This is an optimization exercise on Yosys and OpenROAD, whose aim is small area, not a production implementation.
RTL that was checked went through simulation tests only; none was proved equivalent to the original.
Some runs may be left out. An edit can pass the tests and still lose a function that they never use.
Only the layout flow was run in run 9; the RTL was not checked for function there.
The clock port is modelled as an ideal driver; clocking choices that lean on that would not hold on a real chip.
Power and IR drop assume default switching activity.

File: design/flow/design.v
`timescale 1ns / 1ps
module Acker_Timer (clock, reset,
					start, done
				   );
parameter TIMER_WIDTH = 26;  
input clock, reset;
input [TIMER_WIDTH-1:0] start;
output done;
reg done;
reg [TIMER_WIDTH-1:0] counter, counter_next;
always @(posedge clock)
  begin
	if (reset == 1'b0)   
	  counter <= {TIMER_WIDTH{1'b0}};
	else
	  counter <= counter_next;
  end  
always @(counter or start)
  begin
	if (start != {TIMER_WIDTH{1'b0}})
	  counter_next = start;            
	else if (counter != {TIMER_WIDTH{1'b0}})
	  counter_next = counter - 1'b1;   
	else
	  counter_next = counter;          
  end  
always @(counter)   
  begin
	if (counter == {TIMER_WIDTH{1'b0}})
	  done = 1'b1;   
	else
	  done = 1'b0;   
  end  
endmodule  
 `timescale 1ns / 1ps
 module PWM (
    input	 wire	 clock,
    input  wire		reset,
    input wire power,
    input wire [7:0] voltage,
    output reg analogOutput
  );
  reg [7:0] count;
  always @(posedge clock)
  begin
    if(reset == 1'b0)   
      count <= 8'b0;
    else
    begin
      if(voltage > count)
        analogOutput <= 1'b1 & power;
      else
        analogOutput <= 1'b0;
      count <= count + 1;
    end
  end  
endmodule  
 `timescale 1ns / 1ps
 module order_control(
  input	 wire	clock,
  input   wire	reset,
 	input wire rs232_Data_out_valid, 
	input wire [7:0] rs232_Data_out, 
	output reg oc_rotation_on, 
	output reg [7:0] oc_distance, 
	output reg oc_power, 
	output reg oc_action, 
  output reg [INTERVAL_WIDTH-1:0] sampling_interval, 
  output reg [1:0] sampling_sensor, 
  output reg set_sampling_interval 
);
parameter TIMER_WIDTH = 25; 
parameter TIMER_START_PUMP = 25'd20_000_000;   
parameter TIMER_START_ROTATION = 25'd30000; 
parameter TIMER_ZERO = {TIMER_WIDTH{1'b0}};
parameter INTERVAL_WIDTH = 36;
parameter [INTERVAL_WIDTH-1:0] INTERVAL_UNIT = 36'd3_000_000_000;
reg [TIMER_WIDTH-1:0] timer_start;
wire timer_done;
Acker_Timer #(TIMER_WIDTH) order_timer (
.clock(clock),
.reset(reset),
.start(timer_start),
.done(timer_done)
);
parameter WATER_OUT = 1'b0, FERTILISER_OUT = 1'b1;
parameter SENSOR1 = 2'd0,
	  SENSOR2 = 2'd1,
	  SENSOR3 = 2'd2,
	  SENSOR4 = 2'd3;
parameter [2:0]
     RECEIVE_BYTE0_STATE = 3'd0,
	  RECEIVE_BYTE1_STATE = 3'd1,
	  RECEIVE_BYTE2_STATE = 3'd2,
	  ROTATION_STATE = 3'd3,
	  PUMP_STATE = 3'd4;
reg [2:0] state; 
reg [4:0] pump_time; 
reg [7:0] position; 
reg [7:0] last_position; 
reg last_rs232_Data_out_valid; 
reg [2:0] next_state;
reg [7:0] next_position;
reg [7:0] next_last_position;
reg [4:0] next_pump_time;
reg next_last_rs232_Data_out_valid;
reg [INTERVAL_WIDTH-1:0] next_sampling_interval;
reg [1:0] next_sampling_sensor;
reg next_set_sampling_interval;
reg [7:0] next_oc_distance;
reg next_oc_action;
reg next_oc_power;
reg next_oc_rotation_on;
always @ (posedge clock)
begin
  if(reset == 1'b0)  
  begin
    state <= RECEIVE_BYTE0_STATE; 
    last_rs232_Data_out_valid<= 1'b0;
	  pump_time <= 5'b0;
    position  <= 8'b0;
    last_position <= 8'b0;
    sampling_interval <= 35'b0;
    sampling_sensor <= SENSOR1;
    set_sampling_interval <= 1'b0;
    oc_rotation_on <= 1'b0;
    oc_distance <= 8'b0;
    oc_action <= WATER_OUT;
    oc_power <= 1'b0;
  end else 
  begin
    state <= next_state;
    position <= next_position;
	 last_position <= next_last_position;
    last_rs232_Data_out_valid<= next_last_rs232_Data_out_valid;
	 pump_time <= next_pump_time;
    sampling_interval <= next_sampling_interval;
    sampling_sensor <= next_sampling_sensor;
    set_sampling_interval <= next_set_sampling_interval;
    oc_distance <= next_oc_distance;
    oc_rotation_on <= next_oc_rotation_on;
    oc_power <= next_oc_power;
    oc_action <= next_oc_action;
  end
end
always @ (state, rs232_Data_out_valid, rs232_Data_out, timer_done,
last_rs232_Data_out_valid, oc_distance, position, last_position, oc_action, oc_power, pump_time)
begin
  next_last_rs232_Data_out_valid = rs232_Data_out_valid;
  case(state)
    RECEIVE_BYTE0_STATE: 
		 begin
		  if(rs232_Data_out_valid && (last_rs232_Data_out_valid == 1'b0) && rs232_Data_out[7:6] == 2'b00)
		  begin 
			next_pump_time = rs232_Data_out[4:0]; 
			next_oc_action = rs232_Data_out[5]; 
			next_state = RECEIVE_BYTE1_STATE; 
			next_sampling_interval = 35'b0;
			next_sampling_sensor = SENSOR1;
			next_set_sampling_interval = 1'b0;
		  end else if(rs232_Data_out_valid && (last_rs232_Data_out_valid == 1'b0) && rs232_Data_out[7:6] == 2'b01)
		  begin 
			next_sampling_interval = INTERVAL_UNIT * rs232_Data_out[3:0];
			next_sampling_sensor = rs232_Data_out[5:4]; 
			next_set_sampling_interval = 1'b1;
			next_pump_time = 5'b0;
			next_oc_action = WATER_OUT;
			next_state = RECEIVE_BYTE0_STATE; 
		  end else 
		  begin
			next_sampling_interval = 35'b0;
			next_sampling_sensor = SENSOR1;
			next_set_sampling_interval = 1'b0;
			next_pump_time = 5'b0;
			next_oc_action = WATER_OUT;
			next_state = RECEIVE_BYTE0_STATE; 
		  end 
			next_oc_distance = 8'b0; 
			next_oc_power = 1'b0; 
			next_oc_rotation_on = 1'b0; 
			next_position  = 8'b0;
			next_last_position = last_position;
			timer_start = TIMER_ZERO;
		 end 
    RECEIVE_BYTE1_STATE: 
		 begin
			if(rs232_Data_out_valid && (last_rs232_Data_out_valid == 1'b0))
			begin
			  next_position = rs232_Data_out - last_position; 
			  next_last_position = rs232_Data_out;
			  next_state = RECEIVE_BYTE2_STATE; 
			end else
			begin
			  next_position  = 8'b0;
			  next_last_position = last_position;
			  next_state = RECEIVE_BYTE1_STATE;
			end
			next_oc_action = oc_action; 
			next_oc_distance = 8'b0; 
			next_oc_power = 1'b0; 
			next_oc_rotation_on = 1'b0; 
			next_sampling_interval = 35'b0;
			next_sampling_sensor = SENSOR1;
			next_set_sampling_interval = 1'b0;
			next_pump_time = pump_time; 
			timer_start = TIMER_ZERO; 
		 end  
    RECEIVE_BYTE2_STATE: 
		 begin
			if(rs232_Data_out_valid && (last_rs232_Data_out_valid == 1'b0))
			begin
			 next_oc_distance = rs232_Data_out; 
			 next_oc_rotation_on = 1'b1; 
			 timer_start = TIMER_START_ROTATION; 
			 next_state = ROTATION_STATE; 
			end else
			begin
			  next_oc_distance = 8'b0;
			  next_oc_rotation_on = 1'b0; 
			  timer_start = TIMER_ZERO;
			  next_state = RECEIVE_BYTE2_STATE;
			end
			next_position = position; 
			next_last_position = last_position;
			next_pump_time = pump_time; 
			next_sampling_interval = 35'b0;
			next_sampling_sensor = SENSOR1;
			next_set_sampling_interval = 1'b0;
			next_oc_action = oc_action; 
			next_oc_power = 1'b0; 
		 end  
		ROTATION_STATE: 
		begin
		  if(position == 8'b0) 
		  begin
		    next_position = 8'b0; 
		    next_oc_rotation_on = 1'b0; 
		    timer_start = TIMER_START_PUMP; 
		    next_state = PUMP_STATE;
		  end else if(timer_done) 
		  begin
		    next_position = position - 1; 
		    next_oc_rotation_on = 1'b1; 
		    timer_start = TIMER_START_ROTATION; 
		    next_state = ROTATION_STATE; 
		  end else 
		  begin
		    next_position = position; 
		    next_oc_rotation_on = 1'b1; 
		    timer_start = TIMER_ZERO;
		    next_state = ROTATION_STATE; 
		  end
		  next_last_position = last_position;
		  next_pump_time = pump_time;
		  next_last_position = last_position;
		  next_sampling_interval = 35'b0;
		  next_sampling_sensor = SENSOR1;
		  next_set_sampling_interval = 1'b0;
		  next_oc_power = 1'b0; 
		  next_oc_action = oc_action;
		  next_oc_distance = oc_distance;
		end  
    PUMP_STATE: 
		 begin
			if(pump_time == 5'b0) 
			begin
			  next_pump_time = 5'b0; 
			  next_oc_power = 1'b0; 
			  next_oc_action = WATER_OUT; 
			  timer_start = TIMER_ZERO; 
			  next_state = RECEIVE_BYTE0_STATE;
			end else if(timer_done)
			begin
			  next_pump_time = pump_time - 1; 
			  next_oc_power = 1'b1; 
			  next_oc_action = oc_action; 
			  timer_start = TIMER_START_PUMP; 
			  next_state = PUMP_STATE; 
			end else 
			begin
			  next_pump_time = pump_time; 
			  next_oc_power = 1'b1; 
			  next_oc_action = oc_action; 
			  timer_start = TIMER_ZERO; 
			  next_state = PUMP_STATE; 
			end
			next_last_position = last_position;
			next_position = 8'b0;
			next_sampling_interval = 35'b0;
			next_sampling_sensor = SENSOR1;
			next_set_sampling_interval = 1'b0;
			next_oc_distance = oc_distance;
			next_oc_rotation_on = 1'b0; 
		 end 
    default:
		 begin
			next_oc_distance = 8'b0;
			next_oc_rotation_on = 1'b0;
			next_oc_action = WATER_OUT;
			next_oc_power = 1'b0;
			next_sampling_interval = 35'b0;
			next_sampling_sensor = SENSOR1;
			next_set_sampling_interval = 1'b0;
			timer_start = TIMER_ZERO;
			next_state = RECEIVE_BYTE0_STATE;
			next_last_rs232_Data_out_valid = 1'b0;
			next_pump_time = 5'b0;
			next_last_position = 8'b0;
			next_position  = 8'b0;
		 end 
  endcase 
end
endmodule  
 `timescale 1ns / 1ps
 module adc_controller (
  input	 wire	 clock,
  input  wire		reset,
 	input  wire		    adc_Data_out_valid, 
	input  wire	[13:0] adc_Data_out_ch0, 
	input  wire	[13:0] adc_Data_out_ch1, 
  input 	wire        da_Ready_for_Data_in,
  output reg  [13:0] da_Data_in,
  output reg		   da_Data_in_valid,
  output reg  [1:0]  da_sensor_type,
  input wire [TIMER_WIDTH-1:0] sampling_interval, 
  input wire [1:0] sampling_sensor, 
  input wire set_sampling_interval 
);
parameter SENSOR1 = 2'd0,
	  SENSOR2 = 2'd1,
	  SENSOR3 = 2'd2,
	  SENSOR4 = 2'd3;
parameter INTRO_STATE = 3'd0,
 SENSOR1_STATE = 3'd1,
 SENSOR2_STATE = 3'd2,
 SENSOR3_STATE = 3'd3,
 SENSOR4_STATE = 3'd4;
parameter TIMER_WIDTH = 36; 
parameter TIMER_ZERO = {TIMER_WIDTH{1'b0}};
parameter DELAY_START = 36'd5000000;
parameter [TIMER_WIDTH-1:0] DEFAULT_INTERVAL1 = 36'd20_000_000;
parameter [TIMER_WIDTH-1:0] DEFAULT_INTERVAL2 = 36'd21_000_000;
parameter [TIMER_WIDTH-1:0] DEFAULT_INTERVAL3 = 36'd22_000_000;
parameter [TIMER_WIDTH-1:0] DEFAULT_INTERVAL4 = 36'd23_000_000;
reg [TIMER_WIDTH-1:0] delay_start;
wire delay_done;
Acker_Timer #(TIMER_WIDTH) ADControl_delay (
.clock(clock),
.reset(reset),
.start(delay_start),
.done(delay_done)
);
reg [TIMER_WIDTH-1:0] timer1_start;
wire timer1_done;
Acker_Timer #(TIMER_WIDTH) ADControl_timer1 (
.clock(clock),
.reset(reset),
.start(timer1_start),
.done(timer1_done)
);
reg [TIMER_WIDTH-1:0] timer2_start;
wire timer2_done;
Acker_Timer #(TIMER_WIDTH) ADControl_timer2 (
.clock(clock),
.reset(reset),
.start(timer2_start),
.done(timer2_done)
);
reg [TIMER_WIDTH-1:0] timer3_start;
wire timer3_done;
Acker_Timer #(TIMER_WIDTH) ADControl_timer3 (
.clock(clock),
.reset(reset),
.start(timer3_start),
.done(timer3_done)
);
reg [TIMER_WIDTH-1:0] timer4_start;
wire timer4_done;
Acker_Timer #(TIMER_WIDTH) ADControl_timer4 (
.clock(clock),
.reset(reset),
.start(timer4_start),
.done(timer4_done)
);
reg [TIMER_WIDTH-1:0] sensor1_interval;
reg [TIMER_WIDTH-1:0] sensor2_interval;
reg [TIMER_WIDTH-1:0] sensor3_interval;
reg [TIMER_WIDTH-1:0] sensor4_interval;
reg [TIMER_WIDTH-1:0] next_sensor1_interval;
reg [TIMER_WIDTH-1:0] next_sensor2_interval;
reg [TIMER_WIDTH-1:0] next_sensor3_interval;
reg [TIMER_WIDTH-1:0] next_sensor4_interval;
reg [2:0] state;
reg [2:0] next_state;
reg next_da_Data_in_valid;
reg [13:0]  next_da_Data_in;
reg [1:0] next_da_sensor_type;
always@(posedge clock)
begin
  if(reset == 1'b0)   
  begin
    state <= INTRO_STATE;
    da_Data_in <= 14'b0;
    da_Data_in_valid <= 1'b0;
    da_sensor_type <= SENSOR1;
    sensor1_interval <= DEFAULT_INTERVAL1;
    sensor2_interval <= DEFAULT_INTERVAL2;
    sensor3_interval <= DEFAULT_INTERVAL3;
    sensor4_interval <= DEFAULT_INTERVAL4;
  end else 
  begin
    da_sensor_type <= next_da_sensor_type;
    da_Data_in <= next_da_Data_in;
    da_Data_in_valid <= next_da_Data_in_valid;
    sensor1_interval <= next_sensor1_interval;
    sensor2_interval <= next_sensor2_interval;
    sensor3_interval <= next_sensor3_interval;
    sensor4_interval <= next_sensor4_interval;
    state <= next_state;
  end
end
always@(state,timer1_done,timer2_done,timer3_done,delay_done,timer4_done,adc_Data_out_valid,
da_Ready_for_Data_in,da_sensor_type,adc_Data_out_ch0,adc_Data_out_ch1,
sampling_sensor,sampling_interval,set_sampling_interval,
sensor1_interval, sensor2_interval, sensor3_interval, sensor4_interval)
begin
  if(set_sampling_interval == 1'b1)
      case(sampling_sensor)
			SENSOR1:
			begin
			  next_sensor1_interval = sampling_interval;
			  timer1_start = sampling_interval;
			  next_sensor2_interval = sensor2_interval;
			  next_sensor3_interval = sensor3_interval;
			  next_sensor4_interval = sensor4_interval;
			end
			SENSOR2:
			begin
			  next_sensor1_interval = sensor1_interval;
			  next_sensor2_interval = sampling_interval;
			  timer2_start = sampling_interval;
			  next_sensor3_interval = sensor3_interval;
			  next_sensor4_interval = sensor4_interval;
			end
			SENSOR3:
			begin
			  next_sensor1_interval = sensor1_interval;
			  next_sensor2_interval = sensor2_interval;
			  next_sensor3_interval = sampling_interval;
			  timer3_start = sampling_interval;
			  next_sensor4_interval = sensor4_interval;
			end
			SENSOR4:
			begin
			  next_sensor1_interval = sensor1_interval;
			  next_sensor2_interval = sensor2_interval;
			  next_sensor3_interval = sensor3_interval;
			  next_sensor4_interval = sampling_interval;
			  timer4_start = sampling_interval;
			end
			default:
			begin
				next_sensor1_interval = DEFAULT_INTERVAL1;
				next_sensor2_interval = DEFAULT_INTERVAL2;
				next_sensor3_interval = DEFAULT_INTERVAL3;
				next_sensor4_interval = DEFAULT_INTERVAL4;
			end
		endcase 
  else
  begin
    next_sensor1_interval = sensor1_interval;
    next_sensor2_interval = sensor2_interval;
    next_sensor3_interval = sensor3_interval;
    next_sensor4_interval = sensor4_interval;
  end
  case(state)
    INTRO_STATE: 
    begin
		  next_da_Data_in = 14'b0;
		  next_da_Data_in_valid = 1'b0;
		  next_da_sensor_type = SENSOR1;
		  timer1_start = DEFAULT_INTERVAL1;
  		  timer2_start = DEFAULT_INTERVAL2;
		  timer3_start = DEFAULT_INTERVAL3;
		  timer4_start = DEFAULT_INTERVAL4;
		  delay_start = DELAY_START;
		  next_state = SENSOR1_STATE; 
    end
    SENSOR1_STATE: 
    begin
      if(adc_Data_out_valid && da_Ready_for_Data_in && timer1_done && delay_done)
      begin
        next_da_Data_in = adc_Data_out_ch0; 
        next_da_Data_in_valid = 1'b1;
		  next_da_sensor_type = SENSOR1;
        timer1_start = sensor1_interval;
		  delay_start = DELAY_START;
      end else
      begin
		  next_da_Data_in = da_Data_in;
        next_da_Data_in_valid = 1'b0;
		  next_da_sensor_type = da_sensor_type;
		  delay_start = TIMER_ZERO;
        timer1_start = TIMER_ZERO;
      end
		timer2_start = TIMER_ZERO;
		timer3_start = TIMER_ZERO;
      timer4_start = TIMER_ZERO;
		next_state = SENSOR2_STATE; 
    end 
    SENSOR2_STATE: 
    begin
      if(adc_Data_out_valid && da_Ready_for_Data_in && timer2_done && delay_done)
      begin
        next_da_Data_in = adc_Data_out_ch1;
        next_da_Data_in_valid = 1'b1;
        next_da_sensor_type = SENSOR2;
        timer2_start = sensor2_interval;
        delay_start = DELAY_START;
	  end else
	  begin
		 next_da_Data_in = da_Data_in;
		 next_da_Data_in_valid = 1'b0;
		 next_da_sensor_type = da_sensor_type;
		 timer2_start = TIMER_ZERO;
		 delay_start = TIMER_ZERO;
	  end
	  timer1_start = TIMER_ZERO;
	  timer3_start = TIMER_ZERO;
	  timer4_start = TIMER_ZERO;
	  next_state = SENSOR3_STATE; 
	  end 
    SENSOR3_STATE: 
    begin
      if(adc_Data_out_valid && da_Ready_for_Data_in && timer3_done && delay_done)
      begin
        next_da_Data_in = adc_Data_out_ch0;
        next_da_Data_in_valid = 1'b1;
        next_da_sensor_type = SENSOR3;
        timer3_start = sensor3_interval;
        delay_start = DELAY_START;
      end else
      begin
		  next_da_Data_in = da_Data_in;
        next_da_Data_in_valid = 1'b0;
        next_da_sensor_type = da_sensor_type;
        timer3_start = TIMER_ZERO;
        delay_start = TIMER_ZERO;
      end
      timer1_start = TIMER_ZERO;
      timer2_start = TIMER_ZERO;
      timer4_start = TIMER_ZERO;
      next_state = SENSOR4_STATE; 
    end 
    SENSOR4_STATE: 
    begin
      if(adc_Data_out_valid && da_Ready_for_Data_in && timer4_done && delay_done)
      begin
        next_da_Data_in = adc_Data_out_ch1;
        next_da_Data_in_valid = 1'b1;
        next_da_sensor_type = SENSOR4;
        timer4_start = sensor4_interval;
        delay_start = DELAY_START;
      end else
      begin
		  next_da_Data_in = da_Data_in;
        next_da_Data_in_valid = 1'b0;
		  next_da_sensor_type = da_sensor_type;
        timer4_start = TIMER_ZERO;
		  delay_start = TIMER_ZERO;
      end
      timer1_start = TIMER_ZERO;
      timer2_start = TIMER_ZERO;
      timer3_start = TIMER_ZERO;
      next_state = SENSOR1_STATE; 
    end 
    default:
    begin
      next_state = INTRO_STATE;
      next_da_Data_in = 14'b0;
      next_da_Data_in_valid = 1'b0;
		next_da_sensor_type = SENSOR1;
      timer1_start = DEFAULT_INTERVAL1;
      timer2_start = DEFAULT_INTERVAL2;
      timer3_start = DEFAULT_INTERVAL3;
      timer4_start = DEFAULT_INTERVAL4;
		delay_start = DELAY_START;
    end 
  endcase
end
endmodule 
 `timescale 1ns / 1ps
 module data_access(
  input	 wire	 clock,
  input  wire		reset,
  output 	reg          da_Ready_for_Data_in, 
  input 	 wire  [13:0]  da_Data_in, 
  input 	 wire		       da_Data_in_valid, 
  input 	 wire  [1:0]  da_sensor_type, 
  output reg rs232_Data_in_valid,  
  output reg [7:0] rs232_Data_in,        
  input wire rs232_Ready_for_Data_in          
  );
parameter TIMER_WIDTH = 13; 
parameter TIMER_START = 13'd5000;   
parameter TIMER_ZERO = {TIMER_WIDTH{1'b0}};
reg [TIMER_WIDTH-1:0] timer_start;
wire timer_done;
Acker_Timer #(TIMER_WIDTH) transmission_timer (
.clock(clock),
.reset(reset),
.start(timer_start),
.done(timer_done)
);
parameter [1:0] IDLE_STATE = 2'd0,
    BYTE0_SEND_STATE = 2'd1,
	  BYTE1_SEND_STATE = 2'd2;
reg [1:0] state;
reg [1:0] next_state;
reg next_da_Ready_for_Data_in; 
reg [7:0] next_rs232_Data_in;
reg next_rs232_Data_in_valid;
always@(posedge clock)
begin
  if(reset == 1'b0)   
  begin
    state <= IDLE_STATE;
    da_Ready_for_Data_in <= 1'b1;
    rs232_Data_in <= 8'b0;
    rs232_Data_in_valid <= 1'b0;
  end else 
  begin
    da_Ready_for_Data_in <= next_da_Ready_for_Data_in;
    rs232_Data_in <= next_rs232_Data_in;
    rs232_Data_in_valid <= next_rs232_Data_in_valid;
    state <= next_state;
  end
end
always@(state or rs232_Ready_for_Data_in or rs232_Data_in or da_Data_in_valid or da_Data_in or da_sensor_type or timer_done)
begin
  case(state)
    IDLE_STATE: 
    begin
      if(da_Data_in_valid)
		begin
        next_da_Ready_for_Data_in = 1'b0; 
		  next_state = BYTE0_SEND_STATE; 
		end else
		begin
		  next_da_Ready_for_Data_in = 1'b1; 
		  next_state = IDLE_STATE; 
      end
      next_rs232_Data_in = rs232_Data_in;
      next_rs232_Data_in_valid = 1'b0; 
		timer_start = TIMER_ZERO;
    end
    BYTE0_SEND_STATE: 
    begin
      if(rs232_Ready_for_Data_in == 1'b1)
      begin
        next_rs232_Data_in = {da_sensor_type, da_Data_in[13:8]}; 
        next_rs232_Data_in_valid = 1'b1; 
        next_state = BYTE1_SEND_STATE; 
		  timer_start = TIMER_START;
      end else
      begin
        next_rs232_Data_in = rs232_Data_in;
        next_rs232_Data_in_valid = 1'b0; 
        next_state = BYTE0_SEND_STATE; 
		  timer_start = TIMER_ZERO;
      end
      next_da_Ready_for_Data_in = 1'b0; 
    end
    BYTE1_SEND_STATE: 
    begin
      if(timer_done && rs232_Ready_for_Data_in)
      begin
        next_rs232_Data_in = da_Data_in[7:0]; 
        next_rs232_Data_in_valid = 1'b1; 
		  next_da_Ready_for_Data_in = 1'b1; 
        next_state = IDLE_STATE; 
      end else
		begin
		  next_rs232_Data_in = rs232_Data_in; 
		  next_rs232_Data_in_valid = 1'b0; 
		  next_da_Ready_for_Data_in = 1'b0; 
		  next_state = BYTE1_SEND_STATE; 
		end
		timer_start = TIMER_ZERO;
    end
    default:
    begin
		next_state = IDLE_STATE;
      next_rs232_Data_in = 8'b0;
		next_rs232_Data_in_valid = 1'b0;
		next_da_Ready_for_Data_in = 1'b1;
		timer_start = TIMER_ZERO;
    end
  endcase
end
 endmodule 
`timescale 1ns / 1ps
module ackerchip (
  input  wire        clock,
  input  wire        reset,                    
  input  wire        rs232_Data_out_valid,
  input  wire [7:0]  rs232_Data_out,
  input  wire        rs232_Ready_for_Data_in,
  output wire        rs232_Data_in_valid,
  output wire [7:0]  rs232_Data_in,
  input  wire        adc_Data_out_valid,
  input  wire [13:0] adc_Data_out_ch0,
  input  wire [13:0] adc_Data_out_ch1,
  output wire        oc_rotation_on,
  output wire        oc_power,
  output wire        oc_action,
  output wire        pwm_out
);
localparam INTERVAL_WIDTH = 19;
wire [7:0]  oc_distance;
wire [INTERVAL_WIDTH-1:0] sampling_interval;
wire [1:0]  sampling_sensor;
wire        set_sampling_interval;
wire        da_Ready_for_Data_in;
wire [13:0] da_Data_in;
wire        da_Data_in_valid;
wire [1:0]  da_sensor_type;
order_control #(
  .TIMER_WIDTH(12),
  .TIMER_START_PUMP(12'd2000),
  .TIMER_START_ROTATION(12'd30),
  .INTERVAL_WIDTH(INTERVAL_WIDTH),
  .INTERVAL_UNIT(19'd30000)
) u_order_control (
  .clock(clock),
  .reset(reset),
  .rs232_Data_out_valid(rs232_Data_out_valid),
  .rs232_Data_out(rs232_Data_out),
  .oc_rotation_on(oc_rotation_on),
  .oc_distance(oc_distance),
  .oc_power(oc_power),
  .oc_action(oc_action),
  .sampling_interval(sampling_interval),
  .sampling_sensor(sampling_sensor),
  .set_sampling_interval(set_sampling_interval)
);
PWM u_pwm (
  .clock(clock),
  .reset(reset),
  .power(oc_power),
  .voltage(oc_distance),
  .analogOutput(pwm_out)
);
adc_controller #(
  .TIMER_WIDTH(INTERVAL_WIDTH),
  .DELAY_START(19'd250),
  .DEFAULT_INTERVAL1(19'd6000),
  .DEFAULT_INTERVAL2(19'd6800),
  .DEFAULT_INTERVAL3(19'd7700),
  .DEFAULT_INTERVAL4(19'd8500)
) u_adc_controller (
  .clock(clock),
  .reset(reset),
  .adc_Data_out_valid(adc_Data_out_valid),
  .adc_Data_out_ch0(adc_Data_out_ch0),
  .adc_Data_out_ch1(adc_Data_out_ch1),
  .da_Ready_for_Data_in(da_Ready_for_Data_in),
  .da_Data_in(da_Data_in),
  .da_Data_in_valid(da_Data_in_valid),
  .da_sensor_type(da_sensor_type),
  .sampling_interval(sampling_interval),
  .sampling_sensor(sampling_sensor),
  .set_sampling_interval(set_sampling_interval)
);
data_access #(
  .TIMER_WIDTH(7),
  .TIMER_START(7'd50)
) u_data_access (
  .clock(clock),
  .reset(reset),
  .da_Ready_for_Data_in(da_Ready_for_Data_in),
  .da_Data_in(da_Data_in),
  .da_Data_in_valid(da_Data_in_valid),
  .da_sensor_type(da_sensor_type),
  .rs232_Data_in_valid(rs232_Data_in_valid),
  .rs232_Data_in(rs232_Data_in),
  .rs232_Ready_for_Data_in(rs232_Ready_for_Data_in)
);
endmodule
File: design/flow/run.sh
#!/bin/bash
# synth_recipe.tcl (not shown) runs the flow's synth.tcl, then flattens the netlist and writes it again
# the make line also repeats each setting of config.mk as NAME=value (left out here)
make -C /OpenROAD-flow-scripts/flow DESIGN_CONFIG=/design/flow/config.mk WORK_HOME=/design/flow/orfs CLKGATE_MAP_FILE= SYNTH_SCRIPT=/design/flow/synth_recipe.tcl finish
File: design/flow/config.mk
export PLATFORM = sky130hd
export DESIGN_NAME = ackerchip
export DESIGN_NICKNAME = ackerchip
export VERILOG_FILES = /design/flow/design.v
export SDC_FILE = /design/flow/constraint.sdc
export NUM_CORES = 4
export LEC_CHECK = 0
export CAP_MARGIN = 20
export CORE_MARGIN = 2
export CORE_UTILIZATION = 40
export PLACE_DENSITY = 0.6
export SLEW_MARGIN = 20
File: design/flow/constraint.sdc
create_clock -name core_clock -period 10.0 [get_ports {clock}]
set_input_delay 2.0000 -clock core_clock [delete_from_list [all_inputs] [get_ports {clock}]]
set_output_delay 2.0000 -clock core_clock [all_outputs]
set_load 0.01 [all_outputs]
==> impl_results.md, run 1 <==
* Pwr/cell area at 202.8 nW/um^2
* Post-synthesis cell type count at 71
* Layout overhead on the synthesized area at 15.10%
* Endpoints failing hold at 0
* Final setup margin at 5.195 ns
* Reg-to-reg startpoint: u_adc_controller.ADControl_delay.counter[0]$_SDFFE_PN0P_
* Sequential cell area fraction in the yosys report at 40.31%
* Starting Density at 40.41%
* Antenna viol nets, final at 0
* Final min period at 4.805 ns
* Critical path arrival at 5.29 ns
* RSZ-0062 raised after global routing: false
* Asr flop ratio synth at 0%
* CTS tree: done
* Largest net degree at the start of global routing at 65
* Fraction of final layout cells sized beyond drive strength 1 at 6.480%
* Final Power at 3147 uW
* Status: timing/DRC/antenna clean
* Iter 0 DRT Violations at 807
* Post-layout util at 46.52%
* FF-to-FF End: u_adc_controller.ADControl_timer1.counter[7]$_SDFFE_PN0P_
* Reg2reg path depth at 8
* Hpwl dp at 23,910 microns
* NetSw at 921.8 uW
* CP Launch Type: primary input
* H-tree depth at 1
* Ys Warns at 7
* Slew of the pin with the lowest slew margin at 1.060 ns
* Final setup vio count at 0
* Syn Inst Count at 1,633
* Syn Area/Cell at 8.257 sq um
* Comb pwr share at 21.2%
* Post-Syn Area at 13,480 sq um
* First-pass GRT wire length at 56,390 microns
* Maximum clock insertion buffer count at 3
* Drt wl/cell at 16.11 microns
* EDFF count, synth at 1
* Synth top area cells: dfxtp_1 40%, nand2_1 5.5%, ha_1 5.4%, nor2_1 5.2%, a21oi_1 4.9%
* Max_cap viols at 0
* CP Class: in -> reg
* Hold Path Sink: u_data_access.transmission_timer.counter[6]$_SDFFE_PN0P_
* I/O pin count at 54
* Synth Flop Type: dfxtp_1
* Int Power at 2225 uW
* Fin cells at 2,130
* Die footprint at 35,200 sq um
* Inserted Clock Buffers at 31
* Post-Syn Nets at 1,737
* Most area-hungry cell type in the Yosys netlist: dfxtp_1
* Mean number of vias per cell at 5.431
* Post-Place Cells at 2,072
run 1: logic make-up (layout without fill, tap and decap cells):
| logic type | Yosys count | in the layout | share of synthesized area, % |
|---|---|---|---|
| AO/OA/AOI/OAI | 325 | 325 | 15.51 |
| XOR/XNOR | 117 | 117 | 7.599 |
| adder cells (fa/ha/maj) | 63 | 63 | 6.124 |
| buffers and inverters | 119 | 168 | 3.378 |
| flip-flops | 271 | 271 | 40.31 |
| multiplexers | 5 | 5 | 0.3712 |
| AND/OR/NAND/NOR | 733 | 733 | 26.71 |
run 1: worst max-delay path, cell delays in order:
cell             delay (ns)
clkdlybuf4s50_1        0.80
ha_1                   0.37
fa_1                   0.47
ha_1                   0.35
inv_1                  0.04
or3_1                  0.41
o21ai_0                0.24
a2111oi_0              0.16
or3_1                  0.32
a21oi_1                0.13
run 1: sequential cells by signal, summed over array words and instances (netlist names), 16 cells and up:
signal / count
u_adc_controller.ADControl_timer2.counter: 19
u_adc_controller.sensor4_interval: 16
u_adc_controller.ADControl_timer4.counter: 19
u_adc_controller.ADControl_timer3.counter: 19
u_adc_controller.ADControl_timer1.counter: 19
u_adc_controller.ADControl_delay.counter: 19
u_adc_controller.sensor3_interval: 16
run 1: placed cells by master (no fill, tap or decap), drive strengths merged, types with 15 or more instances in the layout:
cell	count
clkbuf	41
inv	46
or3	17
nand3	85
dfxtp	270
xor2	55
nor4	48
ha	58
nor2	188
o21ai	36
nand2	196
nand2b	27
or4	15
or2	21
a22oi	62
and2	15
a21oi	131
nor3	46
xnor2	62
clkdlybuf4s50	52
run 1: power by group through the flow:
stage	logic [uW]	clock network [uW]	registers [uW]
6_report	666	1240	1240
5_1_grt	751	1310	1250
4_1_cts	666	1270	1240
3_5_place_dp	661	0	1260
3_3_place_gp	651	0	1260
2_1_floorplan	526	0	1240
run 1: worst max-delay path by stage:
stage	startpoint	endpoint	slack, ns	depth (start not counted)
global placement	rs232_Data_out[2]	u_order_control.sampling_interval[18]$_SDFF_PP0_	4.65	10
global route	rs232_Data_out[2]	u_order_control.sampling_interval[18]$_SDFF_PP0_	4.90	12
CTS	rs232_Data_out[2]	u_order_control.sampling_interval[18]$_SDFF_PP0_	5.20	10
floorplan	rs232_Data_out[1]	u_order_control.sampling_interval[18]$_SDFF_PP0_	5.66	9
finish	rs232_Data_out[2]	u_order_control.sampling_interval[18]$_SDFF_PP0_	5.19	10
detailed placement	rs232_Data_out[2]	u_order_control.sampling_interval[18]$_SDFF_PP0_	4.61	10
run 1: routing by layer:
layer | up-vias | wire (microns)
met1 | 5446 | 16080
met3 | 57 | 1569
met2 | 263 | 15810
met5 | - | 0
met4 | 0 | 868
li1 | 5801 | -
run 1: stage by stage:
step           hold WS [ns]  area (sq um)
4_1_cts              0.4510         15520
3_3_place_gp         0.4352         14380
3_5_place_dp         0.4433         14380
5_1_grt              0.4740         15520
2_1_floorplan        0.4279         13480
6_report             0.4466         15520
run 1: layout make-up:
type | instances | area [sq um]
inverters | 45 | 171.4
multi-input cells | 1243 | 7604
fillers | 3314 | 17840
repair buffers | 65 | 615.6
clock buffers | 41 | 884.6
clock inverters | 17 | 249.0
flip-flops and latches | 271 | 5435
well taps | 448 | 560.5
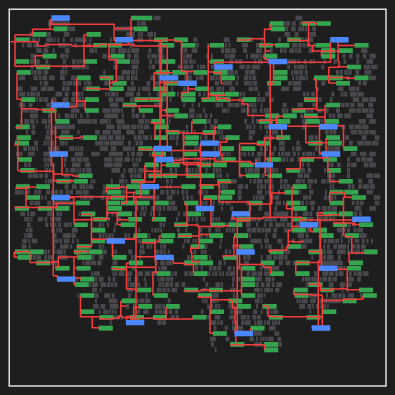
**Above:** run 1 (clock network drawn from the DEF).
Scale: 2 px per micron.
[clock wires] red | length: 3,660 microns
[clock drivers] blue | count: 31
[flip-flops] green | count: 271
routed clock nets: 32
Clock Power Share: 39.5%
clock-net power: 1240 uW
Max Clock Skew: 0.01831 ns
clock latency (worst-skew pair): 0.57 ns

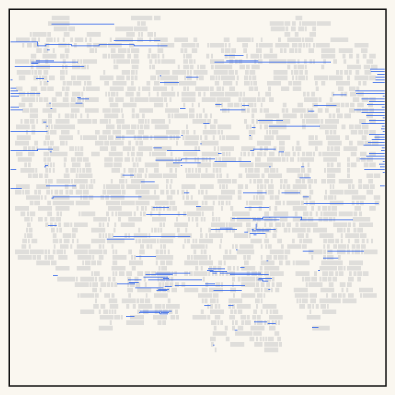
**Above:** run 1 (M3 wires).
Scale: 2 px per micron.
share of all routed wire: 4.6%
nets with wire on the layer: 125
wire length on this layer: 1,570 microns
main direction: horizontal
longest straight run: 58.0 microns
routed wire length: 34,320 microns
met3 Track Usage GR: 2.658%
vias after detailed routing: 11,570

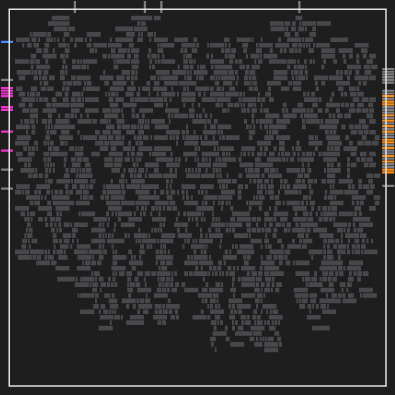
**Above:** run 1 (pin map).
Scale: 2 px per micron. Pins as bars across the die edge, other pins in gray.
| port | color | pins | direction | edge |
|---|---|---|---|---|
| rs232_Data_out | magenta | 8 | input | west |
| clock | blue | 1 | input | west |
| adc_Data_out_ch0 | orange | 14 | input | east |
all pins by edge: 38 east, 12 west, 4 north
PortBufs: 53
die height: 187.6 microns
die width: 187.6 microns

==> run 2: a larger rewrite; changed files in full <==
==> design/flow/design.v <==
`timescale 1ns / 1ps
module ackerchip (
  input  wire        clock,
  input  wire        reset,                    
  input  wire        rs232_Data_out_valid,
  input  wire [7:0]  rs232_Data_out,
  input  wire        rs232_Ready_for_Data_in,
  output wire        rs232_Data_in_valid,
  output wire [7:0]  rs232_Data_in,
  input  wire        adc_Data_out_valid,
  input  wire [13:0] adc_Data_out_ch0,
  input  wire [13:0] adc_Data_out_ch1,
  output wire        oc_rotation_on,
  output wire        oc_power,
  output wire        oc_action,
  output wire        pwm_out
);
reg  [7:0] count;
reg        pwm_q;
reg  [7:0] distance;
reg        power;
always @(posedge clock) begin
  if (reset == 1'b0) count <= 8'd0;
  else               count <= count + 8'd1;
  pwm_q <= (distance > count) & power;
end
assign pwm_out = pwm_q;
reg F;
always @(posedge clock)
  if (reset == 1'b0)  F <= 1'b1;
  else if (count[2])  F <= 1'b0;
wire intro = F & (count[2:0] == 3'd0);    
wire first = F & (count[2:0] != 3'd0);    
wire [1:0] s = count[1:0] - 2'd1;          
reg [16:0] T0, T1, T2, T3;
reg [3:0]  K0, K1, K2, K3;
reg        D0, D1, D2, D3;                
reg [3:0]  set_k;
reg [1:0]  set_s;
reg        set_v;
reg  [7:0] delay;
wire       delay_done = (delay == 8'd0);
reg  [1:0] da_st;                          
wire       da_ready = ~da_st[1];
wire [3:0]  ho = T0[16:13];
wire [12:0] hi = T0[12:0];
wire hi_z = (hi == 13'd0);
wire ho_z = (ho == 4'd0);
wire tdone = hi_z & ho_z;
wire sample = ~F & adc_Data_out_valid & da_ready & tdone & delay_done;
reg [12:0] ldef, ldef1;
always @(*) begin
  case (s)
    2'd0: begin ldef = 13'd1500; ldef1 = 13'd1499; end
    2'd1: begin ldef = 13'd1700; ldef1 = 13'd1699; end
    2'd2: begin ldef = 13'd1925; ldef1 = 13'd1924; end
    default: begin ldef = 13'd2125; ldef1 = 13'd2124; end
  endcase
end
wire [12:0] i_dec = hi_z ? (ho_z ? 13'd0 : 13'd7499) : hi - 13'd1;
wire [3:0]  o_dec = (hi_z & ~ho_z) ? ho - 4'd1 : ho;
reg [16:0] t_new;
always @(*) begin
  if (first)       t_new = {4'd0, ldef1};
  else if (sample) t_new = D0 ? {4'd0, ldef} : {K0, 13'd0};
  else             t_new = {o_dec, i_dec};
end
wire [1:0] wslot = set_s - count[1:0];
wire w0 = set_v & (wslot == 2'd0);
wire w1 = set_v & (wslot == 2'd1);
wire w2 = set_v & (wslot == 2'd2);
wire w3 = set_v & (wslot == 2'd3);
always @(posedge clock) begin
  T0 <= T1; T1 <= T2; T2 <= T3; T3 <= t_new;
  K0 <= w0 ? set_k : K1;
  K1 <= w1 ? set_k : K2;
  K2 <= w2 ? set_k : K3;
  K3 <= w3 ? set_k : K0;
  if (reset == 1'b0) begin
    D0 <= 1'b1; D1 <= 1'b1; D2 <= 1'b1; D3 <= 1'b1;
  end else begin
    D0 <= ~w0 & D1;
    D1 <= ~w1 & D2;
    D2 <= ~w2 & D3;
    D3 <= ~w3 & D0;
  end
  delay <= (intro | sample) ? 8'd250 : (delay_done ? 8'd0 : delay - 8'd1);
end
reg [13:0] sdata;
reg [1:0]  stype;
reg [5:0]  t6;
reg        tx_valid;
reg [7:0]  tx_data;
wire t6_z  = (t6 == 6'd0);
wire send0 = (da_st == 2'd2) & rs232_Ready_for_Data_in;
wire send1 = (da_st == 2'd3) & rs232_Ready_for_Data_in & t6_z;
always @(posedge clock) begin
  if (sample) begin
    sdata <= s[0] ? adc_Data_out_ch1 : adc_Data_out_ch0;
    stype <= s;
  end
  t6 <= (da_st == 2'd2) ? 6'd50 : (t6_z ? 6'd0 : t6 - 6'd1);
  if (reset == 1'b0) begin
    da_st    <= 2'd0;
    tx_valid <= 1'b0;
    tx_data  <= 8'd0;
  end else begin
    case (da_st)
      2'd0: da_st <= sample ? 2'd1 : 2'd0;
      2'd1: da_st <= 2'd2;
      2'd2: da_st <= rs232_Ready_for_Data_in ? 2'd3 : 2'd2;
      default: da_st <= send1 ? 2'd0 : 2'd3;
    endcase
    tx_valid <= send0 | send1;
    if (send0)      tx_data <= {stype, sdata[13:8]};
    else if (send1) tx_data <= sdata[7:0];
  end
end
assign rs232_Data_in_valid = tx_valid;
assign rs232_Data_in       = tx_data;
reg        last_valid;
reg        rot;
reg  [1:0] q;
reg  [4:0] pump_time;
reg  [12:0] X;
reg  [7:0] last_pos;
reg        action;
wire rx   = rs232_Data_out_valid & ~last_valid;
wire [7:0] d = rs232_Data_out;
wire b0   = (q == 2'd0);
wire b1   = (q == 2'd1);
wire b2   = (q == 2'd2);
wire pump = (q == 2'd3) & ~rot;
wire pt_z = (pump_time == 5'd0);
wire px_z = (X[10:0] == 11'd0);
wire steps_z = (X[12:5] == 8'd0);
wire [12:0] xdec = X - 13'd1;
wire reload2000 = rot ? steps_z : px_z;
always @(posedge clock) begin
  if (~q[1])
    X <= {d - last_pos, 5'd30};
  else if (q[0])
    X <= reload2000 ? 13'd2000 : {xdec[12:1], xdec[0] & ~(rot & (X[4:0] == 5'd0))};
  if (b0)
    pump_time <= d[4:0];
  else if (pump & px_z & ~pt_z)
    pump_time <= pump_time - 5'd1;
  if (b2) distance <= d;
  set_k <= d[3:0];
  set_s <= d[5:4];
  if (reset == 1'b0) begin
    last_valid <= 1'b0;
    rot        <= 1'b0;
    q          <= 2'd0;
    last_pos   <= 8'd0;
    action     <= 1'b0;
    power      <= 1'b0;
    set_v      <= 1'b0;
  end else begin
    last_valid <= rs232_Data_out_valid;
    set_v      <= b0 & rx & (d[7:6] == 2'b01);
    power      <= pump & ~pt_z;
    if (b0)
      action <= rx & (d[7:5] == 3'b001);
    else if (pump & pt_z)
      action <= 1'b0;
    if (b1 & rx) last_pos <= d;
    case (q)
      2'd0: if (rx & (d[7:6] == 2'b00)) q <= 2'd1;
      2'd1: if (rx) q <= 2'd2;
      2'd2: if (rx) begin q <= 2'd3; rot <= 1'b1; end
      default:
        if (rot) begin
          if (steps_z) rot <= 1'b0;
        end else if (pt_z) q <= 2'd0;
    endcase
  end
end
assign oc_rotation_on = rot;
assign oc_power       = power;
assign oc_action      = action;
endmodule
==> design/flow/config.mk <==
export PLATFORM = sky130hd
export DESIGN_NAME = ackerchip
export DESIGN_NICKNAME = ackerchip
export VERILOG_FILES = /design/flow/design.v
export SDC_FILE = /design/flow/constraint.sdc
export NUM_CORES = 4
export LEC_CHECK = 0
export CAP_MARGIN = 20
export CORE_MARGIN = 2
export CORE_UTILIZATION = 60
export CTS_BUF_LIST = sky130_fd_sc_hd__clkbuf_8
export CTS_CLUSTER_DIAMETER = 100
export CTS_CLUSTER_SIZE = 30
export PLACE_DENSITY = 0.7
export SLEW_MARGIN = 20
==> run 2 against run 1 <==
Compared with the run above:
- die area decreased by 61%
- combinational power decreased by 45%
- synthesized area fell by 43%
- first-iteration DRC count shrank 57%
- routed wire length down 55%
- largest power group unchanged
==> impl_results.md, run 2 <==
* Die footprint at 13,650 sq um
* Slew of the pin with the lowest slew margin at 0.7641 ns
* Asr flop ratio synth at 0%
* Sequential cell area fraction in the yosys report at 53.59%
* H-tree depth at 4
* Placed Area at 8341 sq um
* Syn Inst Count at 709
* GP Congestion at 0.8351
* Iter 0 DRT Violations at 343
* Total gr overflow at 0
* Vias in the first global route at 4,996
* Layout overhead on the synthesized area at 14.72%
* GRT met2 Usage at 40.42%
* Slew HR at 48.33%
* Vias after detailed routing at 5,248
* Gates resized, CTS repair at 0
* I/O pin count at 54
* Max VDD drop at 0.0001309 V
* Max Freq at 262.3 MHz
* Hold Buf Count CTS at 0
* Clock Tree Root: clkbuf_8
* Max_cap viols at 0
* Final period utilization at 38.12%
* CP delay by family, top: buffers and inverters
* Worst EP required at 10.18 ns
* Core ar. at 12,520 sq um
* Reg clk slew, reported paths at 0.10 ns
* Register Area at 4094 sq um
* Worst path bufs/invs at 3
* Site Rows at 41
* Met1 Use GR at 30.51%
* Pwr/cell area at 216.5 nW/um^2
* Drt wl/cell at 16.27 microns
* Final setup vio count at 0
* Endpoints failing hold at 0
* CP Class: in -> reg
* Crit path cell chain: clkdlybuf4s50_1, inv_1, ha_1, inv_1, fa_1, a211oi_1, o21bai_1, a21oi_1, xor2_1, o32ai_1
* Most frequent cells in the layout: 149 x dfxtp_1, 53 x clkdlybuf4s50_1, 47 x nand2_1, 45 x nor2_1, 44 x inv_1
* Critical path's most frequent cell: inv_1
* Die height at 116.8 microns
* Hpwl dp at 11,160 microns
* Status: timing/DRC/antenna clean
* CP Launch Type: primary input
* Post-layout util at 70.02%
* Commonest non-fill, non-tap cell in the layout: dfxtp_1
* Syn Area/Cell at 10.78 sq um
* RSZ-0062 raised after global routing: false
* TritonRoute pass-1 iters at 5
* Inserted Clock Buffers at 17
* Drt drc at 0
* Post-Syn Area at 7640 sq um
* Antenna viol nets, final at 0
* Fillers at 965
* Post-synthesis cell type count at 63
* Clock Sinks at 186
* First-pass GRT wire length at 24,810 microns
* Fraction of final layout cells sized beyond drive strength 1 at 10.64%
* Largest net degree at the start of global routing at 39
* Final instance area at 8765 sq um
* Seq cells post-synth at 186
* Most area-hungry cell type in the Yosys netlist: dfxtp_1
* Area of the multi-input gates at 3304 sq um
* Crit-path slowest cell: clkdlybuf4s50_1
* Routed wire length at 15,490 microns
* Synth top area cells: dfxtp_1 39%, edfxtp_1 15%, ha_1 6.6%, mux2_2 4.6%, nand2_1 2.3%
* GRT Total Usage at 23.95%
* EDFF count, synth at 37
* CTS tree: done
* Starting Density at 61.04%
* # Post-CTS Setup Buffers at 0
* Final min period at 3.812 ns
* Die width at 116.8 microns
* Critical path arrival at 3.99 ns
* GRT busiest layer: met2
* Mean number of vias per cell at 5.513
* Post-Syn Nets at 791
* Met3 Track Usage GR at 5.870%
* Crit-path max FO at 3
* Slowest cell delay on critical path at 0.45 ns
* Ys Warns at 1
* PortBufs at 53
* Antenna Cells at 0
* Top-area cell type share of the netlist area at 39.04%
* Max Slew Vio Count at 0
* Final #Nets at 849
* Synth Flop Type: dfxtp_1
* CP Capture Type: flip-flop
* Maximum clock insertion buffer count at 2
[run 2: cell count changes in the layout (fill, tap and decap cells not counted), sizes merged, moves of 55 or more]
cell	previous run	this run
a21oi	131	21
nor2	188	45
dfxtp	270	149
nand2	196	47
nand3	85	30
a22oi	62	3
[run 2: final cells by class]
cell class	count	area share [%]
Timing Repair Buffer	58	6.524
Multi-Input combinational cell	458	37.70
Inverter	46	1.970
Tap cell	172	2.455
Clock buffer	18	2.827
Clock inverter	14	1.813
Sequential cell	186	46.71
[run 2: logic make-up after synthesis]
kind of cell	Yosys count	share of synthesized area (%)
buf+inv	65	3.243
xor+xnor	34	3.898
simple gates	227	16.12
mux	48	6.796
fa+ha+maj	41	6.813
flops	186	53.59
compound gates	108	9.548
[run 2: stage by stage]
| stage | cells | worst slack, ns | hold slack, ns | total power [uW] |
|---|---|---|---|---|
| final | 952 | 6.188 | 0.3331 | 1898 |
| after global routing | 952 | 6.014 | 0.3395 | 2006 |
| after CTS | 951 | 6.243 | 0.3346 | 1906 |
| after global placement | 919 | 5.802 | 0.3095 | 1379 |
| after detailed placement | 919 | 5.765 | 0.3121 | 1401 |
| after floorplan | 709 | 6.364 | 0.3096 | 1286 |
[run 2: path summary, 6_finish.rpt]
path | from | endpoint | slack (ns) | cells after the start
worst max-delay path | rs232_Data_out[0] | X[11]$_DFFE_PP_ | 6.19 | 10
worst min-delay path | T2[1]$_DFF_P_ | T1[1]$_DFF_P_ | 0.33 | 0
worst min register to register | T2[1]$_DFF_P_ | T1[1]$_DFF_P_ | 0.33 | 0
worst max register to register | q[1]$_SDFFE_PN0P_ | q[1]$_SDFFE_PN0P_ | 7.40 | 6
[run 2: where the power goes]
| group | total (uW) | internal, uW | leakage, uW | switching [uW] |
|---|---|---|---|---|
| combinational | 367 | 175 | 0.00175 | 193 |
| clock | 508 | 236 | 0.000209 | 272 |
| sequential | 1020 | 927 | 0.00158 | 95.7 |
[run 2: metal layers]
layer  routed length (microns)  vias to the layer above
met1                      7030                     2530
met5                         0                        -
li1                          -                     2596
met4                       250                        0
met2                      7661                       98
met3                       548                       24
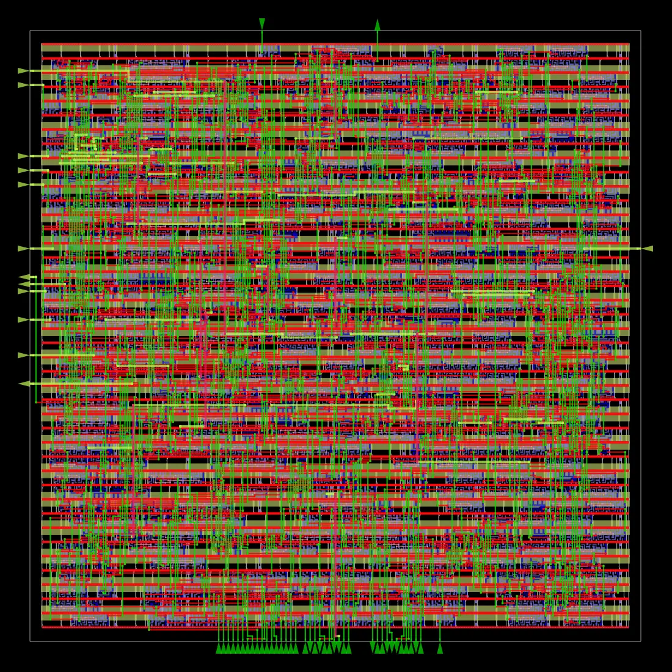
**Above:** run 2 (signal routing as the flow saved it).
uppermost layer routed: met4
DRT met1 WL: 7030 microns

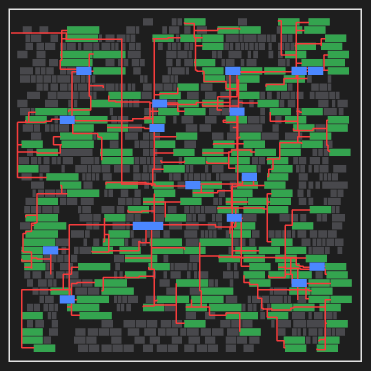
**Above:** run 2 (clock network drawn from the DEF).
Scale: 3 px per micron.
[clock drivers] blue | count: 17
[clock wires] red | length: 1,880 microns
[flip-flops] green | count: 186
routed clock nets: 18
flops lie: spread over the die
Clock Power Share: 26.8%
clock-net power: 508 uW
Max Clock Skew: 0.006575 ns
clock latency (worst-skew pair): 0.46 ns

--- run 3 (diff from run 2) ---
--- a/design/flow/config.mk
+++ b/design/flow/config.mk
@@ -9,7 +9,4 @@
 export CORE_MARGIN = 2
-export CORE_UTILIZATION = 60
-export CTS_BUF_LIST = sky130_fd_sc_hd__clkbuf_8
-export CTS_CLUSTER_DIAMETER = 100
-export CTS_CLUSTER_SIZE = 30
-export PLACE_DENSITY = 0.7
+export CORE_UTILIZATION = 40
+export PLACE_DENSITY = 0.6
 export SLEW_MARGIN = 20
==> run 3 against run 2 <==
Compared with the run above:
- largest power group unchanged
- worst setup slack worse by 0.011 ns
- critical path type unchanged
- clock power up 28%
- via count down 1.1%
- critical path depth unchanged
- synthesized cell count unchanged
- routed wire length up 2.1%
- clock skew up 0.0039 ns
- sequential cell count unchanged
- final cell count up 6.5%
- non-clock buffer count unchanged
- register-to-register slack worse by 0.19 ns
==> impl_results.md, run 3 <==
* Status: timing/DRC/antenna clean
* Compound-Gate Fraction of Synth Area at 9.548%
* Main combinational cell family by area after synthesis: simple AND/OR/NAND/NOR gates
* Reg2reg path depth at 5
* Iter 0 DRT Violations at 151
* Max_cap viols at 0
* Post-synthesis simple-gate area fraction at 16.12%
* GP Congestion at 0.8322
* Final #Nets at 849
* Slew of the pin with the lowest slew margin at 0.9725 ns
* Most area-hungry cell type in the Yosys netlist: dfxtp_1
* PortBufs at 53
* Drt drc at 0
* Commonest non-fill, non-tap cell in the layout: dfxtp_1
* Antenna Cells at 0
* Clock Tree Root: clkbuf_16
* Endpoints failing hold at 0
* CP Capture Type: flip-flop
* # Post-CTS Setup Buffers at 0
* Antenna viol nets, final at 0
* EDFF count, synth at 37
* Seq cells post-synth at 186
* Adder-cell share of the synthesized area at 6.813%
* Total gr overflow at 0
* I/O pin count at 54
* Hold Buf Count CTS at 0
* Post-Syn Area at 7640 sq um
* Asr flop ratio synth at 0%
* H-tree depth at 4
* Comb pwr share at 17.7%
* CP delay by family, top: buffers and inverters
* Clock Power Share at 32.0%
* CP Launch Type: primary input
* Layout overhead on the synthesized area at 17.83%
* Clock latency (worst-skew pair) at 0.44 ns
* FF-to-FF End: K3[1]$_DFF_P_
* Drt wl/cell at 15.60 microns
* Synth top area cells: dfxtp_1 39%, edfxtp_1 15%, ha_1 6.6%, mux2_2 4.6%, nand2_1 2.3%
* Max Slew Vio Count at 0
* Slowest cell delay on critical path at 0.44 ns
* Max VDD drop at 0.0001451 V
* Post-Syn Nets at 791
* Synth Flop Type: dfxtp_1
* CP Class: in -> reg
* Crit path to: X[11]$_DFFE_PP_
* Fraction of final layout cells sized beyond drive strength 1 at 10.26%
* Critical Path Start: rs232_Data_out[0]
* Syn Inst Count at 709
* Reg2reg setup slack at 7.21 ns
* Worst EP required at 10.16 ns
* Post-layout util at 48.13%
* Site Rows at 50
* Critical path arrival at 3.98 ns
* Vias in the first global route at 5,329
* Largest net degree at the start of global routing at 39
* Placed Area at 8418 sq um
* Final Power at 2033 uW
* Crit-path slowest cell: clkdlybuf4s50_1
* Fin cells at 1,014
* Mean number of vias per cell at 5.118
* Gates resized, CTS repair at 0
* Int Power at 1451 uW
* Crit-path max FO at 3
* Max Freq at 261.6 MHz
* Critical path's most frequent cell: inv_1
* Sw Ratio at 28.64%
* CTS tree: done
* Worst path bufs/invs at 3
* Hold path cells at 0
* Post-synthesis cell type count at 63
* Die footprint at 20,220 sq um
* First-pass GRT wire length at 26,280 microns
* CP Depth at 10
## run 3: cell types whose count changed in the layout (fill, tap and decap cells not counted), sizes merged
cell / before / now
inv: 52 / 50
clkinv: 5 / 7
clkinvlp: 1 / 2
bufinv: 2 / 1
## run 3: how the worst min path moves through the flow
stage | startpoint | end | slack (ns)
detailed placement | T1[8]$_DFF_P_ | T0[8]$_DFF_P_ | 0.31
floorplan | T1[0]$_DFF_P_ | T0[0]$_DFF_P_ | 0.31
global placement | T3[12]$_SDFF_PP0_ | T2[12]$_DFF_P_ | 0.31
finish | T2[11]$_DFF_P_ | T1[11]$_DFF_P_ | 0.33
CTS | T2[11]$_DFF_P_ | T1[11]$_DFF_P_ | 0.33
global route | T3[9]$_DFF_P_ | T2[9]$_DFF_P_ | 0.33
## run 3: cell type report
cell class                 instances  area, sq um
timing repair buffer              58        575.6
tap                              234        292.8
clock buffer                      18        429.2
sequential                       186         4094
fill                            1709         9703
inverter                          46        172.7
multi-input combinational        458         3298
clock inverter                    14        140.1
## run 3: metal layers
layer,GRT usage (%),wire length (microns)
met1,19.48,7133
met2,29.11,7908
met3,3.836,472
met4,6.895,307
met5,0,0
## run 3: cell families after synthesis
group,after synthesis
AO/OA/AOI/OAI,108
XOR/XNOR,34
adder cells (fa/ha/maj),41
buffers and inverters,65
flip-flops,186
multiplexers,48
AND/OR/NAND/NOR,227
## run 3: per-stage QoR
step	setup slack, ns	hold WS, ns
global route	6.002	0.3316
detailed placement	5.732	0.3121
CTS	6.192	0.3271
global placement	5.805	0.3099
finish	6.177	0.3264
floorplan	6.364	0.3096
## run 3: power by group through the flow
stage	sequential [uW]	clock [uW]	combinational, uW
3_5_place_dp	1040	0	360
4_1_cts	1030	666	363
2_1_floorplan	1010	0	280
3_3_place_gp	1030	0	348
5_1_grt	1040	698	404
6_report	1020	650	360
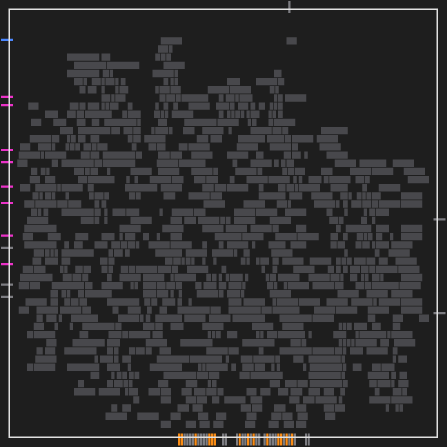
**Above:** run 3 (pin map).
Scale: 3 px per micron. Pins as bars across the die edge, other pins in gray.
| port | color | pins | direction | edge |
|---|---|---|---|---|
| rs232_Data_out | magenta | 8 | input | west |
| clock | blue | 1 | input | west |
| adc_Data_out_ch0 | orange | 14 | input | south |
all pins by edge: 39 south, 12 west, 2 east, 1 north
die height: 142.2 microns
die width: 142.2 microns

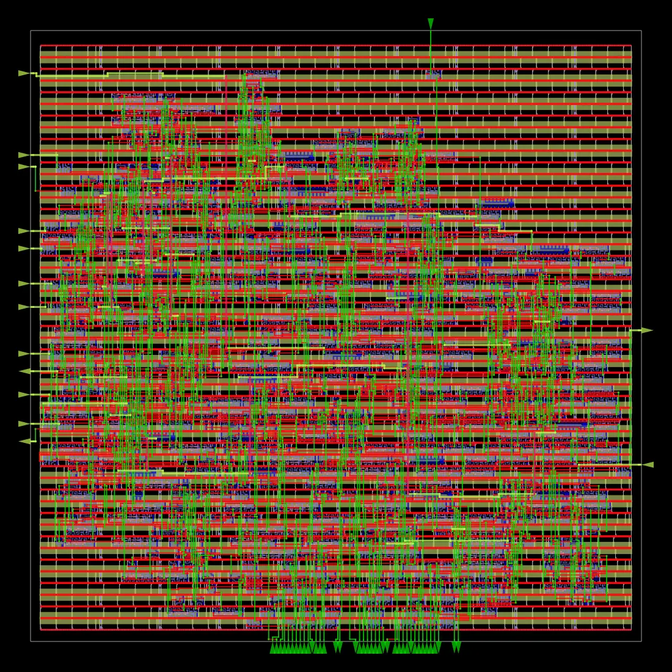
**Above:** run 3 (signal routing as the flow saved it).
met2 wire len: 7908 microns
GRT Total Usage: 16.58%
vias after detailed routing: 5,190

--- run 4 (diff from run 3) ---
--- a/design/flow/design.v
+++ b/design/flow/design.v
@@ -53,10 +53,13 @@
   case (s)
-    2'd0: begin ldef = 13'd1500; ldef1 = 13'd1499; end
-    2'd1: begin ldef = 13'd1700; ldef1 = 13'd1699; end
-    2'd2: begin ldef = 13'd1925; ldef1 = 13'd1924; end
-    default: begin ldef = 13'd2125; ldef1 = 13'd2124; end
+    2'd0: begin ldef = 13'd2353; ldef1 = 13'd4707; end    
+    2'd1: begin ldef = 13'd1574; ldef1 = 13'd3149; end    
+    2'd2: begin ldef = 13'd7127; ldef1 = 13'd6063; end    
+    default: begin ldef = 13'd5175; ldef1 = 13'd2159; end  
   endcase
 end
-wire [12:0] i_dec = hi_z ? (ho_z ? 13'd0 : 13'd7499) : hi - 13'd1;
-wire [3:0]  o_dec = (hi_z & ~ho_z) ? ho - 4'd1 : ho;
+wire hi_fb = (hi[12] ^ hi[3] ^ hi[2] ^ hi[0]) & (hi[11:0] != 12'd0);
+wire [12:0] hi_step = {hi[11:0], hi_fb};
+wire wrap = hi_z & ~ho_z;
+wire [12:0] i_dec = hi_step | (wrap ? 13'd676 : 13'd0);    
+wire [3:0]  o_dec = wrap ? ho - 4'd1 : ho;
 reg [16:0] t_new;
@@ -86,3 +89,3 @@
   end
-  delay <= (intro | sample) ? 8'd250 : (delay_done ? 8'd0 : delay - 8'd1);
+  delay <= (intro | sample) ? 8'd35 : {delay[6:0], (delay[7] ^ delay[5] ^ delay[4] ^ delay[3]) & (delay[6:0] != 7'd0)};   
 end
@@ -101,3 +104,3 @@
   end
-  t6 <= (da_st == 2'd2) ? 6'd50 : (t6_z ? 6'd0 : t6 - 6'd1);
+  t6 <= (da_st == 2'd2) ? 6'd10 : {t6[4:0], (t6[5] ^ t6[4]) & (t6[4:0] != 5'd0)};   
   if (reset == 1'b0) begin
@@ -135,10 +138,14 @@
 wire px_z = (X[10:0] == 11'd0);
-wire steps_z = (X[12:5] == 8'd0);
-wire [12:0] xdec = X - 13'd1;
-wire reload2000 = rot ? steps_z : px_z;
+wire at_target = (last_pos == X[12:5]);
+wire rt_e = (X[4:0] == 5'b00001);
+wire px_fb = (X[10] ^ X[8]) & (X[9:0] != 10'd0);
+wire [10:0] px_step = {X[9:0], px_fb} | (px_z ? 11'd13 : 11'd0);
 always @(posedge clock) begin
   if (~q[1])
-    X <= {d - last_pos, 5'd30};
-  else if (q[0])
-    X <= reload2000 ? 13'd2000 : {xdec[12:1], xdec[0] & ~(rot & (X[4:0] == 5'd0))};
+    X <= {d, 5'b00010};
+  else if (rot) begin
+    if (at_target) X[10:0] <= 11'd13;
+    else           X[4:0]  <= {X[3:0], X[4] ^ X[2]};
+  end else if (q[0])
+    X[10:0] <= px_step;
   if (b0)
@@ -166,3 +173,3 @@
       action <= 1'b0;
-    if (b1 & rx) last_pos <= d;
+    if (rot & rt_e & ~at_target) last_pos <= last_pos + 8'd1;
     case (q)
@@ -173,3 +180,3 @@
         if (rot) begin
-          if (steps_z) rot <= 1'b0;
+          if (at_target) rot <= 1'b0;
         end else if (pt_z) q <= 2'd0;
--- a/design/flow/config.mk
+++ b/design/flow/config.mk
@@ -9,4 +9,5 @@
 export CORE_MARGIN = 2
-export CORE_UTILIZATION = 40
-export PLACE_DENSITY = 0.6
+export CORE_UTILIZATION = 60
+export CTS_BUF_LIST = sky130_fd_sc_hd__clkbuf_8
+export PLACE_DENSITY = 0.7
 export SLEW_MARGIN = 20
==> run 4 against run 3 <==
Compared with the run above:
- sequential share of layout area grew 6.0 points
- sequential power shrank 4%
- worst setup slack gained 0.088 ns
- critical path type is now reg -> out
- synthesized cell count shrank 18%
- maximum frequency grew 2.4%
- design area shrank 12%
- clock power shrank 17%
- largest power group unchanged
- via count shrank 16%
- hold slack gained 0.0077 ns
- still clean on timing, DRC and antenna
- power shrank 13%
- first-iteration DRC count grew 11%
==> impl_results.md, run 4 <==
* Max Slew Vio Count at 0
* Clock Sinks at 186
* Max Freq at 267.7 MHz
* Sequential cell area fraction in the yosys report at 59.68%
* Post-synthesis simple-gate area fraction at 12.16%
* Post-Syn Nets at 651
* Seq cells post-synth at 186
* Starting Density at 60.86%
* Die footprint at 12,310 sq um
* CP Capture Type: primary output
* Final setup vio count at 0
* First-pass GRT wire length at 21,720 microns
* Final setup margin at 6.265 ns
* Max Clock Skew at 0.01046 ns
* Fraction of final layout cells sized beyond drive strength 1 at 11.77%
* CP Launch Type: flip-flop
* EDFF count, synth at 37
* Max VDD drop at 0.0002241 V
* Main combinational cell family by area after synthesis: simple AND/OR/NAND/NOR gates
* Most frequent cells in the layout: 149 x dfxtp_1, 53 x clkdlybuf4s50_1, 37 x edfxtp_1, 36 x nand2_1, 33 x inv_1
* Final period utilization at 37.35%
* Antenna Cells at 0
* Slew HR at 36.03%
* Post-synthesis cell type count at 61
* Adder-cell share of the synthesized area at 4.742%
* Worst EP required at 8.00 ns
* Antenna viol nets, final at 0
* I/O pin count at 54
* Endpoints failing hold at 0
* Inserted Clock Buffers at 17
* Status: timing/DRC/antenna clean
* Gates resized, CTS repair at 0
* Clock Tree Root: clkbuf_8
* Hold Crit Start: T2[10]$_DFF_P_
* Asr flop ratio synth at 0%
* Vias in the first global route at 4,522
* GP Congestion at 0.8157
* H-tree depth at 4
* Syn Inst Count at 584
* Largest net degree at the start of global routing at 46
* Top-area cell type share of the netlist area at 43.48%
* CTS tree: done
* Xor-xnor portion of the synthesized cell area at 3.830%
* Slew of the pin with the lowest slew margin at 0.9596 ns
* Hpwl dp at 8892 microns
* Reg-to-reg startpoint: X[6]$_DFFE_PP_
* Worst path bufs/invs at 1
* Pwr/cell area at 222.8 nW/um^2
* Multiplexer share of the synthesized area at 7.441%
* CP Class: reg -> out
* Site Rows at 39
* CP delay by family, top: flip-flops
* Clock latency (worst-skew pair) at 0.47 ns
* Maximum clock insertion buffer count at 2
* Syn Area/Cell at 11.75 sq um
* Core ar. at 11,270 sq um
* Register Area at 4094 sq um
* Compound-Gate Fraction of Synth Area at 9.283%
* Synth top area cells: dfxtp_1 43%, edfxtp_1 16%, mux2_2 5.3%, ha_1 4.7%, xnor2_1 3.3%
* Max_cap viols at 0
* Synth Flop Type: dfxtp_1
* Crit path cell chain: clkdlybuf4s50_1
* Final min period at 3.735 ns
* Die width at 110.9 microns
* Pre-CTS setup slack at 5.840 ns
* Critical Path Start: rot$_SDFFE_PN0P_
* Die height at 110.9 microns
* Most area-hungry cell type in the Yosys netlist: dfxtp_1
* Drt drc at 0
run 4: cell count changes after synthesis, moves of 6 or more:
cell     delta
nand3_1    -19
xor2_1     -12
nand2_1    -11
o22ai_1     -9
xnor2_1     +8
nor2_1     -26
ha_1       -14
a22o_1      +6
nor3_1     -14
nor2b_1     -9
inv_1      -11
run 4: through the flow:
| stage | power (uW) | utilization [%] | cell area [sq um] | hold WS [ns] | std cells |
|---|---|---|---|---|---|
| after floorplan | 1163 | - | 6860 | 0.3096 | 584 |
| after global placement | 1234 | 66.71 | 7520 | 0.3097 | 765 |
| after detailed placement | 1251 | 66.71 | 7520 | 0.3121 | 765 |
| after CTS | 1787 | 70.55 | 7953 | 0.3358 | 797 |
| after global routing | 1861 | 70.55 | 7953 | 0.3382 | 797 |
| final | 1772 | 70.55 | 7953 | 0.3341 | 797 |
run 4: final cells by class:
type | instances | share of cell area (%)
multi-input combinational | 346 | 32.32
tap | 143 | 2.250
clock inverter | 15 | 2.502
timing repair buffer | 55 | 6.860
clock buffer | 17 | 2.942
inverter | 35 | 1.652
sequential | 186 | 51.48
run 4: routing by layer:
layer	vias up	global-route usage [%]
met3	14	5.686
met1	2104	27.89
met4	0	7.833
met5	-	0
met2	63	37.26
li1	2175	-
run 4: logic make-up after synthesis:
group / Yosys count
and+or+nand+nor: 151
xor gates and xnor gates: 30
AOI/OAI and AO/OA: 92
muxes: 47
DFF: 186
buffers and inverters: 52
adders and majority gates: 26
run 4: power breakdown:
part	switching [uW]	leakage [uW]	total, uW	internal, uW
Clock	279	0.000219	537	258
Combinational	124	0.00134	253	129
Sequential	73.2	0.00158	983	909
run 4: worst paths after layout:
path / to / cells after the start
setup / recovery: oc_rotation_on / 1
hold / removal: T1[10]$_DFF_P_ / 0
setup reg to reg: X[10]$_DFFE_PP_ / 5
hold reg to reg: T1[10]$_DFF_P_ / 0
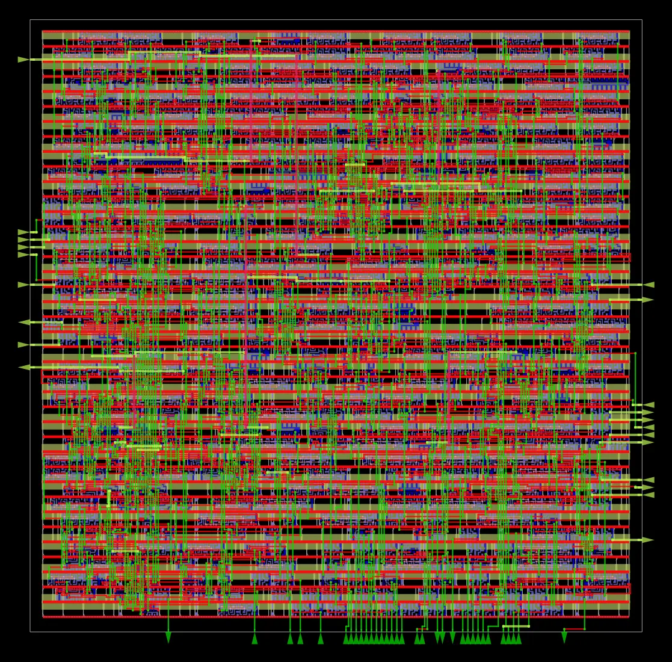
**Above:** run 4 (signal routing as the flow saved it).
drt wl/cell: 15.88 microns
DRT met1 WL: 5971 microns
met2 wire len: 6173 microns
GRT Total Usage: 22.18%
routed wire length: 12,650 microns

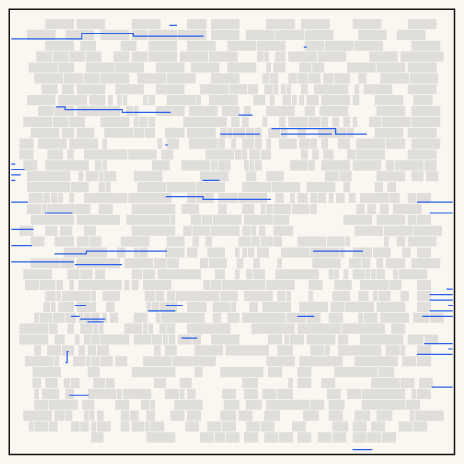
**Above:** run 4 (M3 wires).
Scale: 4 px per micron.
vias after detailed routing: 4,356
met3 Track Usage GR: 5.686%

--- run 5 (diff from run 4) ---
==> design/flow/flow/run.sh (new file) <==
#!/bin/bash
# Own layout flow: the standard flow (standard synthesis unchanged), with
# the port buffers made from buf_1 cells and clock tree synthesis run without
# dummy loads. Each tool's output goes to the ORFS logs under orfs/logs; make's
# own output goes to standard.log in this folder.
set -euo pipefail
export BUFFER_PORTS_ARGS="-buffer_cell sky130_fd_sc_hd__buf_1"
export CTS_ARGS="-sink_clustering_enable -repair_clock_nets -dont_use_dummy_load -buf_list sky130_fd_sc_hd__clkbuf_8"
bash standard.sh > standard.log 2>&1
==> design/flow/standard.sh (new file) <==
#!/bin/bash
# synth_recipe.tcl (not shown) runs the flow's synth.tcl, then flattens the netlist and writes it again
# the make line also repeats each setting of config.mk as NAME=value (left out here)
make -C /OpenROAD-flow-scripts/flow DESIGN_CONFIG=/design/flow/config.mk WORK_HOME=/design/flow/orfs CLKGATE_MAP_FILE= SYNTH_SCRIPT=/design/flow/synth_recipe.tcl "${@:-finish}"
removed: design/flow/run.sh
==> run 5 against run 4 <==
Compared with the run above:
- largest power group unchanged
- maximum frequency increased by 14%
- design area is 6.7% lower
- clock power down 33%
- sequential cell count stayed put
- critical path type is now in -> reg
- global-route usage decreased by 1.3 points
- worst setup slack improved by 0.45 ns
- via count down 0.30%
- final cell count down 1.9%
- power down 11%
- synthesized area unchanged
- core utilization decreased by 4.7 points
==> impl_results.md, run 5 <==
* Syn Inst Count at 584
* Reg clk slew, reported paths at 0.10 ns
* Placed Area at 7188 sq um
* Antenna Cells at 0
* Endpoints failing hold at 0
* Clock latency (worst-skew pair) at 0.46 ns
* Most frequent cells in the layout: 149 x dfxtp_1, 53 x buf_1, 37 x edfxtp_1, 36 x nand2_1, 33 x inv_1
* Layout overhead on the synthesized area at 8.189%
* NetSw at 406.1 uW
* RSZ-0062 raised after global routing: false
* Worst EP required at 10.34 ns
* Hold Slack at 0.3096 ns
* Reg2reg path depth at 5
* Asr flop ratio synth at 0%
* Max Slew Vio Count at 0
* Max VDD drop at 0.0001590 V
* Max Freq at 304.1 MHz
* Flop pwr share at 62.0%
* Final period utilization at 32.88%
* Final instance area at 7422 sq um
* Sequential cell area fraction in the yosys report at 59.68%
* Largest net degree at the start of global routing at 46
* Die footprint at 12,310 sq um
* Critical Path Start: adc_Data_out_valid
* Int Power at 1179 uW
* Clock Tree Root: clkbuf_8
* Most area-hungry cell type in the Yosys netlist: dfxtp_1
* CTS tree: done
* Die height at 110.9 microns
* Clock Power Share at 22.8%
* Core ar. at 11,270 sq um
* Post-Syn Area at 6860 sq um
* Crit-path max FO at 22
* CP Class: in -> reg
* Total gr overflow at 0
* Commonest non-fill, non-tap cell in the layout: dfxtp_1
* Mean number of vias per cell at 5.554
* Drt wl/cell at 15.40 microns
* Maximum clock insertion buffer count at 2
* PortBufs at 53
* EDFF count, synth at 37
* Max_cap viols at 0
* Slew HR at 30.18%
* Seq cells post-synth at 186
* Final min period at 3.288 ns
* Antenna viol nets, final at 0
* Pwr/cell area at 213.5 nW/um^2
* Drt drc at 0
* Synth Flop Type: dfxtp_1
* Fraction of final layout cells sized beyond drive strength 1 at 9.703%
* Die width at 110.9 microns
* Final setup margin at 6.712 ns
* Critical path arrival at 3.62 ns
* Iter 0 DRT Violations at 208
* Synth top area cells: dfxtp_1 43%, edfxtp_1 16%, mux2_2 5.3%, ha_1 4.7%, xnor2_1 3.3%
* Syn Area/Cell at 11.75 sq um
* TritonRoute pass-1 iters at 8
* Sw Ratio at 25.62%
* Status: timing/DRC/antenna clean
* Post-Syn Nets at 651
* Inserted Clock Buffers at 17
* Slew of the pin with the lowest slew margin at 1.047 ns
* Site Rows at 39
* Gates resized, CTS repair at 0
* GP Congestion at 0.8175
* Ys Warns at 1
* Pre-CTS setup slack at 6.233 ns
* CP Launch Type: primary input
* Hold path cells at 0
* CP Capture Type: flip-flop
* First-pass GRT wire length at 20,340 microns
* # Post-CTS Setup Buffers at 0
## run 5: cell counts after synthesis
No cell type changed its count.
## run 5: layout make-up
| class | instances | area, sq um |
|---|---|---|
| multi-input cells | 346 | 2570 |
| repair buffers | 55 | 214.0 |
| flip-flops and latches | 186 | 4094 |
| well taps | 143 | 178.9 |
| inverters | 35 | 131.4 |
| fillers | 895 | 3850 |
| clock buffers | 17 | 234.0 |
## run 5: power groups by stage
stage / clock, uW / sequential [uW] / combinational, uW
after detailed placement: 0 / 998 / 240
after CTS: 372 / 983 / 243
after floorplan: 0 / 969 / 194
after global placement: 0 / 993 / 230
final: 361 / 983 / 241
after global routing: 400 / 997 / 273
## run 5: per-layer routing
layer / up-vias / global-route usage (%) / share of wire, %
li1: 2158 / - / -
met1: 2076 / 27.54 / 46
met2: 95 / 33.58 / 48
met3: 14 / 5.741 / 4.3
met4: 0 / 6.583 / 1.3
met5: - / 0 / 0
## run 5: kinds of logic (layout without fill, tap and decap cells)
kind of cell,after synthesis,count (layout),share of synthesized area [%]
buffers and inverters,52,107,2.863
muxes,47,47,7.441
xor gates and xnor gates,30,30,3.830
adders and majority gates,26,26,4.742
and+or+nand+nor,151,151,12.17
DFF,186,186,59.68
AOI/OAI and AO/OA,92,92,9.284
## run 5: through the flow
step	power, uW	instances
after floorplan	1163	584
after global placement	1222	765
after detailed placement	1239	765
after CTS	1598	782
after global routing	1670	782
final	1585	782
## run 5: critical path, cell delays in order
cell and delay [ns]:
buf_1 0.08, nor4b_1 0.21, and4b_1 0.35, nand2_2 0.15, inv_2 0.39, a31oi_1 0.21, and2_1 0.23
## run 5: path summary, 6_finish.rpt
kind                    endpoint  slack, ns
max          delay[2]$_SDFF_PP0_       6.71
min                T2[5]$_DFF_P_       0.31
max reg2reg      X[10]$_DFFE_PP_       7.34
min reg2reg        T2[5]$_DFF_P_       0.31
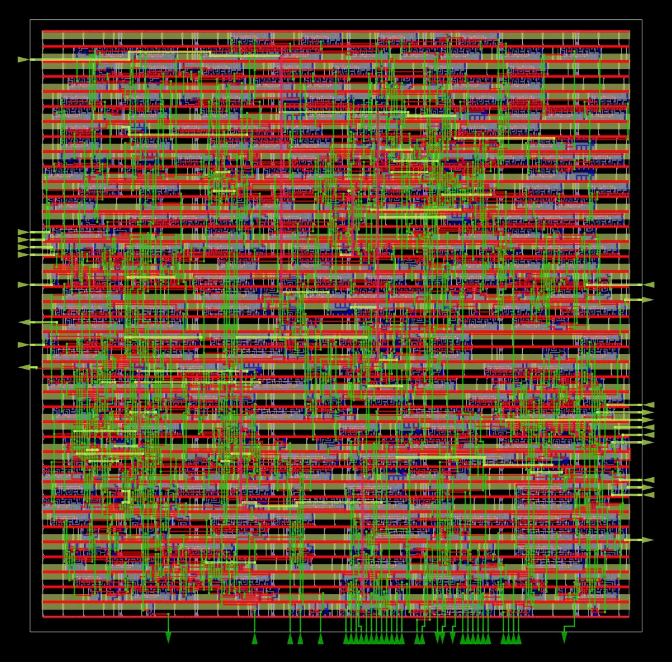
**Above:** run 5 (signal routing as the flow saved it).
met2 wire len: 5796 microns
vias after detailed routing: 4,343
WL met3: 516 microns
GRT Total Usage: 20.83%
DRT met1 WL: 5571 microns

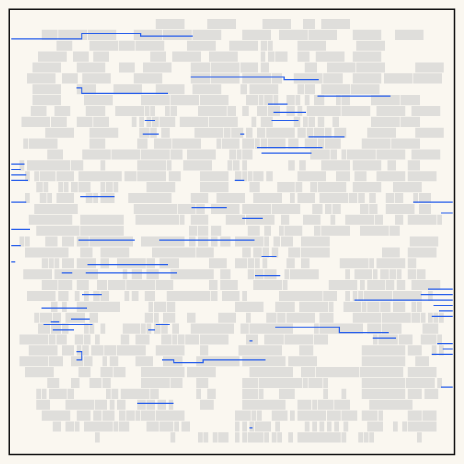
**Above:** run 5 (M3 wires).
Scale: 4 px per micron.
nets with wire on the layer: 46
main direction: horizontal
longest straight run: 24.3 microns
wire length on this layer: 517 microns
met3 Track Usage GR: 5.741%
routed wire length: 12,040 microns

--- run 6 (diff from run 5) ---
--- a/design/flow/design.v
+++ b/design/flow/design.v
@@ -37,5 +37,5 @@
 reg        D0, D1, D2, D3;                
-reg [3:0]  set_k;
-reg [1:0]  set_s;
-reg        set_v;
+reg        set_v;                          
+wire [3:0] set_k;
+wire [1:0] set_s;
 reg  [7:0] delay;
@@ -93,5 +93,5 @@
 reg [1:0]  stype;
-reg [5:0]  t6;
 reg        tx_valid;
 reg [7:0]  tx_data;
+wire [5:0] t6 = sdata[13:8];
 wire t6_z  = (t6 == 6'd0);
@@ -103,4 +103,6 @@
     stype <= s;
-  end
-  t6 <= (da_st == 2'd2) ? 6'd10 : {t6[4:0], (t6[5] ^ t6[4]) & (t6[4:0] != 5'd0)};   
+  end else if (send0)
+    sdata[13:8] <= 6'd10;
+  else if (da_st == 2'd3)
+    sdata[13:8] <= {t6[4:0], (t6[5] ^ t6[4]) & (t6[4:0] != 5'd0)};
   if (reset == 1'b0) begin
@@ -131,2 +133,4 @@
 wire rx   = rs232_Data_out_valid & ~last_valid;
+assign set_k = X[8:5];
+assign set_s = X[10:9];
 wire [7:0] d = rs232_Data_out;
@@ -155,4 +159,2 @@
   if (b2) distance <= d;
-  set_k <= d[3:0];
-  set_s <= d[5:4];
   if (reset == 1'b0) begin
==> run 6 against run 5 <==
Compared with the run above:
- first-iteration DRC count decreased by 5.8%
- still clean on timing, DRC and antenna
- sequential cell count shrank 12
- critical path type unchanged
- die area is 1.3% lower
- hold slack improved by 0.016 ns
- clock power down 2%
- sequential share of layout area fell by 2.2 points
- largest cell class unchanged
- largest power group unchanged
==> impl_results.md, run 6 <==
* Most frequent cells in the layout: 137 x dfxtp_1, 53 x buf_1, 45 x nand2_1, 37 x edfxtp_1, 28 x inv_1
* Post-synthesis cell type count at 58
* Ys Warns at 1
* H-tree depth at 4
* Reg2reg setup slack at 7.13 ns
* Slew HR at 40.53%
* Antenna viol nets, final at 0
* Vias in the first global route at 4,333
* Syn Area/Cell at 11.51 sq um
* Met2 wire len at 6294 microns
* Hpwl dp at 8973 microns
* Core ar. at 10,940 sq um
* Clock latency (worst-skew pair) at 0.45 ns
* Most area-hungry cell type in the Yosys netlist: dfxtp_1
* Total gr overflow at 0
* Max Slew Vio Count at 0
* Asr flop ratio synth at 0%
* Pwr/cell area at 205.6 nW/um^2
* TritonRoute pass-1 iters at 5
* GP Congestion at 0.7723
* First-pass GRT wire length at 20,580 microns
* Hold Buf Count CTS at 0
* Slew of the pin with the lowest slew margin at 0.8920 ns
* Final Power at 1497 uW
* EDFF count, synth at 37
* Die footprint at 12,140 sq um
* Status: timing/DRC/antenna clean
* Vias after detailed routing at 4,441
* Site Rows at 38
* Endpoints failing hold at 0
* Top-area cell type share of the netlist area at 40.53%
* CTS tree: done
* Largest net degree at the start of global routing at 25
* WL met3 at 561 microns
* Drt wl/cell at 16.04 microns
* RSZ-0062 raised after global routing: false
* Drt drc at 0
* Sequential cell area fraction in the yosys report at 56.95%
* Reg clk slew, reported paths at 0.09 ns
* Post-Place Cells at 764
* Iter 0 DRT Violations at 196
* Post-Syn Area at 6766 sq um
* Routed wire length at 12,530 microns
* Gates resized, CTS repair at 0
* Antenna Cells at 0
* Fin cells at 781
* Final period utilization at 37.93%
* Post-Syn Nets at 656
* Clock Tree Root: clkbuf_8
* Initial antenna violation count at 0
* # Post-CTS Setup Buffers at 0
* DRT met1 WL at 5576 microns
* PortBufs at 53
* CP Launch Type: primary input
* CP Capture Type: flip-flop
* Starting Density at 61.88%
* Clock Sinks at 174
* Worst min path class: reg -> reg
* Mean number of vias per cell at 5.686
* Fraction of final layout cells sized beyond drive strength 1 at 8.892%
* I/O pin count at 54
* Seq cells post-synth at 174
* Final #Nets at 711
* Crit-path max FO at 17
* Max VDD drop at 0.0001806 V
* Inserted Clock Buffers at 17
* Max Freq at 263.6 MHz
* Worst EP required at 10.12 ns
* Final setup vio count at 0
* Fillers at 883
* GRT Total Usage at 22.54%
* Uppermost layer routed: met4
* Max Clock Skew at 0.03025 ns
* Max_cap viols at 0
* Maximum clock insertion buffer count at 2
* Synth Flop Type: dfxtp_1
-- run 6: cell types whose count changed after synthesis, sizes merged, moves of 5 or more --
| cell | change |
|---|---|
| nor3 | +5 |
| dfxtp | -12 |
| buf | +5 |
| a21oi | +6 |
| nand2 | +8 |
| mux2i | +6 |
| mux2 | -7 |
| inv | -6 |
-- run 6: worst paths after layout --
path,start,endpoint,cells past startpoint
hold reg to reg,T3[0]$_SDFF_PP1_,T2[0]$_DFF_P_,0
setup reg to reg,T0[7]$_DFF_P_,sdata[11]$_DFFE_PP_,5
hold / removal,T3[0]$_SDFF_PP1_,T2[0]$_DFF_P_,0
setup / recovery,adc_Data_out_valid,sdata[11]$_DFFE_PP_,6
-- run 6: metrics by stage --
step                instance area [sq um]  worst slack, ns
CTS                                  7279            6.256
finish                               7279            6.207
floorplan                            6766            6.342
global placement                     7046            5.886
detailed placement                   7046            5.788
global route                         7279            6.083
-- run 6: critical path, stage by stage --
cell and delay (ns):
buf_1 0.11, nor4b_1 0.49, and3_1 0.47, nand3_4 0.19, clkinv_2 0.33, or3_1 0.31
-- run 6: metal layers --
| metal | GRT usage, % | up-vias |
|---|---|---|
| met2 | 38.43 | 98 |
| met5 | 0 | - |
| met4 | 7.054 | 0 |
| met1 | 27.58 | 2152 |
| met3 | 6.584 | 6 |
| li1 | - | 2185 |
-- run 6: cell type report --
class / count / area, sq um / area share, %
sequential: 174 / 3854 / 52.94
tap: 140 / 175.2 / 2.406
clock buffer: 17 / 234.0 / 3.214
timing repair buffer: 55 / 214.0 / 2.939
inverter: 30 / 113.9 / 1.564
multi-input combinational: 365 / 2689 / 36.94
-- run 6: kinds of logic after synthesis --
family	count (synthesis)	share of synthesized area [%]
compound gates	102	10.54
xor+xnor	31	4.013
fa+ha+maj	27	4.993
buf+inv	49	3.310
flops	174	56.95
mux	46	7.267
simple gates	159	12.93
-- run 6: power breakdown --
part           internal [uW]  switching (uW)  total, uW
combinational            108             118        226
sequential               849            67.9        917
clock                    150             204        354
total                   1110             389       1500
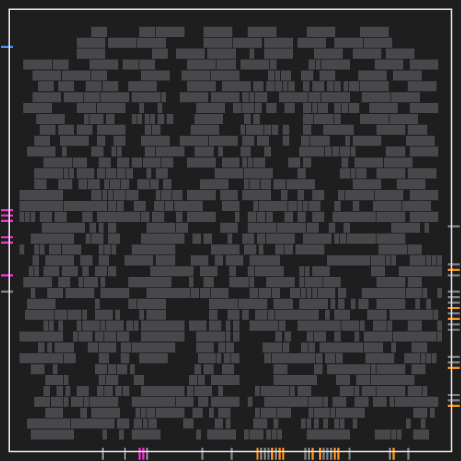
**Above:** run 6 (pin map).
Scale: 4 px per micron. Pins as bars across the die edge, other pins in gray.
| port | color | pins | direction | edge |
|---|---|---|---|---|
| adc_Data_out_ch0 | orange | 14 | input | 9 south, 5 east |
| rs232_Data_out | magenta | 8 | input | 6 west, 2 south |
| clock | blue | 1 | input | west |
die width: 110.2 microns
die height: 110.2 microns

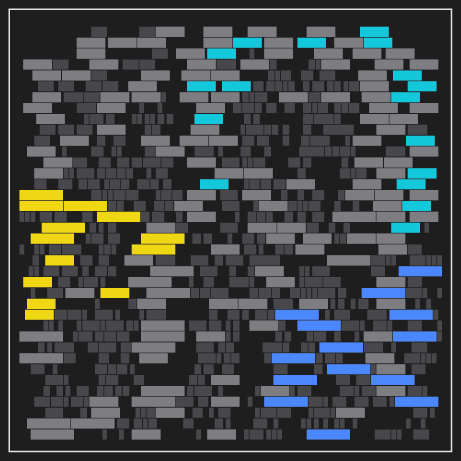
**Above:** run 6 (register map, names as in the netlist).
Scale: 4 px per micron. Other sequential cells in the stronger gray, the rest of the logic in the fainter gray.
| name in the netlist | color | placed flops |
|---|---|---|
| sdata | blue | 14 |
| T1 | cyan | 17 |
| X | yellow | 13 |
register share of the cell area: 52.94%
post-layout util: 66.57%
Seq power: 917 uW

--- run 7 (diff from run 6) ---
--- a/design/flow/config.mk
+++ b/design/flow/config.mk
@@ -9,5 +9,5 @@
 export CORE_MARGIN = 2
-export CORE_UTILIZATION = 60
+export CORE_UTILIZATION = 75
 export CTS_BUF_LIST = sky130_fd_sc_hd__clkbuf_8
-export PLACE_DENSITY = 0.7
+export PLACE_DENSITY = 0.85
 export SLEW_MARGIN = 20
==> run 7 against run 6 <==
Compared with the run above:
- still clean
- clock skew is 0.011 ns higher
- hold slack worse by 0.0098 ns
- first-iteration DRC count rose by 19%
- count of clock-buffer cells in the layout is the same
- via count rose by 2.7%
- final cell count fell by 4.1%
- combinational power increased by 2%
- largest power group unchanged
==> impl_results.md, run 7 <==
* Status: timing/DRC/antenna clean
* Critical path arrival at 3.91 ns
* Final #Nets at 711
* FF-to-FF End: sdata[12]$_DFFE_PP_
* Layout overhead on the synthesized area at 6.990%
* Syn Inst Count at 588
* Sw Ratio at 26.66%
* Int Power at 1108 uW
* Inserted Clock Buffers at 17
* Drt drc at 0
* Post-layout util at 83.01%
* Slew HR at 43.32%
* Routed wire length at 13,090 microns
* Clock latency (worst-skew pair) at 0.44 ns
* Max Freq at 261.3 MHz
* GRT Total Usage at 28.10%
* Pre-CTS setup slack at 5.784 ns
* Slew of the pin with the lowest slew margin at 0.8483 ns
* PortBufs at 53
* Vias after detailed routing at 4,560
* H-tree depth at 4
* Seq cells post-synth at 174
* Drt wl/cell at 17.48 microns
* CP Class: in -> reg
* Flop pwr share at 61.4%
* Max_cap viols at 0
* Die height at 98.99 microns
* Clock Sinks at 174
* Core ar. at 8721 sq um
* Fraction of final layout cells sized beyond drive strength 1 at 8.892%
* Final period utilization at 38.27%
* Placed Area at 7005 sq um
* Met2 wire len at 6389 microns
* CP Capture Type: flip-flop
* Max Clock Skew at 0.04125 ns
* Uppermost layer routed: met4
* EDFF count, synth at 37
* Syn Area/Cell at 11.51 sq um
* Post-Syn Area at 6766 sq um
* Fillers at 512
* Mean number of vias per cell at 6.088
* GP Congestion at 0.8212
* Reg2reg path depth at 5
* Reg-to-reg startpoint: T0[0]$_DFF_P_
* Area of the multi-input gates at 2689 sq um
* Commonest non-fill, non-tap cell in the layout: dfxtp_1
* Antenna viol nets, final at 0
* Hpwl dp at 9355 microns
* NetSw at 402.8 uW
* # Post-CTS Setup Buffers at 0
* Final setup margin at 6.173 ns
* Synth top area cells: dfxtp_1 41%, edfxtp_1 16%, ha_1 5.0%, mux2_2 4.2%, xnor2_1 3.4%
* Reg2reg setup slack at 7.04 ns
* Pwr/cell area at 208.7 nW/um^2
* Hold Buf Count CTS at 0
* TritonRoute pass-1 iters at 5
* Top-area cell type share of the netlist area at 40.53%
* Post-synthesis cell type count at 58
* Register Area at 3854 sq um
* Synth Flop Type: dfxtp_1
* I/O pin count at 54
* Die width at 98.99 microns
* Max VDD drop at 0.0001488 V
* Largest net degree at the start of global routing at 37
* RSZ-0062 raised after global routing: false
* Die footprint at 9798 sq um
* Ys Warns at 1
* WL met3 at 704 microns
* Reg clk slew, reported paths at 0.09 ns
* Comb pwr share at 15.3%
* Final setup vio count at 0
* First-pass GRT wire length at 21,650 microns
* Asr flop ratio synth at 0%
* Vias in the first global route at 4,601
* Gates resized, CTS repair at 0
* Endpoints failing hold at 0
* Final instance area at 7239 sq um
* Starting Density at 77.59%
* Max Slew Vio Count at 0
* Clock Tree Root: clkbuf_8
* Post-Syn Nets at 656
* CTS tree: done
* Site Rows at 34
* CP Launch Type: primary input
* Most area-hungry cell type in the Yosys netlist: dfxtp_1
* Worst EP required at 10.08 ns
* Most frequent cells in the layout: 137 x dfxtp_1, 53 x buf_1, 45 x nand2_1, 37 x edfxtp_1, 28 x inv_1
* Antenna Cells at 0
* Fin cells at 749
* Post-Place Cells at 732
* Crit-path max FO at 17
* Critical Path Start: adc_Data_out_valid
* Maximum clock insertion buffer count at 2
* Clock Power Share at 23.3%
* Final min period at 3.827 ns
* DRT met1 WL at 5602 microns
* Iter 0 DRT Violations at 234
-- run 7: cell counts after synthesis --
No cell type changed its count.
-- run 7: how the worst min path moves through the flow --
stage | startpoint | end | slack [ns] | depth (start not counted)
2_1_floorplan | T1[0]$_DFF_P_ | T0[0]$_DFF_P_ | 0.31 | 0
3_3_place_gp | T2[0]$_DFF_P_ | T1[0]$_DFF_P_ | 0.31 | 0
3_5_place_dp | T2[0]$_DFF_P_ | T1[0]$_DFF_P_ | 0.31 | 0
4_1_cts | T3[8]$_DFF_P_ | T2[8]$_DFF_P_ | 0.31 | 0
5_1_grt | T3[8]$_DFF_P_ | T2[8]$_DFF_P_ | 0.32 | 0
6_report | T2[0]$_DFF_P_ | T1[0]$_DFF_P_ | 0.32 | 0
-- run 7: area by class of cell --
cell class | instances | share of cell area (%)
sequential | 174 | 53.23
multi-input combinational | 365 | 37.14
clock buffer | 17 | 3.232
timing repair buffer | 55 | 2.955
tap | 108 | 1.867
inverter | 30 | 1.573
-- run 7: cell families after synthesis --
group	share of synthesized area, %
flops	56.95
fa+ha+maj	4.993
mux	7.267
xor+xnor	4.013
compound gates	10.54
simple gates	12.93
buf+inv	3.310
-- run 7: power by group through the flow --
stage	combinational, uW	sequential [uW]	clock [uW]
CTS	230	928	356
floorplan	183	906	0
finish	231	927	352
global placement	211	932	0
detailed placement	226	941	0
global route	255	940	381
-- run 7: worst max-delay path, cell delays in order --
cell,delay (ns)
buf_1,0.10
nor4b_1,0.50
and3_1,0.48
nand3_4,0.19
clkinv_2,0.32
or3_1,0.32
-- run 7: routing by layer --
metal,up-vias,GRT usage (%)
met5,-,0
met4,0,12.22
met3,47,5.248
met2,185,47.82
met1,2140,35.14
li1,2188,-
-- run 7: per-stage QoR --
step	hold WS, ns	power (uW)
floorplan	0.3096	1089
global placement	0.3097	1143
detailed placement	0.3121	1167
CTS	0.3137	1513
global route	0.3184	1576
finish	0.3153	1511
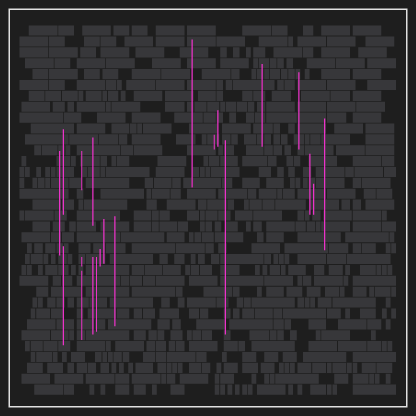
**Above:** run 7 (metal 4).
Scale: 4 px per micron.
nets with wire on the layer: 18
wire length on this layer: 393 microns

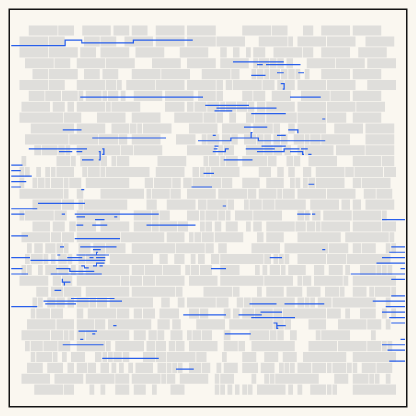
**Above:** run 7 (M3 wires).
Scale: 4 px per micron.
main direction: horizontal
longest straight run: 30.4 microns
wire length on this layer: 704 microns
share of all routed wire: 5.4%
nets with wire on the layer: 85

--- run 8 (diff from run 7) ---
--- a/design/flow/design.v
+++ b/design/flow/design.v
@@ -21,2 +21,9 @@
 reg        power;
+reg pwm_gt;
+integer gi;
+always @(*) begin
+  pwm_gt = 1'b0;
+  for (gi = 0; gi < 8; gi = gi + 1)
+    pwm_gt = count[gi] ? (distance[gi] & pwm_gt) : (distance[gi] | pwm_gt);
+end
 always @(posedge clock) begin
@@ -24,3 +31,3 @@
   else               count <= count + 8'd1;
-  pwm_q <= (distance > count) & power;
+  pwm_q <= pwm_gt & power;
 end
@@ -97,4 +104,4 @@
 wire t6_z  = (t6 == 6'd0);
-wire send0 = (da_st == 2'd2) & rs232_Ready_for_Data_in;
-wire send1 = (da_st == 2'd3) & rs232_Ready_for_Data_in & t6_z;
+wire send0 = (da_st == 2'd3) & rs232_Ready_for_Data_in;
+wire send1 = (da_st == 2'd2) & rs232_Ready_for_Data_in & t6_z;
 always @(posedge clock) begin
@@ -105,3 +112,3 @@
     sdata[13:8] <= 6'd10;
-  else if (da_st == 2'd3)
+  else if (da_st == 2'd2)
     sdata[13:8] <= {t6[4:0], (t6[5] ^ t6[4]) & (t6[4:0] != 5'd0)};
@@ -114,5 +121,5 @@
       2'd0: da_st <= sample ? 2'd1 : 2'd0;
-      2'd1: da_st <= 2'd2;
-      2'd2: da_st <= rs232_Ready_for_Data_in ? 2'd3 : 2'd2;
-      default: da_st <= send1 ? 2'd0 : 2'd3;
+      2'd1: da_st <= 2'd3;
+      2'd3: da_st <= rs232_Ready_for_Data_in ? 2'd2 : 2'd3;
+      default: da_st <= send1 ? 2'd0 : 2'd2;
     endcase
@@ -138,4 +145,4 @@
 wire b1   = (q == 2'd1);
-wire b2   = (q == 2'd2);
-wire pump = (q == 2'd3) & ~rot;
+wire b2   = (q == 2'd3);
+wire pump = (q == 2'd2) & ~rot;
 wire pt_z = (pump_time == 5'd0);
@@ -152,3 +159,3 @@
     else           X[4:0]  <= {X[3:0], X[4] ^ X[2]};
-  end else if (q[0])
+  end else if (~q[0])
     X[10:0] <= px_step;
@@ -178,4 +185,4 @@
       2'd0: if (rx & (d[7:6] == 2'b00)) q <= 2'd1;
-      2'd1: if (rx) q <= 2'd2;
-      2'd2: if (rx) begin q <= 2'd3; rot <= 1'b1; end
+      2'd1: if (rx) q <= 2'd3;
+      2'd3: if (rx) begin q <= 2'd2; rot <= 1'b1; end
       default:
--- a/design/flow/config.mk
+++ b/design/flow/config.mk
@@ -9,5 +9,5 @@
 export CORE_MARGIN = 2
-export CORE_UTILIZATION = 75
+export CORE_UTILIZATION = 60
 export CTS_BUF_LIST = sky130_fd_sc_hd__clkbuf_8
-export PLACE_DENSITY = 0.85
+export PLACE_DENSITY = 0.7
 export SLEW_MARGIN = 20
==> run 8 against run 7 <==
Compared with the run above:
- still clean on timing, DRC and antenna
- core utilization decreased by 17 points
- routed wire length is 4.6% lower
- die area up 19%
- combinational power rose by 23%
- design area shrank 2.4%
- synthesized cell count is 3.4% lower
- final cell count increased by 1.9%
- via count down 6.2%
- clock skew decreased by 0.0092 ns
- critical path depth did not move
- first-iteration DRC count increased by 1.3%
- synthesized area is 3.8% lower
- largest power group unchanged
- highest routed layer unchanged
==> impl_results.md, run 8 <==
* Mean number of vias per cell at 5.606
* Post-Syn Nets at 624
* Comb pwr share at 17.9%
* Most area-hungry cell type in the Yosys netlist: dfxtp_1
* Vias in the first global route at 4,173
* Most common cell in the netlist: dfxtp_1
* RSZ-0062 raised after global routing: false
* Die height at 108.2 microns
* Maximum clock insertion buffer count at 2
* NetSw at 442.3 uW
* Fillers at 865
* Max Clock Skew at 0.03210 ns
* Syn Inst Count at 568
* Post-Syn Area at 6511 sq um
* Hpwl dp at 8944 microns
* Die footprint at 11,700 sq um
* Syn Area/Cell at 11.46 sq um
* Final instance area at 7064 sq um
* Initial antenna violation count at 0
* Antenna viol nets, final at 0
* I/O pin count at 54
* Antenna Cells at 0
* # Post-CTS Setup Buffers at 0
* Inserted Clock Buffers at 17
* First-pass GRT wire length at 20,270 microns
* Asr flop ratio synth at 0%
* Clock Sinks at 174
* Starting Density at 60.87%
* Slew of the pin with the lowest slew margin at 0.9797 ns
* Slew HR at 34.45%
* Seq cells post-synth at 174
* Clock Power Share at 22.1%
* Setup tns final at 0 ns
* Placed Area at 6822 sq um
* Crit-path max FO at 11
* Int Power at 1151 uW
* Die width at 108.2 microns
* CP Launch Type: primary input
* Max_cap viols at 0
* CTS tree: done
* Top-area cell type share of the netlist area at 42.12%
* H-tree depth at 4
* Pwr/cell area at 225.5 nW/um^2
* EDFF count, synth at 37
* Total gr overflow at 0
* Pleak at 0.002834 uW
* Max VDD drop at 0.0001665 V
* Hold Buf Count CTS at 0
* Synth top area cells: dfxtp_1 42%, edfxtp_1 17%, mux2_2 4.3%, ha_1 2.9%, xor2_1 2.8%
* Most frequent cells in the layout: 137 x dfxtp_1, 53 x buf_1, 44 x nand2_1, 37 x edfxtp_1, 25 x mux2_2
* Largest net degree at the start of global routing at 33
* Worst EP required at 10.34 ns
* Final setup vio count at 0
* Sw Ratio at 27.76%
* Site Rows at 38
* Ys Warns at 1
* Gates resized, CTS repair at 0
* PortBufs at 53
* Iter 0 DRT Violations at 237
* Layout overhead on the synthesized area at 8.494%
* Final #Nets at 681
* Status: timing/DRC/antenna clean
* Drt drc at 0
* Synth Flop Type: dfxtp_1
* Clock latency (worst-skew pair) at 0.45 ns
* Max Slew Vio Count at 0
* Post-layout util at 66.04%
* Max Freq at 301.6 MHz
* Worst min path class: reg -> reg
* Post-synthesis cell type count at 60
* Sequential cell area fraction in the yosys report at 59.19%
* CP Class: in -> reg
* Critical path arrival at 3.65 ns
* Synth cell count leaders: 137 x dfxtp_1, 44 x nand2_1, 37 x edfxtp_1
* Flop pwr share at 60.0%
* GP Congestion at 0.8713
* Clock Tree Root: clkbuf_8
* Endpoints failing hold at 0
* CP Capture Type: flip-flop
* Final min period at 3.316 ns
* TritonRoute pass-1 iters at 4
* Commonest non-fill, non-tap cell in the layout: dfxtp_1
* GRT Total Usage at 22.82%
* Fraction of final layout cells sized beyond drive strength 1 at 9.149%
* Core ar. at 10,700 sq um
* Reg clk slew, reported paths at 0.09 ns
* Final period utilization at 33.16%
==> run 8: final timing paths <==
path | start | to | slack, ns | depth (start not counted)
setup / recovery | adc_Data_out_valid | T3[10]$_DFF_P_ | 6.68 | 6
hold / removal | T3[12]$_DFF_P_ | T2[12]$_DFF_P_ | 0.32 | 0
setup reg to reg | T0[3]$_DFF_P_ | T3[10]$_DFF_P_ | 7.36 | 6
hold reg to reg | T3[12]$_DFF_P_ | T2[12]$_DFF_P_ | 0.32 | 0
==> run 8: cell families (layout without fill, tap and decap cells) <==
family,count (synthesis),in the layout,synth area share (%)
flops,174,174,59.19
simple gates,166,166,13.53
compound gates,92,92,9.647
mux,42,42,6.937
buf+inv,41,96,2.690
xor+xnor,37,37,4.977
fa+ha+maj,16,16,3.036
==> run 8: critical path: stages <==
cell     delay (ns)
buf_1          0.08
nand3_1        0.17
nor4_2         0.74
nor2_1         0.33
a32oi_1        0.24
o21ai_1        0.08
==> run 8: per-layer routing <==
layer | track usage [%] | vias up | routed length (microns)
met1 | 29.51 | 2066 | 5744
met3 | 5.907 | 19 | 524
met4 | 8.791 | 0 | 197
met2 | 36.93 | 99 | 6026
met5 | 0 | - | 0
li1 | - | 2093 | -
==> run 8: layout make-up <==
cell class	instances	area, sq um	area share (%)
inverters	24	90.09	1.275
well taps	140	175.2	2.480
multi-input cells	353	2497	35.35
flip-flops and latches	174	3854	54.55
repair buffers	55	214.0	3.029
clock buffers	17	234.0	3.312
==> run 8: power groups by stage <==
stage          Combinational, uW  Clock [uW]  Sequential, uW
2_1_floorplan                234           0             934
3_3_place_gp                 274           0             967
3_5_place_dp                 284           0             971
4_1_cts                      286         364             956
5_1_grt                      321         390             971
6_report                     285         353             955
==> run 8: per-stage QoR <==
stage	worst slack, ns	hold WS, ns	power (uW)	std cells
final	6.684	0.3154	1593	763
after global routing	6.546	0.3279	1683	763
after CTS	6.812	0.3180	1607	763
after detailed placement	6.320	0.3121	1255	746
after global placement	6.352	0.3101	1241	746
after floorplan	6.462	0.3096	1168	568
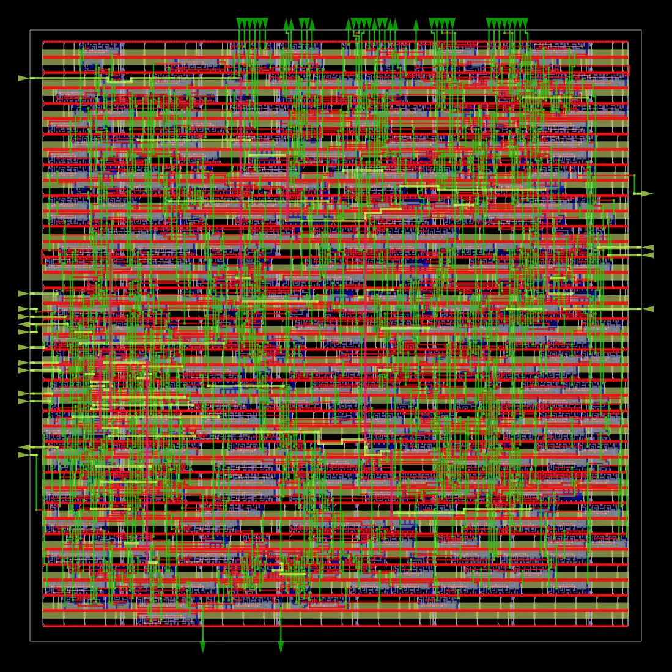
**Above:** run 8 (signal routing as the flow saved it).
met2 wire len: 6026 microns
WL met3: 524 microns
drt wl/cell: 16.37 microns

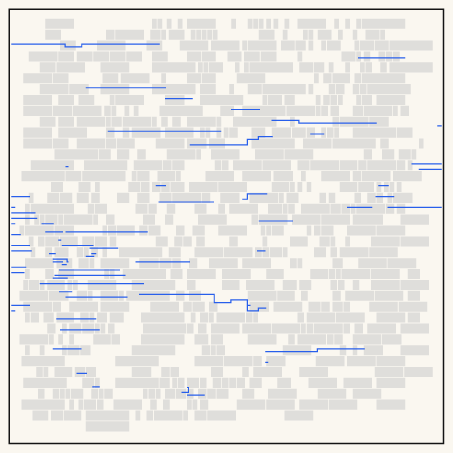
**Above:** run 8 (M3 wires).
Scale: 4 px per micron.
longest straight run: 28.1 microns
main direction: horizontal
wire length on this layer: 524 microns
share of all routed wire: 4.2%
routed wire length: 12,490 microns
met3 Track Usage GR: 5.907%
vias after detailed routing: 4,277

--- run 9 (diff from run 8) ---
--- a/design/flow/design.v
+++ b/design/flow/design.v
@@ -71,8 +71,4 @@
 wire [3:0]  o_dec = wrap ? ho - 4'd1 : ho;
-reg [16:0] t_new;
-always @(*) begin
-  if (first)       t_new = {4'd0, ldef1};
-  else if (sample) t_new = D0 ? {4'd0, ldef} : {K0, 13'd0};
-  else             t_new = {o_dec, i_dec};
-end
+wire [16:0] t_new = first ? {4'd0, ldef1}
+                          : ({o_dec, i_dec} | (sample ? (D0 ? {4'd0, ldef} : {K0, 13'd0}) : 17'd0));
 wire [1:0] wslot = set_s - count[1:0];
@@ -156,2 +152,4 @@
     X <= {d, 5'b00010};
+  else if (q[0])
+    X[4:0] <= 5'b00010;
   else if (rot) begin
@@ -159,3 +157,3 @@
     else           X[4:0]  <= {X[3:0], X[4] ^ X[2]};
-  end else if (~q[0])
+  end else
     X[10:0] <= px_step;
@@ -163,5 +161,5 @@
     pump_time <= d[4:0];
-  else if (pump & px_z & ~pt_z)
+  else if (pump & px_z)                     
     pump_time <= pump_time - 5'd1;
-  if (b2) distance <= d;
+  if (q[0]) distance <= d;                  
   if (reset == 1'b0) begin
==> design/flow/flow/run.sh (replaced) <==
#!/bin/bash
# Own layout flow: the standard flow (standard synthesis unchanged), with
#  - the port buffers made from buf_1 cells,
#  - clock tree synthesis without dummy loads, and each clock buffer then
#    sized down to the smallest size that keeps its sinks' clock slew within
#    CTS_SINK_SLEW_MAX (flow/post_cts.tcl).
# make's output goes to flow_make.log in this folder; each tool's full output
# is in the ORFS logs under orfs/logs.
set -euo pipefail
HERE=$(pwd)
export BUFFER_PORTS_ARGS="-buffer_cell sky130_fd_sc_hd__buf_1"
export CTS_ARGS="-sink_clustering_enable -repair_clock_nets -dont_use_dummy_load -buf_list sky130_fd_sc_hd__clkbuf_8"
export POST_CTS_TCL="$HERE/flow/post_cts.tcl"
export CTS_SINK_SLEW_MAX=0.125
bash standard.sh > "$HERE/flow_make.log" 2>&1
==> design/flow/flow/post_cts.tcl (new file) <==
# After clock tree synthesis: give each clock buffer the smallest size whose
# sinks still see a clock edge of at most CTS_SINK_SLEW_MAX (ns, with
# placement parasitics), then legalize the placement again.
set sizes {sky130_fd_sc_hd__clkbuf_2 sky130_fd_sc_hd__clkbuf_4 sky130_fd_sc_hd__clkbuf_8 sky130_fd_sc_hd__clkbuf_16}
proc worst_sink_slew { inst } {
  set out [get_pins -of_objects $inst -filter "direction==output"]
  set worst 0
  foreach p [get_pins -of_objects [get_nets -of_objects $out] -filter "direction==input"] {
    set s [get_property $p slew_max]
    if { $s > $worst } { set worst $s }
  }
  return $worst
}
set limit $::env(CTS_SINK_SLEW_MAX)
estimate_parasitics -placement
set bufs {}
foreach inst [get_cells *] {
  if { [string match "sky130_fd_sc_hd__clkbuf_*" [get_property $inst ref_name]] } { lappend bufs $inst }
}
foreach inst $bufs {
  set orig [get_property $inst ref_name]
  set chosen ""
  foreach size $sizes {
    replace_cell $inst $size
    estimate_parasitics -placement
    set w [worst_sink_slew $inst]
    foreach p [get_pins -of_objects [get_nets -of_objects [get_pins -of_objects $inst -filter "direction==output"]] -filter "direction==input"] {
      set c [get_cells -of_objects $p]
      if { [string match "sky130_fd_sc_hd__clkbuf_*" [get_property $c ref_name]] } {
        set w2 [worst_sink_slew $c]
        if { $w2 > $w } { set w $w2 }
      }
    }
    if { $w <= $limit } { set chosen $size; break }
  }
  if { $chosen eq "" } { set chosen $orig; replace_cell $inst $orig }
  puts "clock buffer [get_property $inst full_name]: $orig -> $chosen"
}
estimate_parasitics -placement
detailed_placement
check_placement -verbose
estimate_parasitics -placement
==> run 9 against run 8 <==
Compared with the run above:
- core utilization up 0.19 points
- non-clock buffer count unchanged
- clock power down 16%
- count of clock-buffer cells in the layout unchanged
- critical path type unchanged
==> impl_results.md, run 9 <==
* Fillers at 827
* Status: timing/DRC/antenna clean
* CP Class: in -> reg
* CP Capture Type: flip-flop
* Fin cells at 750
* Top-area cell type share of the netlist area at 43.08%
* Syn Inst Count at 559
* Post-Syn Nets at 611
* Fraction of final layout cells sized beyond drive strength 1 at 9.121%
* Reg2reg setup slack at 7.25 ns
* Worst min path class: reg -> reg
* Clock Sinks at 174
* FF-to-FF End: sdata[11]$_DFFE_PP_
* Hold Path Sink: T0[3]$_DFF_P_
* Reg2reg path depth at 6
* Pleak at 0.002640 uW
* Max_cap viols at 0
* Final min period at 3.587 ns
* Antenna viol nets, final at 0
* CTS tree: done
* Die height at 107.0 microns
* Die footprint at 11,450 sq um
* Most area-hungry cell type in the Yosys netlist: dfxtp_1
* Max Slew Vio Count at 0
* Final #Nets at 668
* Final period utilization at 35.87%
* Ys Warns at 1
* Slew HR at 39.80%
* Slowest cell delay on critical path at 0.94 ns
* Total gr overflow at 0
* Asr flop ratio synth at 0%
* Max Freq at 278.8 MHz
* Post-synthesis cell type count at 60
* Most frequent cells in the layout: 137 x dfxtp_1, 53 x buf_1, 43 x nor2_1, 37 x edfxtp_1, 36 x nand2_1
* CP Launch Type: primary input
* TritonRoute pass-1 iters at 8
* Core ar. at 10,320 sq um
* Most common cell in the netlist: dfxtp_1
* Antenna Cells at 0
* Worst EP required at 10.33 ns
* Max Clock Skew at 0.03245 ns
* Synth top area cells: dfxtp_1 43%, edfxtp_1 17%, mux2_2 4.8%, nor2_1 2.6%, xor2_1 2.3%
* Flop pwr share at 67.0%
* Crit-path max FO at 26
* I/O pin count at 54
* Max VDD drop at 0.0001324 V
* Die width at 107.0 microns
* Commonest non-fill, non-tap cell in the layout: dfxtp_1
* Iter 0 DRT Violations at 275
* Largest net degree at the start of global routing at 35
* Sequential cell area fraction in the yosys report at 60.53%
* Site Rows at 37
* Synth cell count leaders: 137 x dfxtp_1, 44 x nor2_1, 37 x edfxtp_1
* Sw Ratio at 23.53%
* RSZ-0062 raised after global routing: false
* Reg-to-reg startpoint: T0[14]$_DFF_P_
* Endpoints failing hold at 0
* NetSw at 303.2 uW
* Slew of the pin with the lowest slew margin at 0.8974 ns
* Syn Area/Cell at 11.39 sq um
* Crit-path slowest cell: clkinv_1
* Crit path cell chain: buf_1, clkinv_1, a211oi_1
* Critical path arrival at 3.92 ns
* Final setup vio count at 0
* Starting Density at 61.67%
* Clock latency (worst-skew pair) at 0.44 ns
* Pwr/cell area at 188.5 nW/um^2
* Vias in the first global route at 4,019
* Post-Place Cells at 733
* Initial antenna violation count at 0
* Clock Power Share at 22.9%
* Hold Crit Start: T1[3]$_DFF_P_
* PortBufs at 53
* Drt drc at 0
* Synth Flop Type: dfxtp_1
* EDFF count, synth at 37
* Layout overhead on the synthesized area at 7.390%
* Mean number of vias per cell at 5.633
* Setup tns final at 0 ns
* Post-Syn Area at 6366 sq um
* Int Power at 985.3 uW
* Hold path cells at 0
[run 9: final cells by class]
type	instances	area (sq um)	area share [%]
sequential	174	3854	56.37
inverter	25	93.84	1.373
clock buffer	17	158.9	2.324
timing repair buffer	55	214.0	3.130
multi-input combinational	343	2346	34.32
tap	136	170.2	2.489
[run 9: per-stage QoR]
stage               hold WS [ns]  total power [uW]  setup slack [ns]  utilization [%]  instance area [sq um]
floorplan                 0.3096             963.3             6.520                -                   6366
global placement          0.3099              1002             6.060            64.66                   6675
detailed placement        0.3121              1009             5.925            64.66                   6675
global route              0.2965              1355             6.219            66.22                   6837
finish                    0.2972              1289             6.413            66.22                   6837
[run 9: cell families (layout without fill, tap and decap cells)]
kind of cell	Yosys count	count (layout)	share of synthesized area (%)
buffers and inverters	42	97	2.653
muxes	39	39	6.663
DFF	174	174	60.53
xor gates and xnor gates	31	31	4.265
adders and majority gates	11	11	2.162
AOI/OAI and AO/OA	98	98	10.22
and+or+nand+nor	164	164	13.50
[run 9: critical path, delay by kind of cell]
kind / cells / cell delay [ns]
compound gates: 1 / 0.44
buf+inv: 2 / 1.47
[run 9: worst max-delay path by stage]
stage / start / end
floorplan: adc_Data_out_valid / sdata[10]$_DFFE_PP_
global placement: reset / last_pos[5]$_SDFFE_PN0P_
detailed placement: reset / tx_data[7]$_SDFFE_PN0P_
global route: reset / tx_data[3]$_SDFFE_PN0P_
finish: reset / tx_data[7]$_SDFFE_PN0P_
[run 9: metal layers]
metal | global-route usage (%) | wire length (microns) | up-vias
met1 | 31.47 | 5609 | 1989
met4 | 8.442 | 225 | 0
met5 | 0 | 0 | -
met2 | 33.76 | 5354 | 139
met3 | 6.687 | 721 | 15
li1 | - | - | 2082
[run 9: power groups by stage]
stage	Combinational, uW	Sequential (uW)	Clock, uW
finish	130	863	296
global route	144	874	336
detailed placement	129	881	0
global placement	124	877	0
floorplan	101	863	0
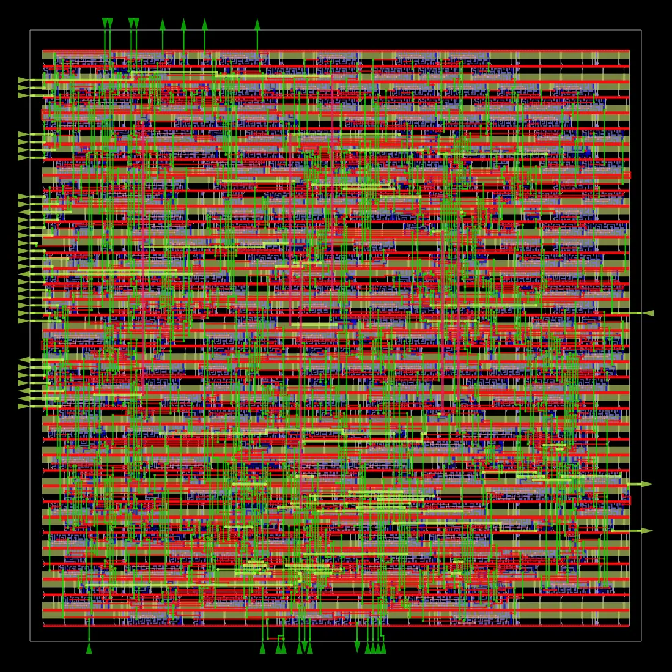
**Above:** run 9 (signal routing as the flow saved it).
DRT met1 WL: 5609 microns
drt wl/cell: 15.88 microns
met2 wire len: 5354 microns
WL met3: 721 microns
GRT Total Usage: 22.68%

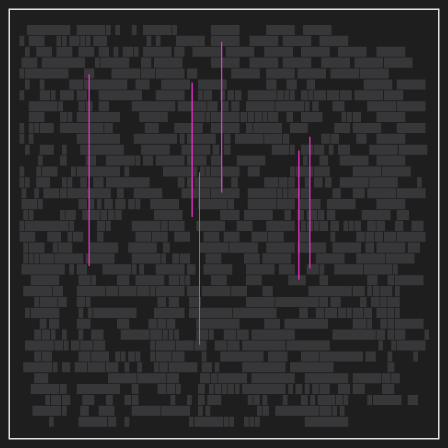
**Above:** run 9 (metal 4).
Scale: 4 px per micron.
wire length on this layer: 226 microns
longest straight run: 47.6 microns
vias after detailed routing: 4,225
routed wire length: 11,910 microns

--- run 10 (diff from run 9) ---
--- a/design/flow/design.v
+++ b/design/flow/design.v
@@ -71,4 +71,8 @@
 wire [3:0]  o_dec = wrap ? ho - 4'd1 : ho;
-wire [16:0] t_new = first ? {4'd0, ldef1}
-                          : ({o_dec, i_dec} | (sample ? (D0 ? {4'd0, ldef} : {K0, 13'd0}) : 17'd0));
+reg [16:0] t_new;
+always @(*) begin
+  if (first)       t_new = {4'd0, ldef1};
+  else if (sample) t_new = D0 ? {4'd0, ldef} : {K0, 13'd0};
+  else             t_new = {o_dec, i_dec};
+end
 wire [1:0] wslot = set_s - count[1:0];
==> run 10 against run 9 <==
Compared with the run above:
- still clean on timing, DRC and antenna
- clock power decreased by 2%
- via count is 1.6% lower
- die area up 0.57%
- power decreased by 0.82%
- hold slack improved by 0.0064 ns
- clock skew increased by 0.0073 ns
- sequential share of layout area down 0.13 points
- worst setup slack worse by 0.0059 ns
- non-clock buffer count is 1 higher
- largest power group unchanged
==> impl_results.md, run 10 <==
* Routed wire length at 11,530 microns
* Reg clk slew, reported paths at 0.11 ns
* CTS tree: done
* Final instance area at 6853 sq um
* Ys Warns at 1
* Slew of the pin with the lowest slew margin at 0.8777 ns
* Initial antenna violation count at 0
* Largest net degree at the start of global routing at 42
* Post-synthesis cell type count at 54
* Final setup margin at 6.407 ns
* Drt drc at 0
* Most frequent cells in the layout: 137 x dfxtp_1, 53 x buf_1, 37 x edfxtp_1, 31 x nand2_1
* First-pass GRT wire length at 19,510 microns
* Synth top area cells: dfxtp_1 43%, edfxtp_1 17%, mux2_2 4.2%, xnor2_1 3.3%, ha_1 2.1%
* Status: timing/DRC/antenna clean
* Placed Area at 6695 sq um
* Most area-hungry cell type in the Yosys netlist: dfxtp_1
* Syn Inst Count at 556
* Clock latency (worst-skew pair) at 0.44 ns
* Final #Nets at 663
* Iter 0 DRT Violations at 172
* Max Slew Vio Count at 0
* Endpoints failing hold at 0
* Final period utilization at 35.93%
* CP Capture Type: flip-flop
* Crit-path max FO at 20
* Pre-CTS setup slack at 5.954 ns
* Mean number of vias per cell at 5.580
* Worst EP required at 10.34 ns
* Slew HR at 41.49%
* RSZ-0062 raised after global routing: false
* GRT Total Usage at 21.97%
* Setup tns final at 0 ns
* Pleak at 0.002720 uW
* Top-area cell type share of the netlist area at 42.83%
* Drt wl/cell at 15.47 microns
* Die width at 107.3 microns
* Layout overhead on the synthesized area at 7.014%
* Max_cap viols at 0
* Seq cells post-synth at 174
* CP Launch Type: primary input
* Vias in the first global route at 3,999
* Max Freq at 278.3 MHz
* Hpwl dp at 8248 microns
* Asr flop ratio synth at 0%
* Max Clock Skew at 0.03976 ns
* Post-Syn Area at 6404 sq um
* Vias after detailed routing at 4,157
* Die footprint at 11,520 sq um
* GP Congestion at 0.8348
* Critical path arrival at 3.93 ns
* PortBufs at 53
* Fraction of final layout cells sized beyond drive strength 1 at 8.703%
* Synth Flop Type: dfxtp_1
* CP Class: in -> reg
* Most common cell in the netlist: dfxtp_1
* Total gr overflow at 0
* I/O pin count at 54
* Starting Density at 62.03%
* Die height at 107.3 microns
* Site Rows at 37
* Syn Area/Cell at 11.52 sq um
* Clock Sinks at 174
* Commonest non-fill, non-tap cell in the layout: dfxtp_1
* Antenna viol nets, final at 0
* TritonRoute pass-1 iters at 4
* Final Power at 1278 uW
* Max VDD drop at 0.0001468 V
* EDFF count, synth at 37
* Sequential cell area fraction in the yosys report at 60.18%
* Final min period at 3.593 ns
* Post-Syn Nets at 608
* Pwr/cell area at 186.5 nW/um^2
* Antenna Cells at 0
* Synth cell count leaders: 137 x dfxtp_1, 37 x edfxtp_1, 31 x nand2_1
* Worst min path class: reg -> reg
* Final setup vio count at 0
* Core ar. at 10,320 sq um
[run 10: cell count changes after synthesis, moves of 5 or more]
cell      change
a211oi_1      -5
a21oi_1       -5
xnor2_1      +10
nor2b_1       +5
a21boi_0      +6
xor2_1       -11
and2_1       +11
nor2_1       -20
nand2_1       -5
o211a_1       +6
[run 10: kinds of logic after synthesis]
kind of cell,Yosys count,share of synthesized area [%]
AO/OA/AOI/OAI,107,11.49
XOR/XNOR,30,4.103
adder cells (fa/ha/maj),11,2.149
buffers and inverters,43,2.794
flip-flops,174,60.18
multiplexers,35,5.940
AND/OR/NAND/NOR,156,13.35
[run 10: path summary, 6_finish.rpt]
kind | startpoint | endpoint | depth (start not counted) | slack [ns]
worst max-delay path | adc_Data_out_valid | delay[2]$_SDFF_PP0_ | 7 | 6.41
worst min-delay path | T3[11]$_DFF_P_ | T2[11]$_DFF_P_ | 0 | 0.30
worst max register to register | T0[13]$_DFF_P_ | delay[2]$_SDFF_PP0_ | 8 | 7.32
worst min register to register | T3[11]$_DFF_P_ | T2[11]$_DFF_P_ | 0 | 0.30
[run 10: worst max-delay path: stages]
cell	delay (ns)
buf_1	0.06
or4b_1	0.48
nor4_4	0.23
nand2_2	0.33
inv_2	0.40
a31oi_1	0.20
and2_1	0.23
[run 10: layout make-up]
type                    instances  area, sq um
fillers                       837         3471
well taps                     136        170.2
clock buffers                  17        150.1
inverters                      23        86.33
flip-flops and latches        174         3854
repair buffers                 56        221.5
multi-input cells             339         2371
[run 10: through the flow]
stage	util, %	hold WS (ns)	instances
final	66.38	0.3036	745
after global placement	64.85	0.3100	727
after detailed placement	64.85	0.3121	727
after floorplan	-	0.3096	556
after global routing	66.38	0.3089	745
[run 10: where the power goes]
group,total (uW),leakage [uW],switching (uW),internal [uW]
combinational,126,0.00116,60.5,65.6
sequential,863,0.00147,46.0,817
clock,289,0.0000881,195,94.3
total,1280,0.00272,302,977
[run 10: per-layer routing]
| metal | routed length [microns] | GRT usage (%) | vias to the layer above |
|---|---|---|---|
| li1 | - | - | 2066 |
| met1 | 5373 | 28.68 | 1981 |
| met2 | 5497 | 35.67 | 90 |
| met3 | 448 | 4.903 | 20 |
| met4 | 206 | 8.627 | 0 |
| met5 | 0 | 0 | - |
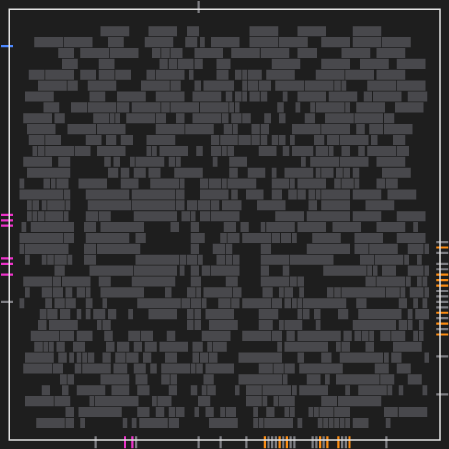
**Above:** run 10 (pin map).
Scale: 4 px per micron. Pins as bars across the die edge, other pins in gray.
| port | color | pins | direction | edge |
|---|---|---|---|---|
| adc_Data_out_ch0 | orange | 14 | input | 7 south, 7 east |
| rs232_Data_out | magenta | 8 | input | 6 west, 2 south |
| clock | blue | 1 | input | west |
all pins by edge: 26 south, 19 east, 8 west, 1 north

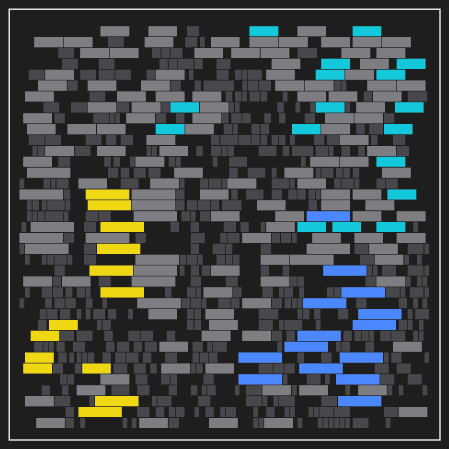
**Above:** run 10 (register map, names as in the netlist).
Scale: 4 px per micron. Other sequential cells in the stronger gray, the rest of the logic in the fainter gray.
| name in the netlist | color | placed flops |
|---|---|---|
| sdata | blue | 14 |
| T1 | cyan | 17 |
| X | yellow | 13 |
Seq power: 863 uW
Register Area: 3854 sq um
register share of the cell area: 56.24%
post-layout util: 66.38%

--- run 11 (diff from run 10) ---
--- a/design/flow/design.v
+++ b/design/flow/design.v
@@ -60,19 +60,15 @@
   case (s)
-    2'd0: begin ldef = 13'd2353; ldef1 = 13'd4707; end    
-    2'd1: begin ldef = 13'd1574; ldef1 = 13'd3149; end    
-    2'd2: begin ldef = 13'd7127; ldef1 = 13'd6063; end    
-    default: begin ldef = 13'd5175; ldef1 = 13'd2159; end  
+    2'd0: begin ldef = 13'd5360; ldef1 = 13'd2528; end    
+    2'd1: begin ldef = 13'd5493; ldef1 = 13'd2795; end    
+    2'd2: begin ldef = 13'd2402; ldef1 = 13'd4805; end    
+    default: begin ldef = 13'd1378; ldef1 = 13'd2757; end  
   endcase
 end
-wire hi_fb = (hi[12] ^ hi[3] ^ hi[2] ^ hi[0]) & (hi[11:0] != 12'd0);
+wire hi_fb = (hi[12] ^ hi[11] ^ hi[10] ^ hi[9] ^ hi[8] ^ hi[1]) & (hi[11:0] != 12'd0);
 wire [12:0] hi_step = {hi[11:0], hi_fb};
 wire wrap = hi_z & ~ho_z;
-wire [12:0] i_dec = hi_step | (wrap ? 13'd676 : 13'd0);    
+wire [12:0] i_dec = hi_step | (wrap ? 13'd7905 : 13'd0);    
 wire [3:0]  o_dec = wrap ? ho - 4'd1 : ho;
-reg [16:0] t_new;
-always @(*) begin
-  if (first)       t_new = {4'd0, ldef1};
-  else if (sample) t_new = D0 ? {4'd0, ldef} : {K0, 13'd0};
-  else             t_new = {o_dec, i_dec};
-end
+wire [16:0] t_new = first ? {4'd0, ldef1}
+                          : ({o_dec, i_dec} | (sample ? (D0 ? {4'd0, ldef} : {K0, 13'd0}) : 17'd0));
 wire [1:0] wslot = set_s - count[1:0];
--- a/design/flow/config.mk
+++ b/design/flow/config.mk
@@ -7,3 +7,3 @@
 export LEC_CHECK = 0
-export CAP_MARGIN = 20
+export CAP_MARGIN = 0
 export CORE_MARGIN = 2
@@ -12,2 +12,2 @@
 export PLACE_DENSITY = 0.7
-export SLEW_MARGIN = 20
+export SLEW_MARGIN = 0
==> run 11 against run 10 <==
Compared with the run above:
- design area shrank 0.53%
- still clean on timing, DRC and antenna
- power is essentially flat
- synthesized area shrank 1.1%
- critical endpoint is now oc_rotation_on
- sequential power is essentially flat
- core utilization shrank 0.054 points
- non-clock buffer count grew 1
- highest routed layer unchanged
- via count shrank 1.9%
- hold slack lost 0.0096 ns
==> impl_results.md, run 11 <==
* Status: timing/DRC/antenna clean
* First-pass GRT wire length at 18,800 microns
* Top-area cell type share of the netlist area at 43.29%
* Total gr overflow at 0
* Final #Nets at 665
* Max Slew Vio Count at 0
* CP delay by family, top: flip-flops
* Drt drc at 0
* GRT Total Usage at 21.60%
* Post-Syn Nets at 606
* Max Freq at 326.0 MHz
* Fin cells at 748
* Most common cell in the netlist: dfxtp_1
* Hpwl dp at 8121 microns
* Most frequent cells in the layout: 137 x dfxtp_1, 53 x buf_1, 39 x nand2_1, 37 x edfxtp_1, 28 x a21oi_1
* CTS tree: done
* Hold Slack at 0.2940 ns
* Mean number of vias per cell at 5.453
* Pleak at 0.002712 uW
* Slew of the pin with the lowest slew margin at 0.9713 ns
* Clock latency (worst-skew pair) at 0.43 ns
* Crit-path max FO at 8
* Layout overhead on the synthesized area at 7.583%
* GP Congestion at 0.8746
* Drt wl/cell at 15.25 microns
* Final min period at 3.067 ns
* Post-Syn Area at 6336 sq um
* CP Launch Type: flip-flop
* Largest net degree at the start of global routing at 40
* Worst EP required at 8.00 ns
* Pwr/cell area at 187.5 nW/um^2
* Worst path bufs/invs at 1
* Most area-hungry cell type in the Yosys netlist: dfxtp_1
* Worst min path class: reg -> reg
* Antenna Cells at 0
* Slew HR at 35.01%
* Synth cell count leaders: 137 x dfxtp_1, 39 x nand2_1, 37 x edfxtp_1
* Die width at 106.8 microns
* CP Capture Type: primary output
* Syn Area/Cell at 11.42 sq um
* Commonest non-fill, non-tap cell in the layout: dfxtp_1
* Synth top area cells: dfxtp_1 43%, edfxtp_1 18%, mux2_2 4.3%, xnor2_1 2.9%, nand2_1 2.3%
* Max VDD drop at 0.0001041 V
* Crit-path slowest cell: dfxtp_1
* Starting Density at 61.65%
* RSZ-0062 raised after global routing: false
* Asr flop ratio synth at 0%
* TritonRoute pass-1 iters at 5
* Crit path cell chain: buf_1
* Site Rows at 37
* Iter 0 DRT Violations at 205
* Post-synthesis cell type count at 50
* Critical path arrival at 1.07 ns
* Vias in the first global route at 3,936
* Syn Inst Count at 555
* Die height at 106.8 microns
* Die footprint at 11,400 sq um
* Sequential cell area fraction in the yosys report at 60.82%
* Fraction of final layout cells sized beyond drive strength 1 at 8.660%
* I/O pin count at 54
* Core ar. at 10,280 sq um
* Ys Warns at 1
* Seq cells post-synth at 174
* Max_cap viols at 0
* Endpoints failing hold at 0
* Final period utilization at 30.67%
* EDFF count, synth at 37
## run 11: changes by cell type after synthesis, sizes merged, moves of 4 or more
cell	previous run	this run
xor2	6	16
o211ai	7	2
nand2	32	39
o21ai	24	18
o22ai	4	0
and2	18	22
a21oi	20	28
a21boi	7	2
a31oi	7	3
## run 11: final timing paths
check / slack, ns / depth (start not counted) / startpoint / end
max: 6.93 / 1 / rot$_SDFFE_PN0P_ / oc_rotation_on
min reg2reg: 0.29 / 0 / T3[6]$_SDFF_PP1_ / T2[6]$_DFF_P_
max reg2reg: 7.38 / 6 / X[5]$_DFFE_PP_ / X[10]$_DFFE_PP_
min: 0.29 / 0 / T3[6]$_SDFF_PP1_ / T2[6]$_DFF_P_
## run 11: cell type report
class                      count  area, sq um
fill                         845         3461
inverter                      26        97.59
timing repair buffer          57        229.0
multi-input combinational    338         2320
clock buffer                  17        146.4
sequential                   174         3854
tap                          136        170.2
## run 11: layer usage
metal | vias up | share of wire [%] | routed length [microns] | global-route usage, %
met5 | - | 0 | 0 | 0
met4 | 0 | 1.4 | 160 | 8.905
met3 | 15 | 5.1 | 577 | 6.018
met2 | 109 | 48 | 5477 | 35.62
met1 | 1915 | 46 | 5193 | 26.82
li1 | 2040 | - | - | -
## run 11: where the power goes
group	internal, uW	total, uW	switching [uW]	leakage [uW]
Combinational	68.1	132	64.3	0.00114
Sequential	817	861	44.4	0.00148
Clock	92.1	285	193	0.0000860
Total	977	1280	301	0.00271
## run 11: cell families after synthesis
logic type      share of synthesized area (%)
mux                                     6.477
flops                                   60.82
simple gates                            14.47
xor+xnor                                5.115
fa+ha+maj                               2.133
buf+inv                                 2.567
compound gates                          8.412
## run 11: through the flow
stage / power (uW) / setup slack [ns] / area, sq um / utilization, %
finish: 1278 / 6.933 / 6817 / 66.33
global route: 1339 / 6.842 / 6817 / 66.33
detailed placement: 1008 / 6.561 / 6670 / 64.90
global placement: 1001 / 6.627 / 6670 / 64.90
floorplan: 963.7 / 6.565 / 6336 / -
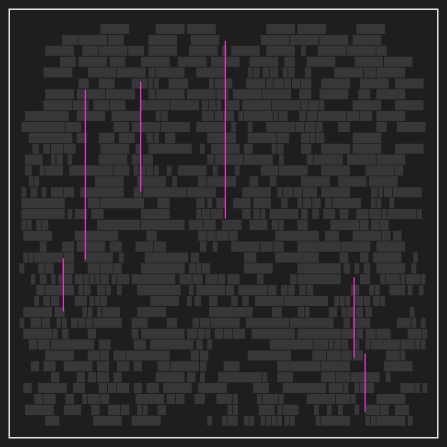
**Above:** run 11 (metal 4).
Scale: 4 px per micron.
main direction: vertical
wire length on this layer: 161 microns
share of all routed wire: 1.4%
routed wire length: 11,410 microns
vias after detailed routing: 4,079

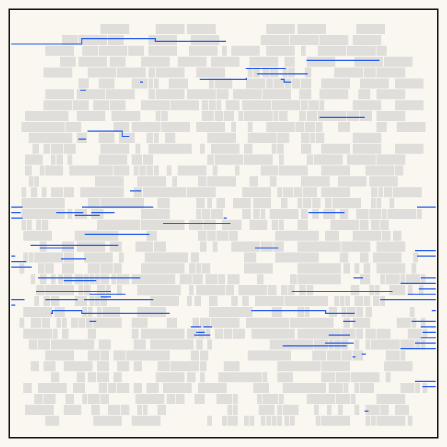
**Above:** run 11 (M3 wires).
Scale: 4 px per micron.
met3 Track Usage GR: 6.018%

## separate check: timing with driven ports
Ports are ideal in the flow. The routed layouts listed here were re-timed in OpenROAD. Step 1, drivers: a clkbuf_16 drives clock and a buf_2 each remaining input, both assumed. Step 2 moves the port delays by t, midway between the first and last clock arrival at a register: inputs arrive t later, outputs are due t later. That takes back most of the time a late clock gives input paths. a / b / c = ideal ports / drivers / drivers and shift; a / b = the first two.
| run | t, ns | setup slack, ns | worst data-port slew with drivers (ns) |
|---|---|---|---|
| run 1 | 0.603 | 5.195 / 5.207 / 4.604 | 0.05 |
| run 2 | 0.492 | 6.188 / 6.203 / 5.711 | 0.05 |
| run 3 | 0.477 | 6.177 / 6.200 / 5.723 | 0.04 |
| run 4 | 0.493 | 6.265 / 6.232 / 5.837 | 0.04 |
| run 5 | 0.476 | 6.712 / 6.710 / 6.243 | 0.03 |
| run 6 | 0.472 | 6.207 / 6.219 / 5.747 | 0.04 |
| run 7 | 0.455 | 6.173 / 6.182 / 5.727 | 0.04 |
| run 8 | 0.467 | 6.684 / 6.685 / 6.218 | 0.04 |
| run 9 | 0.455 | 6.413 / 6.421 / 5.966 | 0.03 |
| run 10 | 0.454 | 6.407 / 6.416 / 5.962 | 0.03 |
| run 11 | 0.450 | 6.933 / 6.899 / 6.525 | 0.03 |
After both steps setup and hold are still met in every run listed. The setup slack of run 1, which loses most, moves by +0.012 ns with the drivers and by -0.591 ns with both steps.
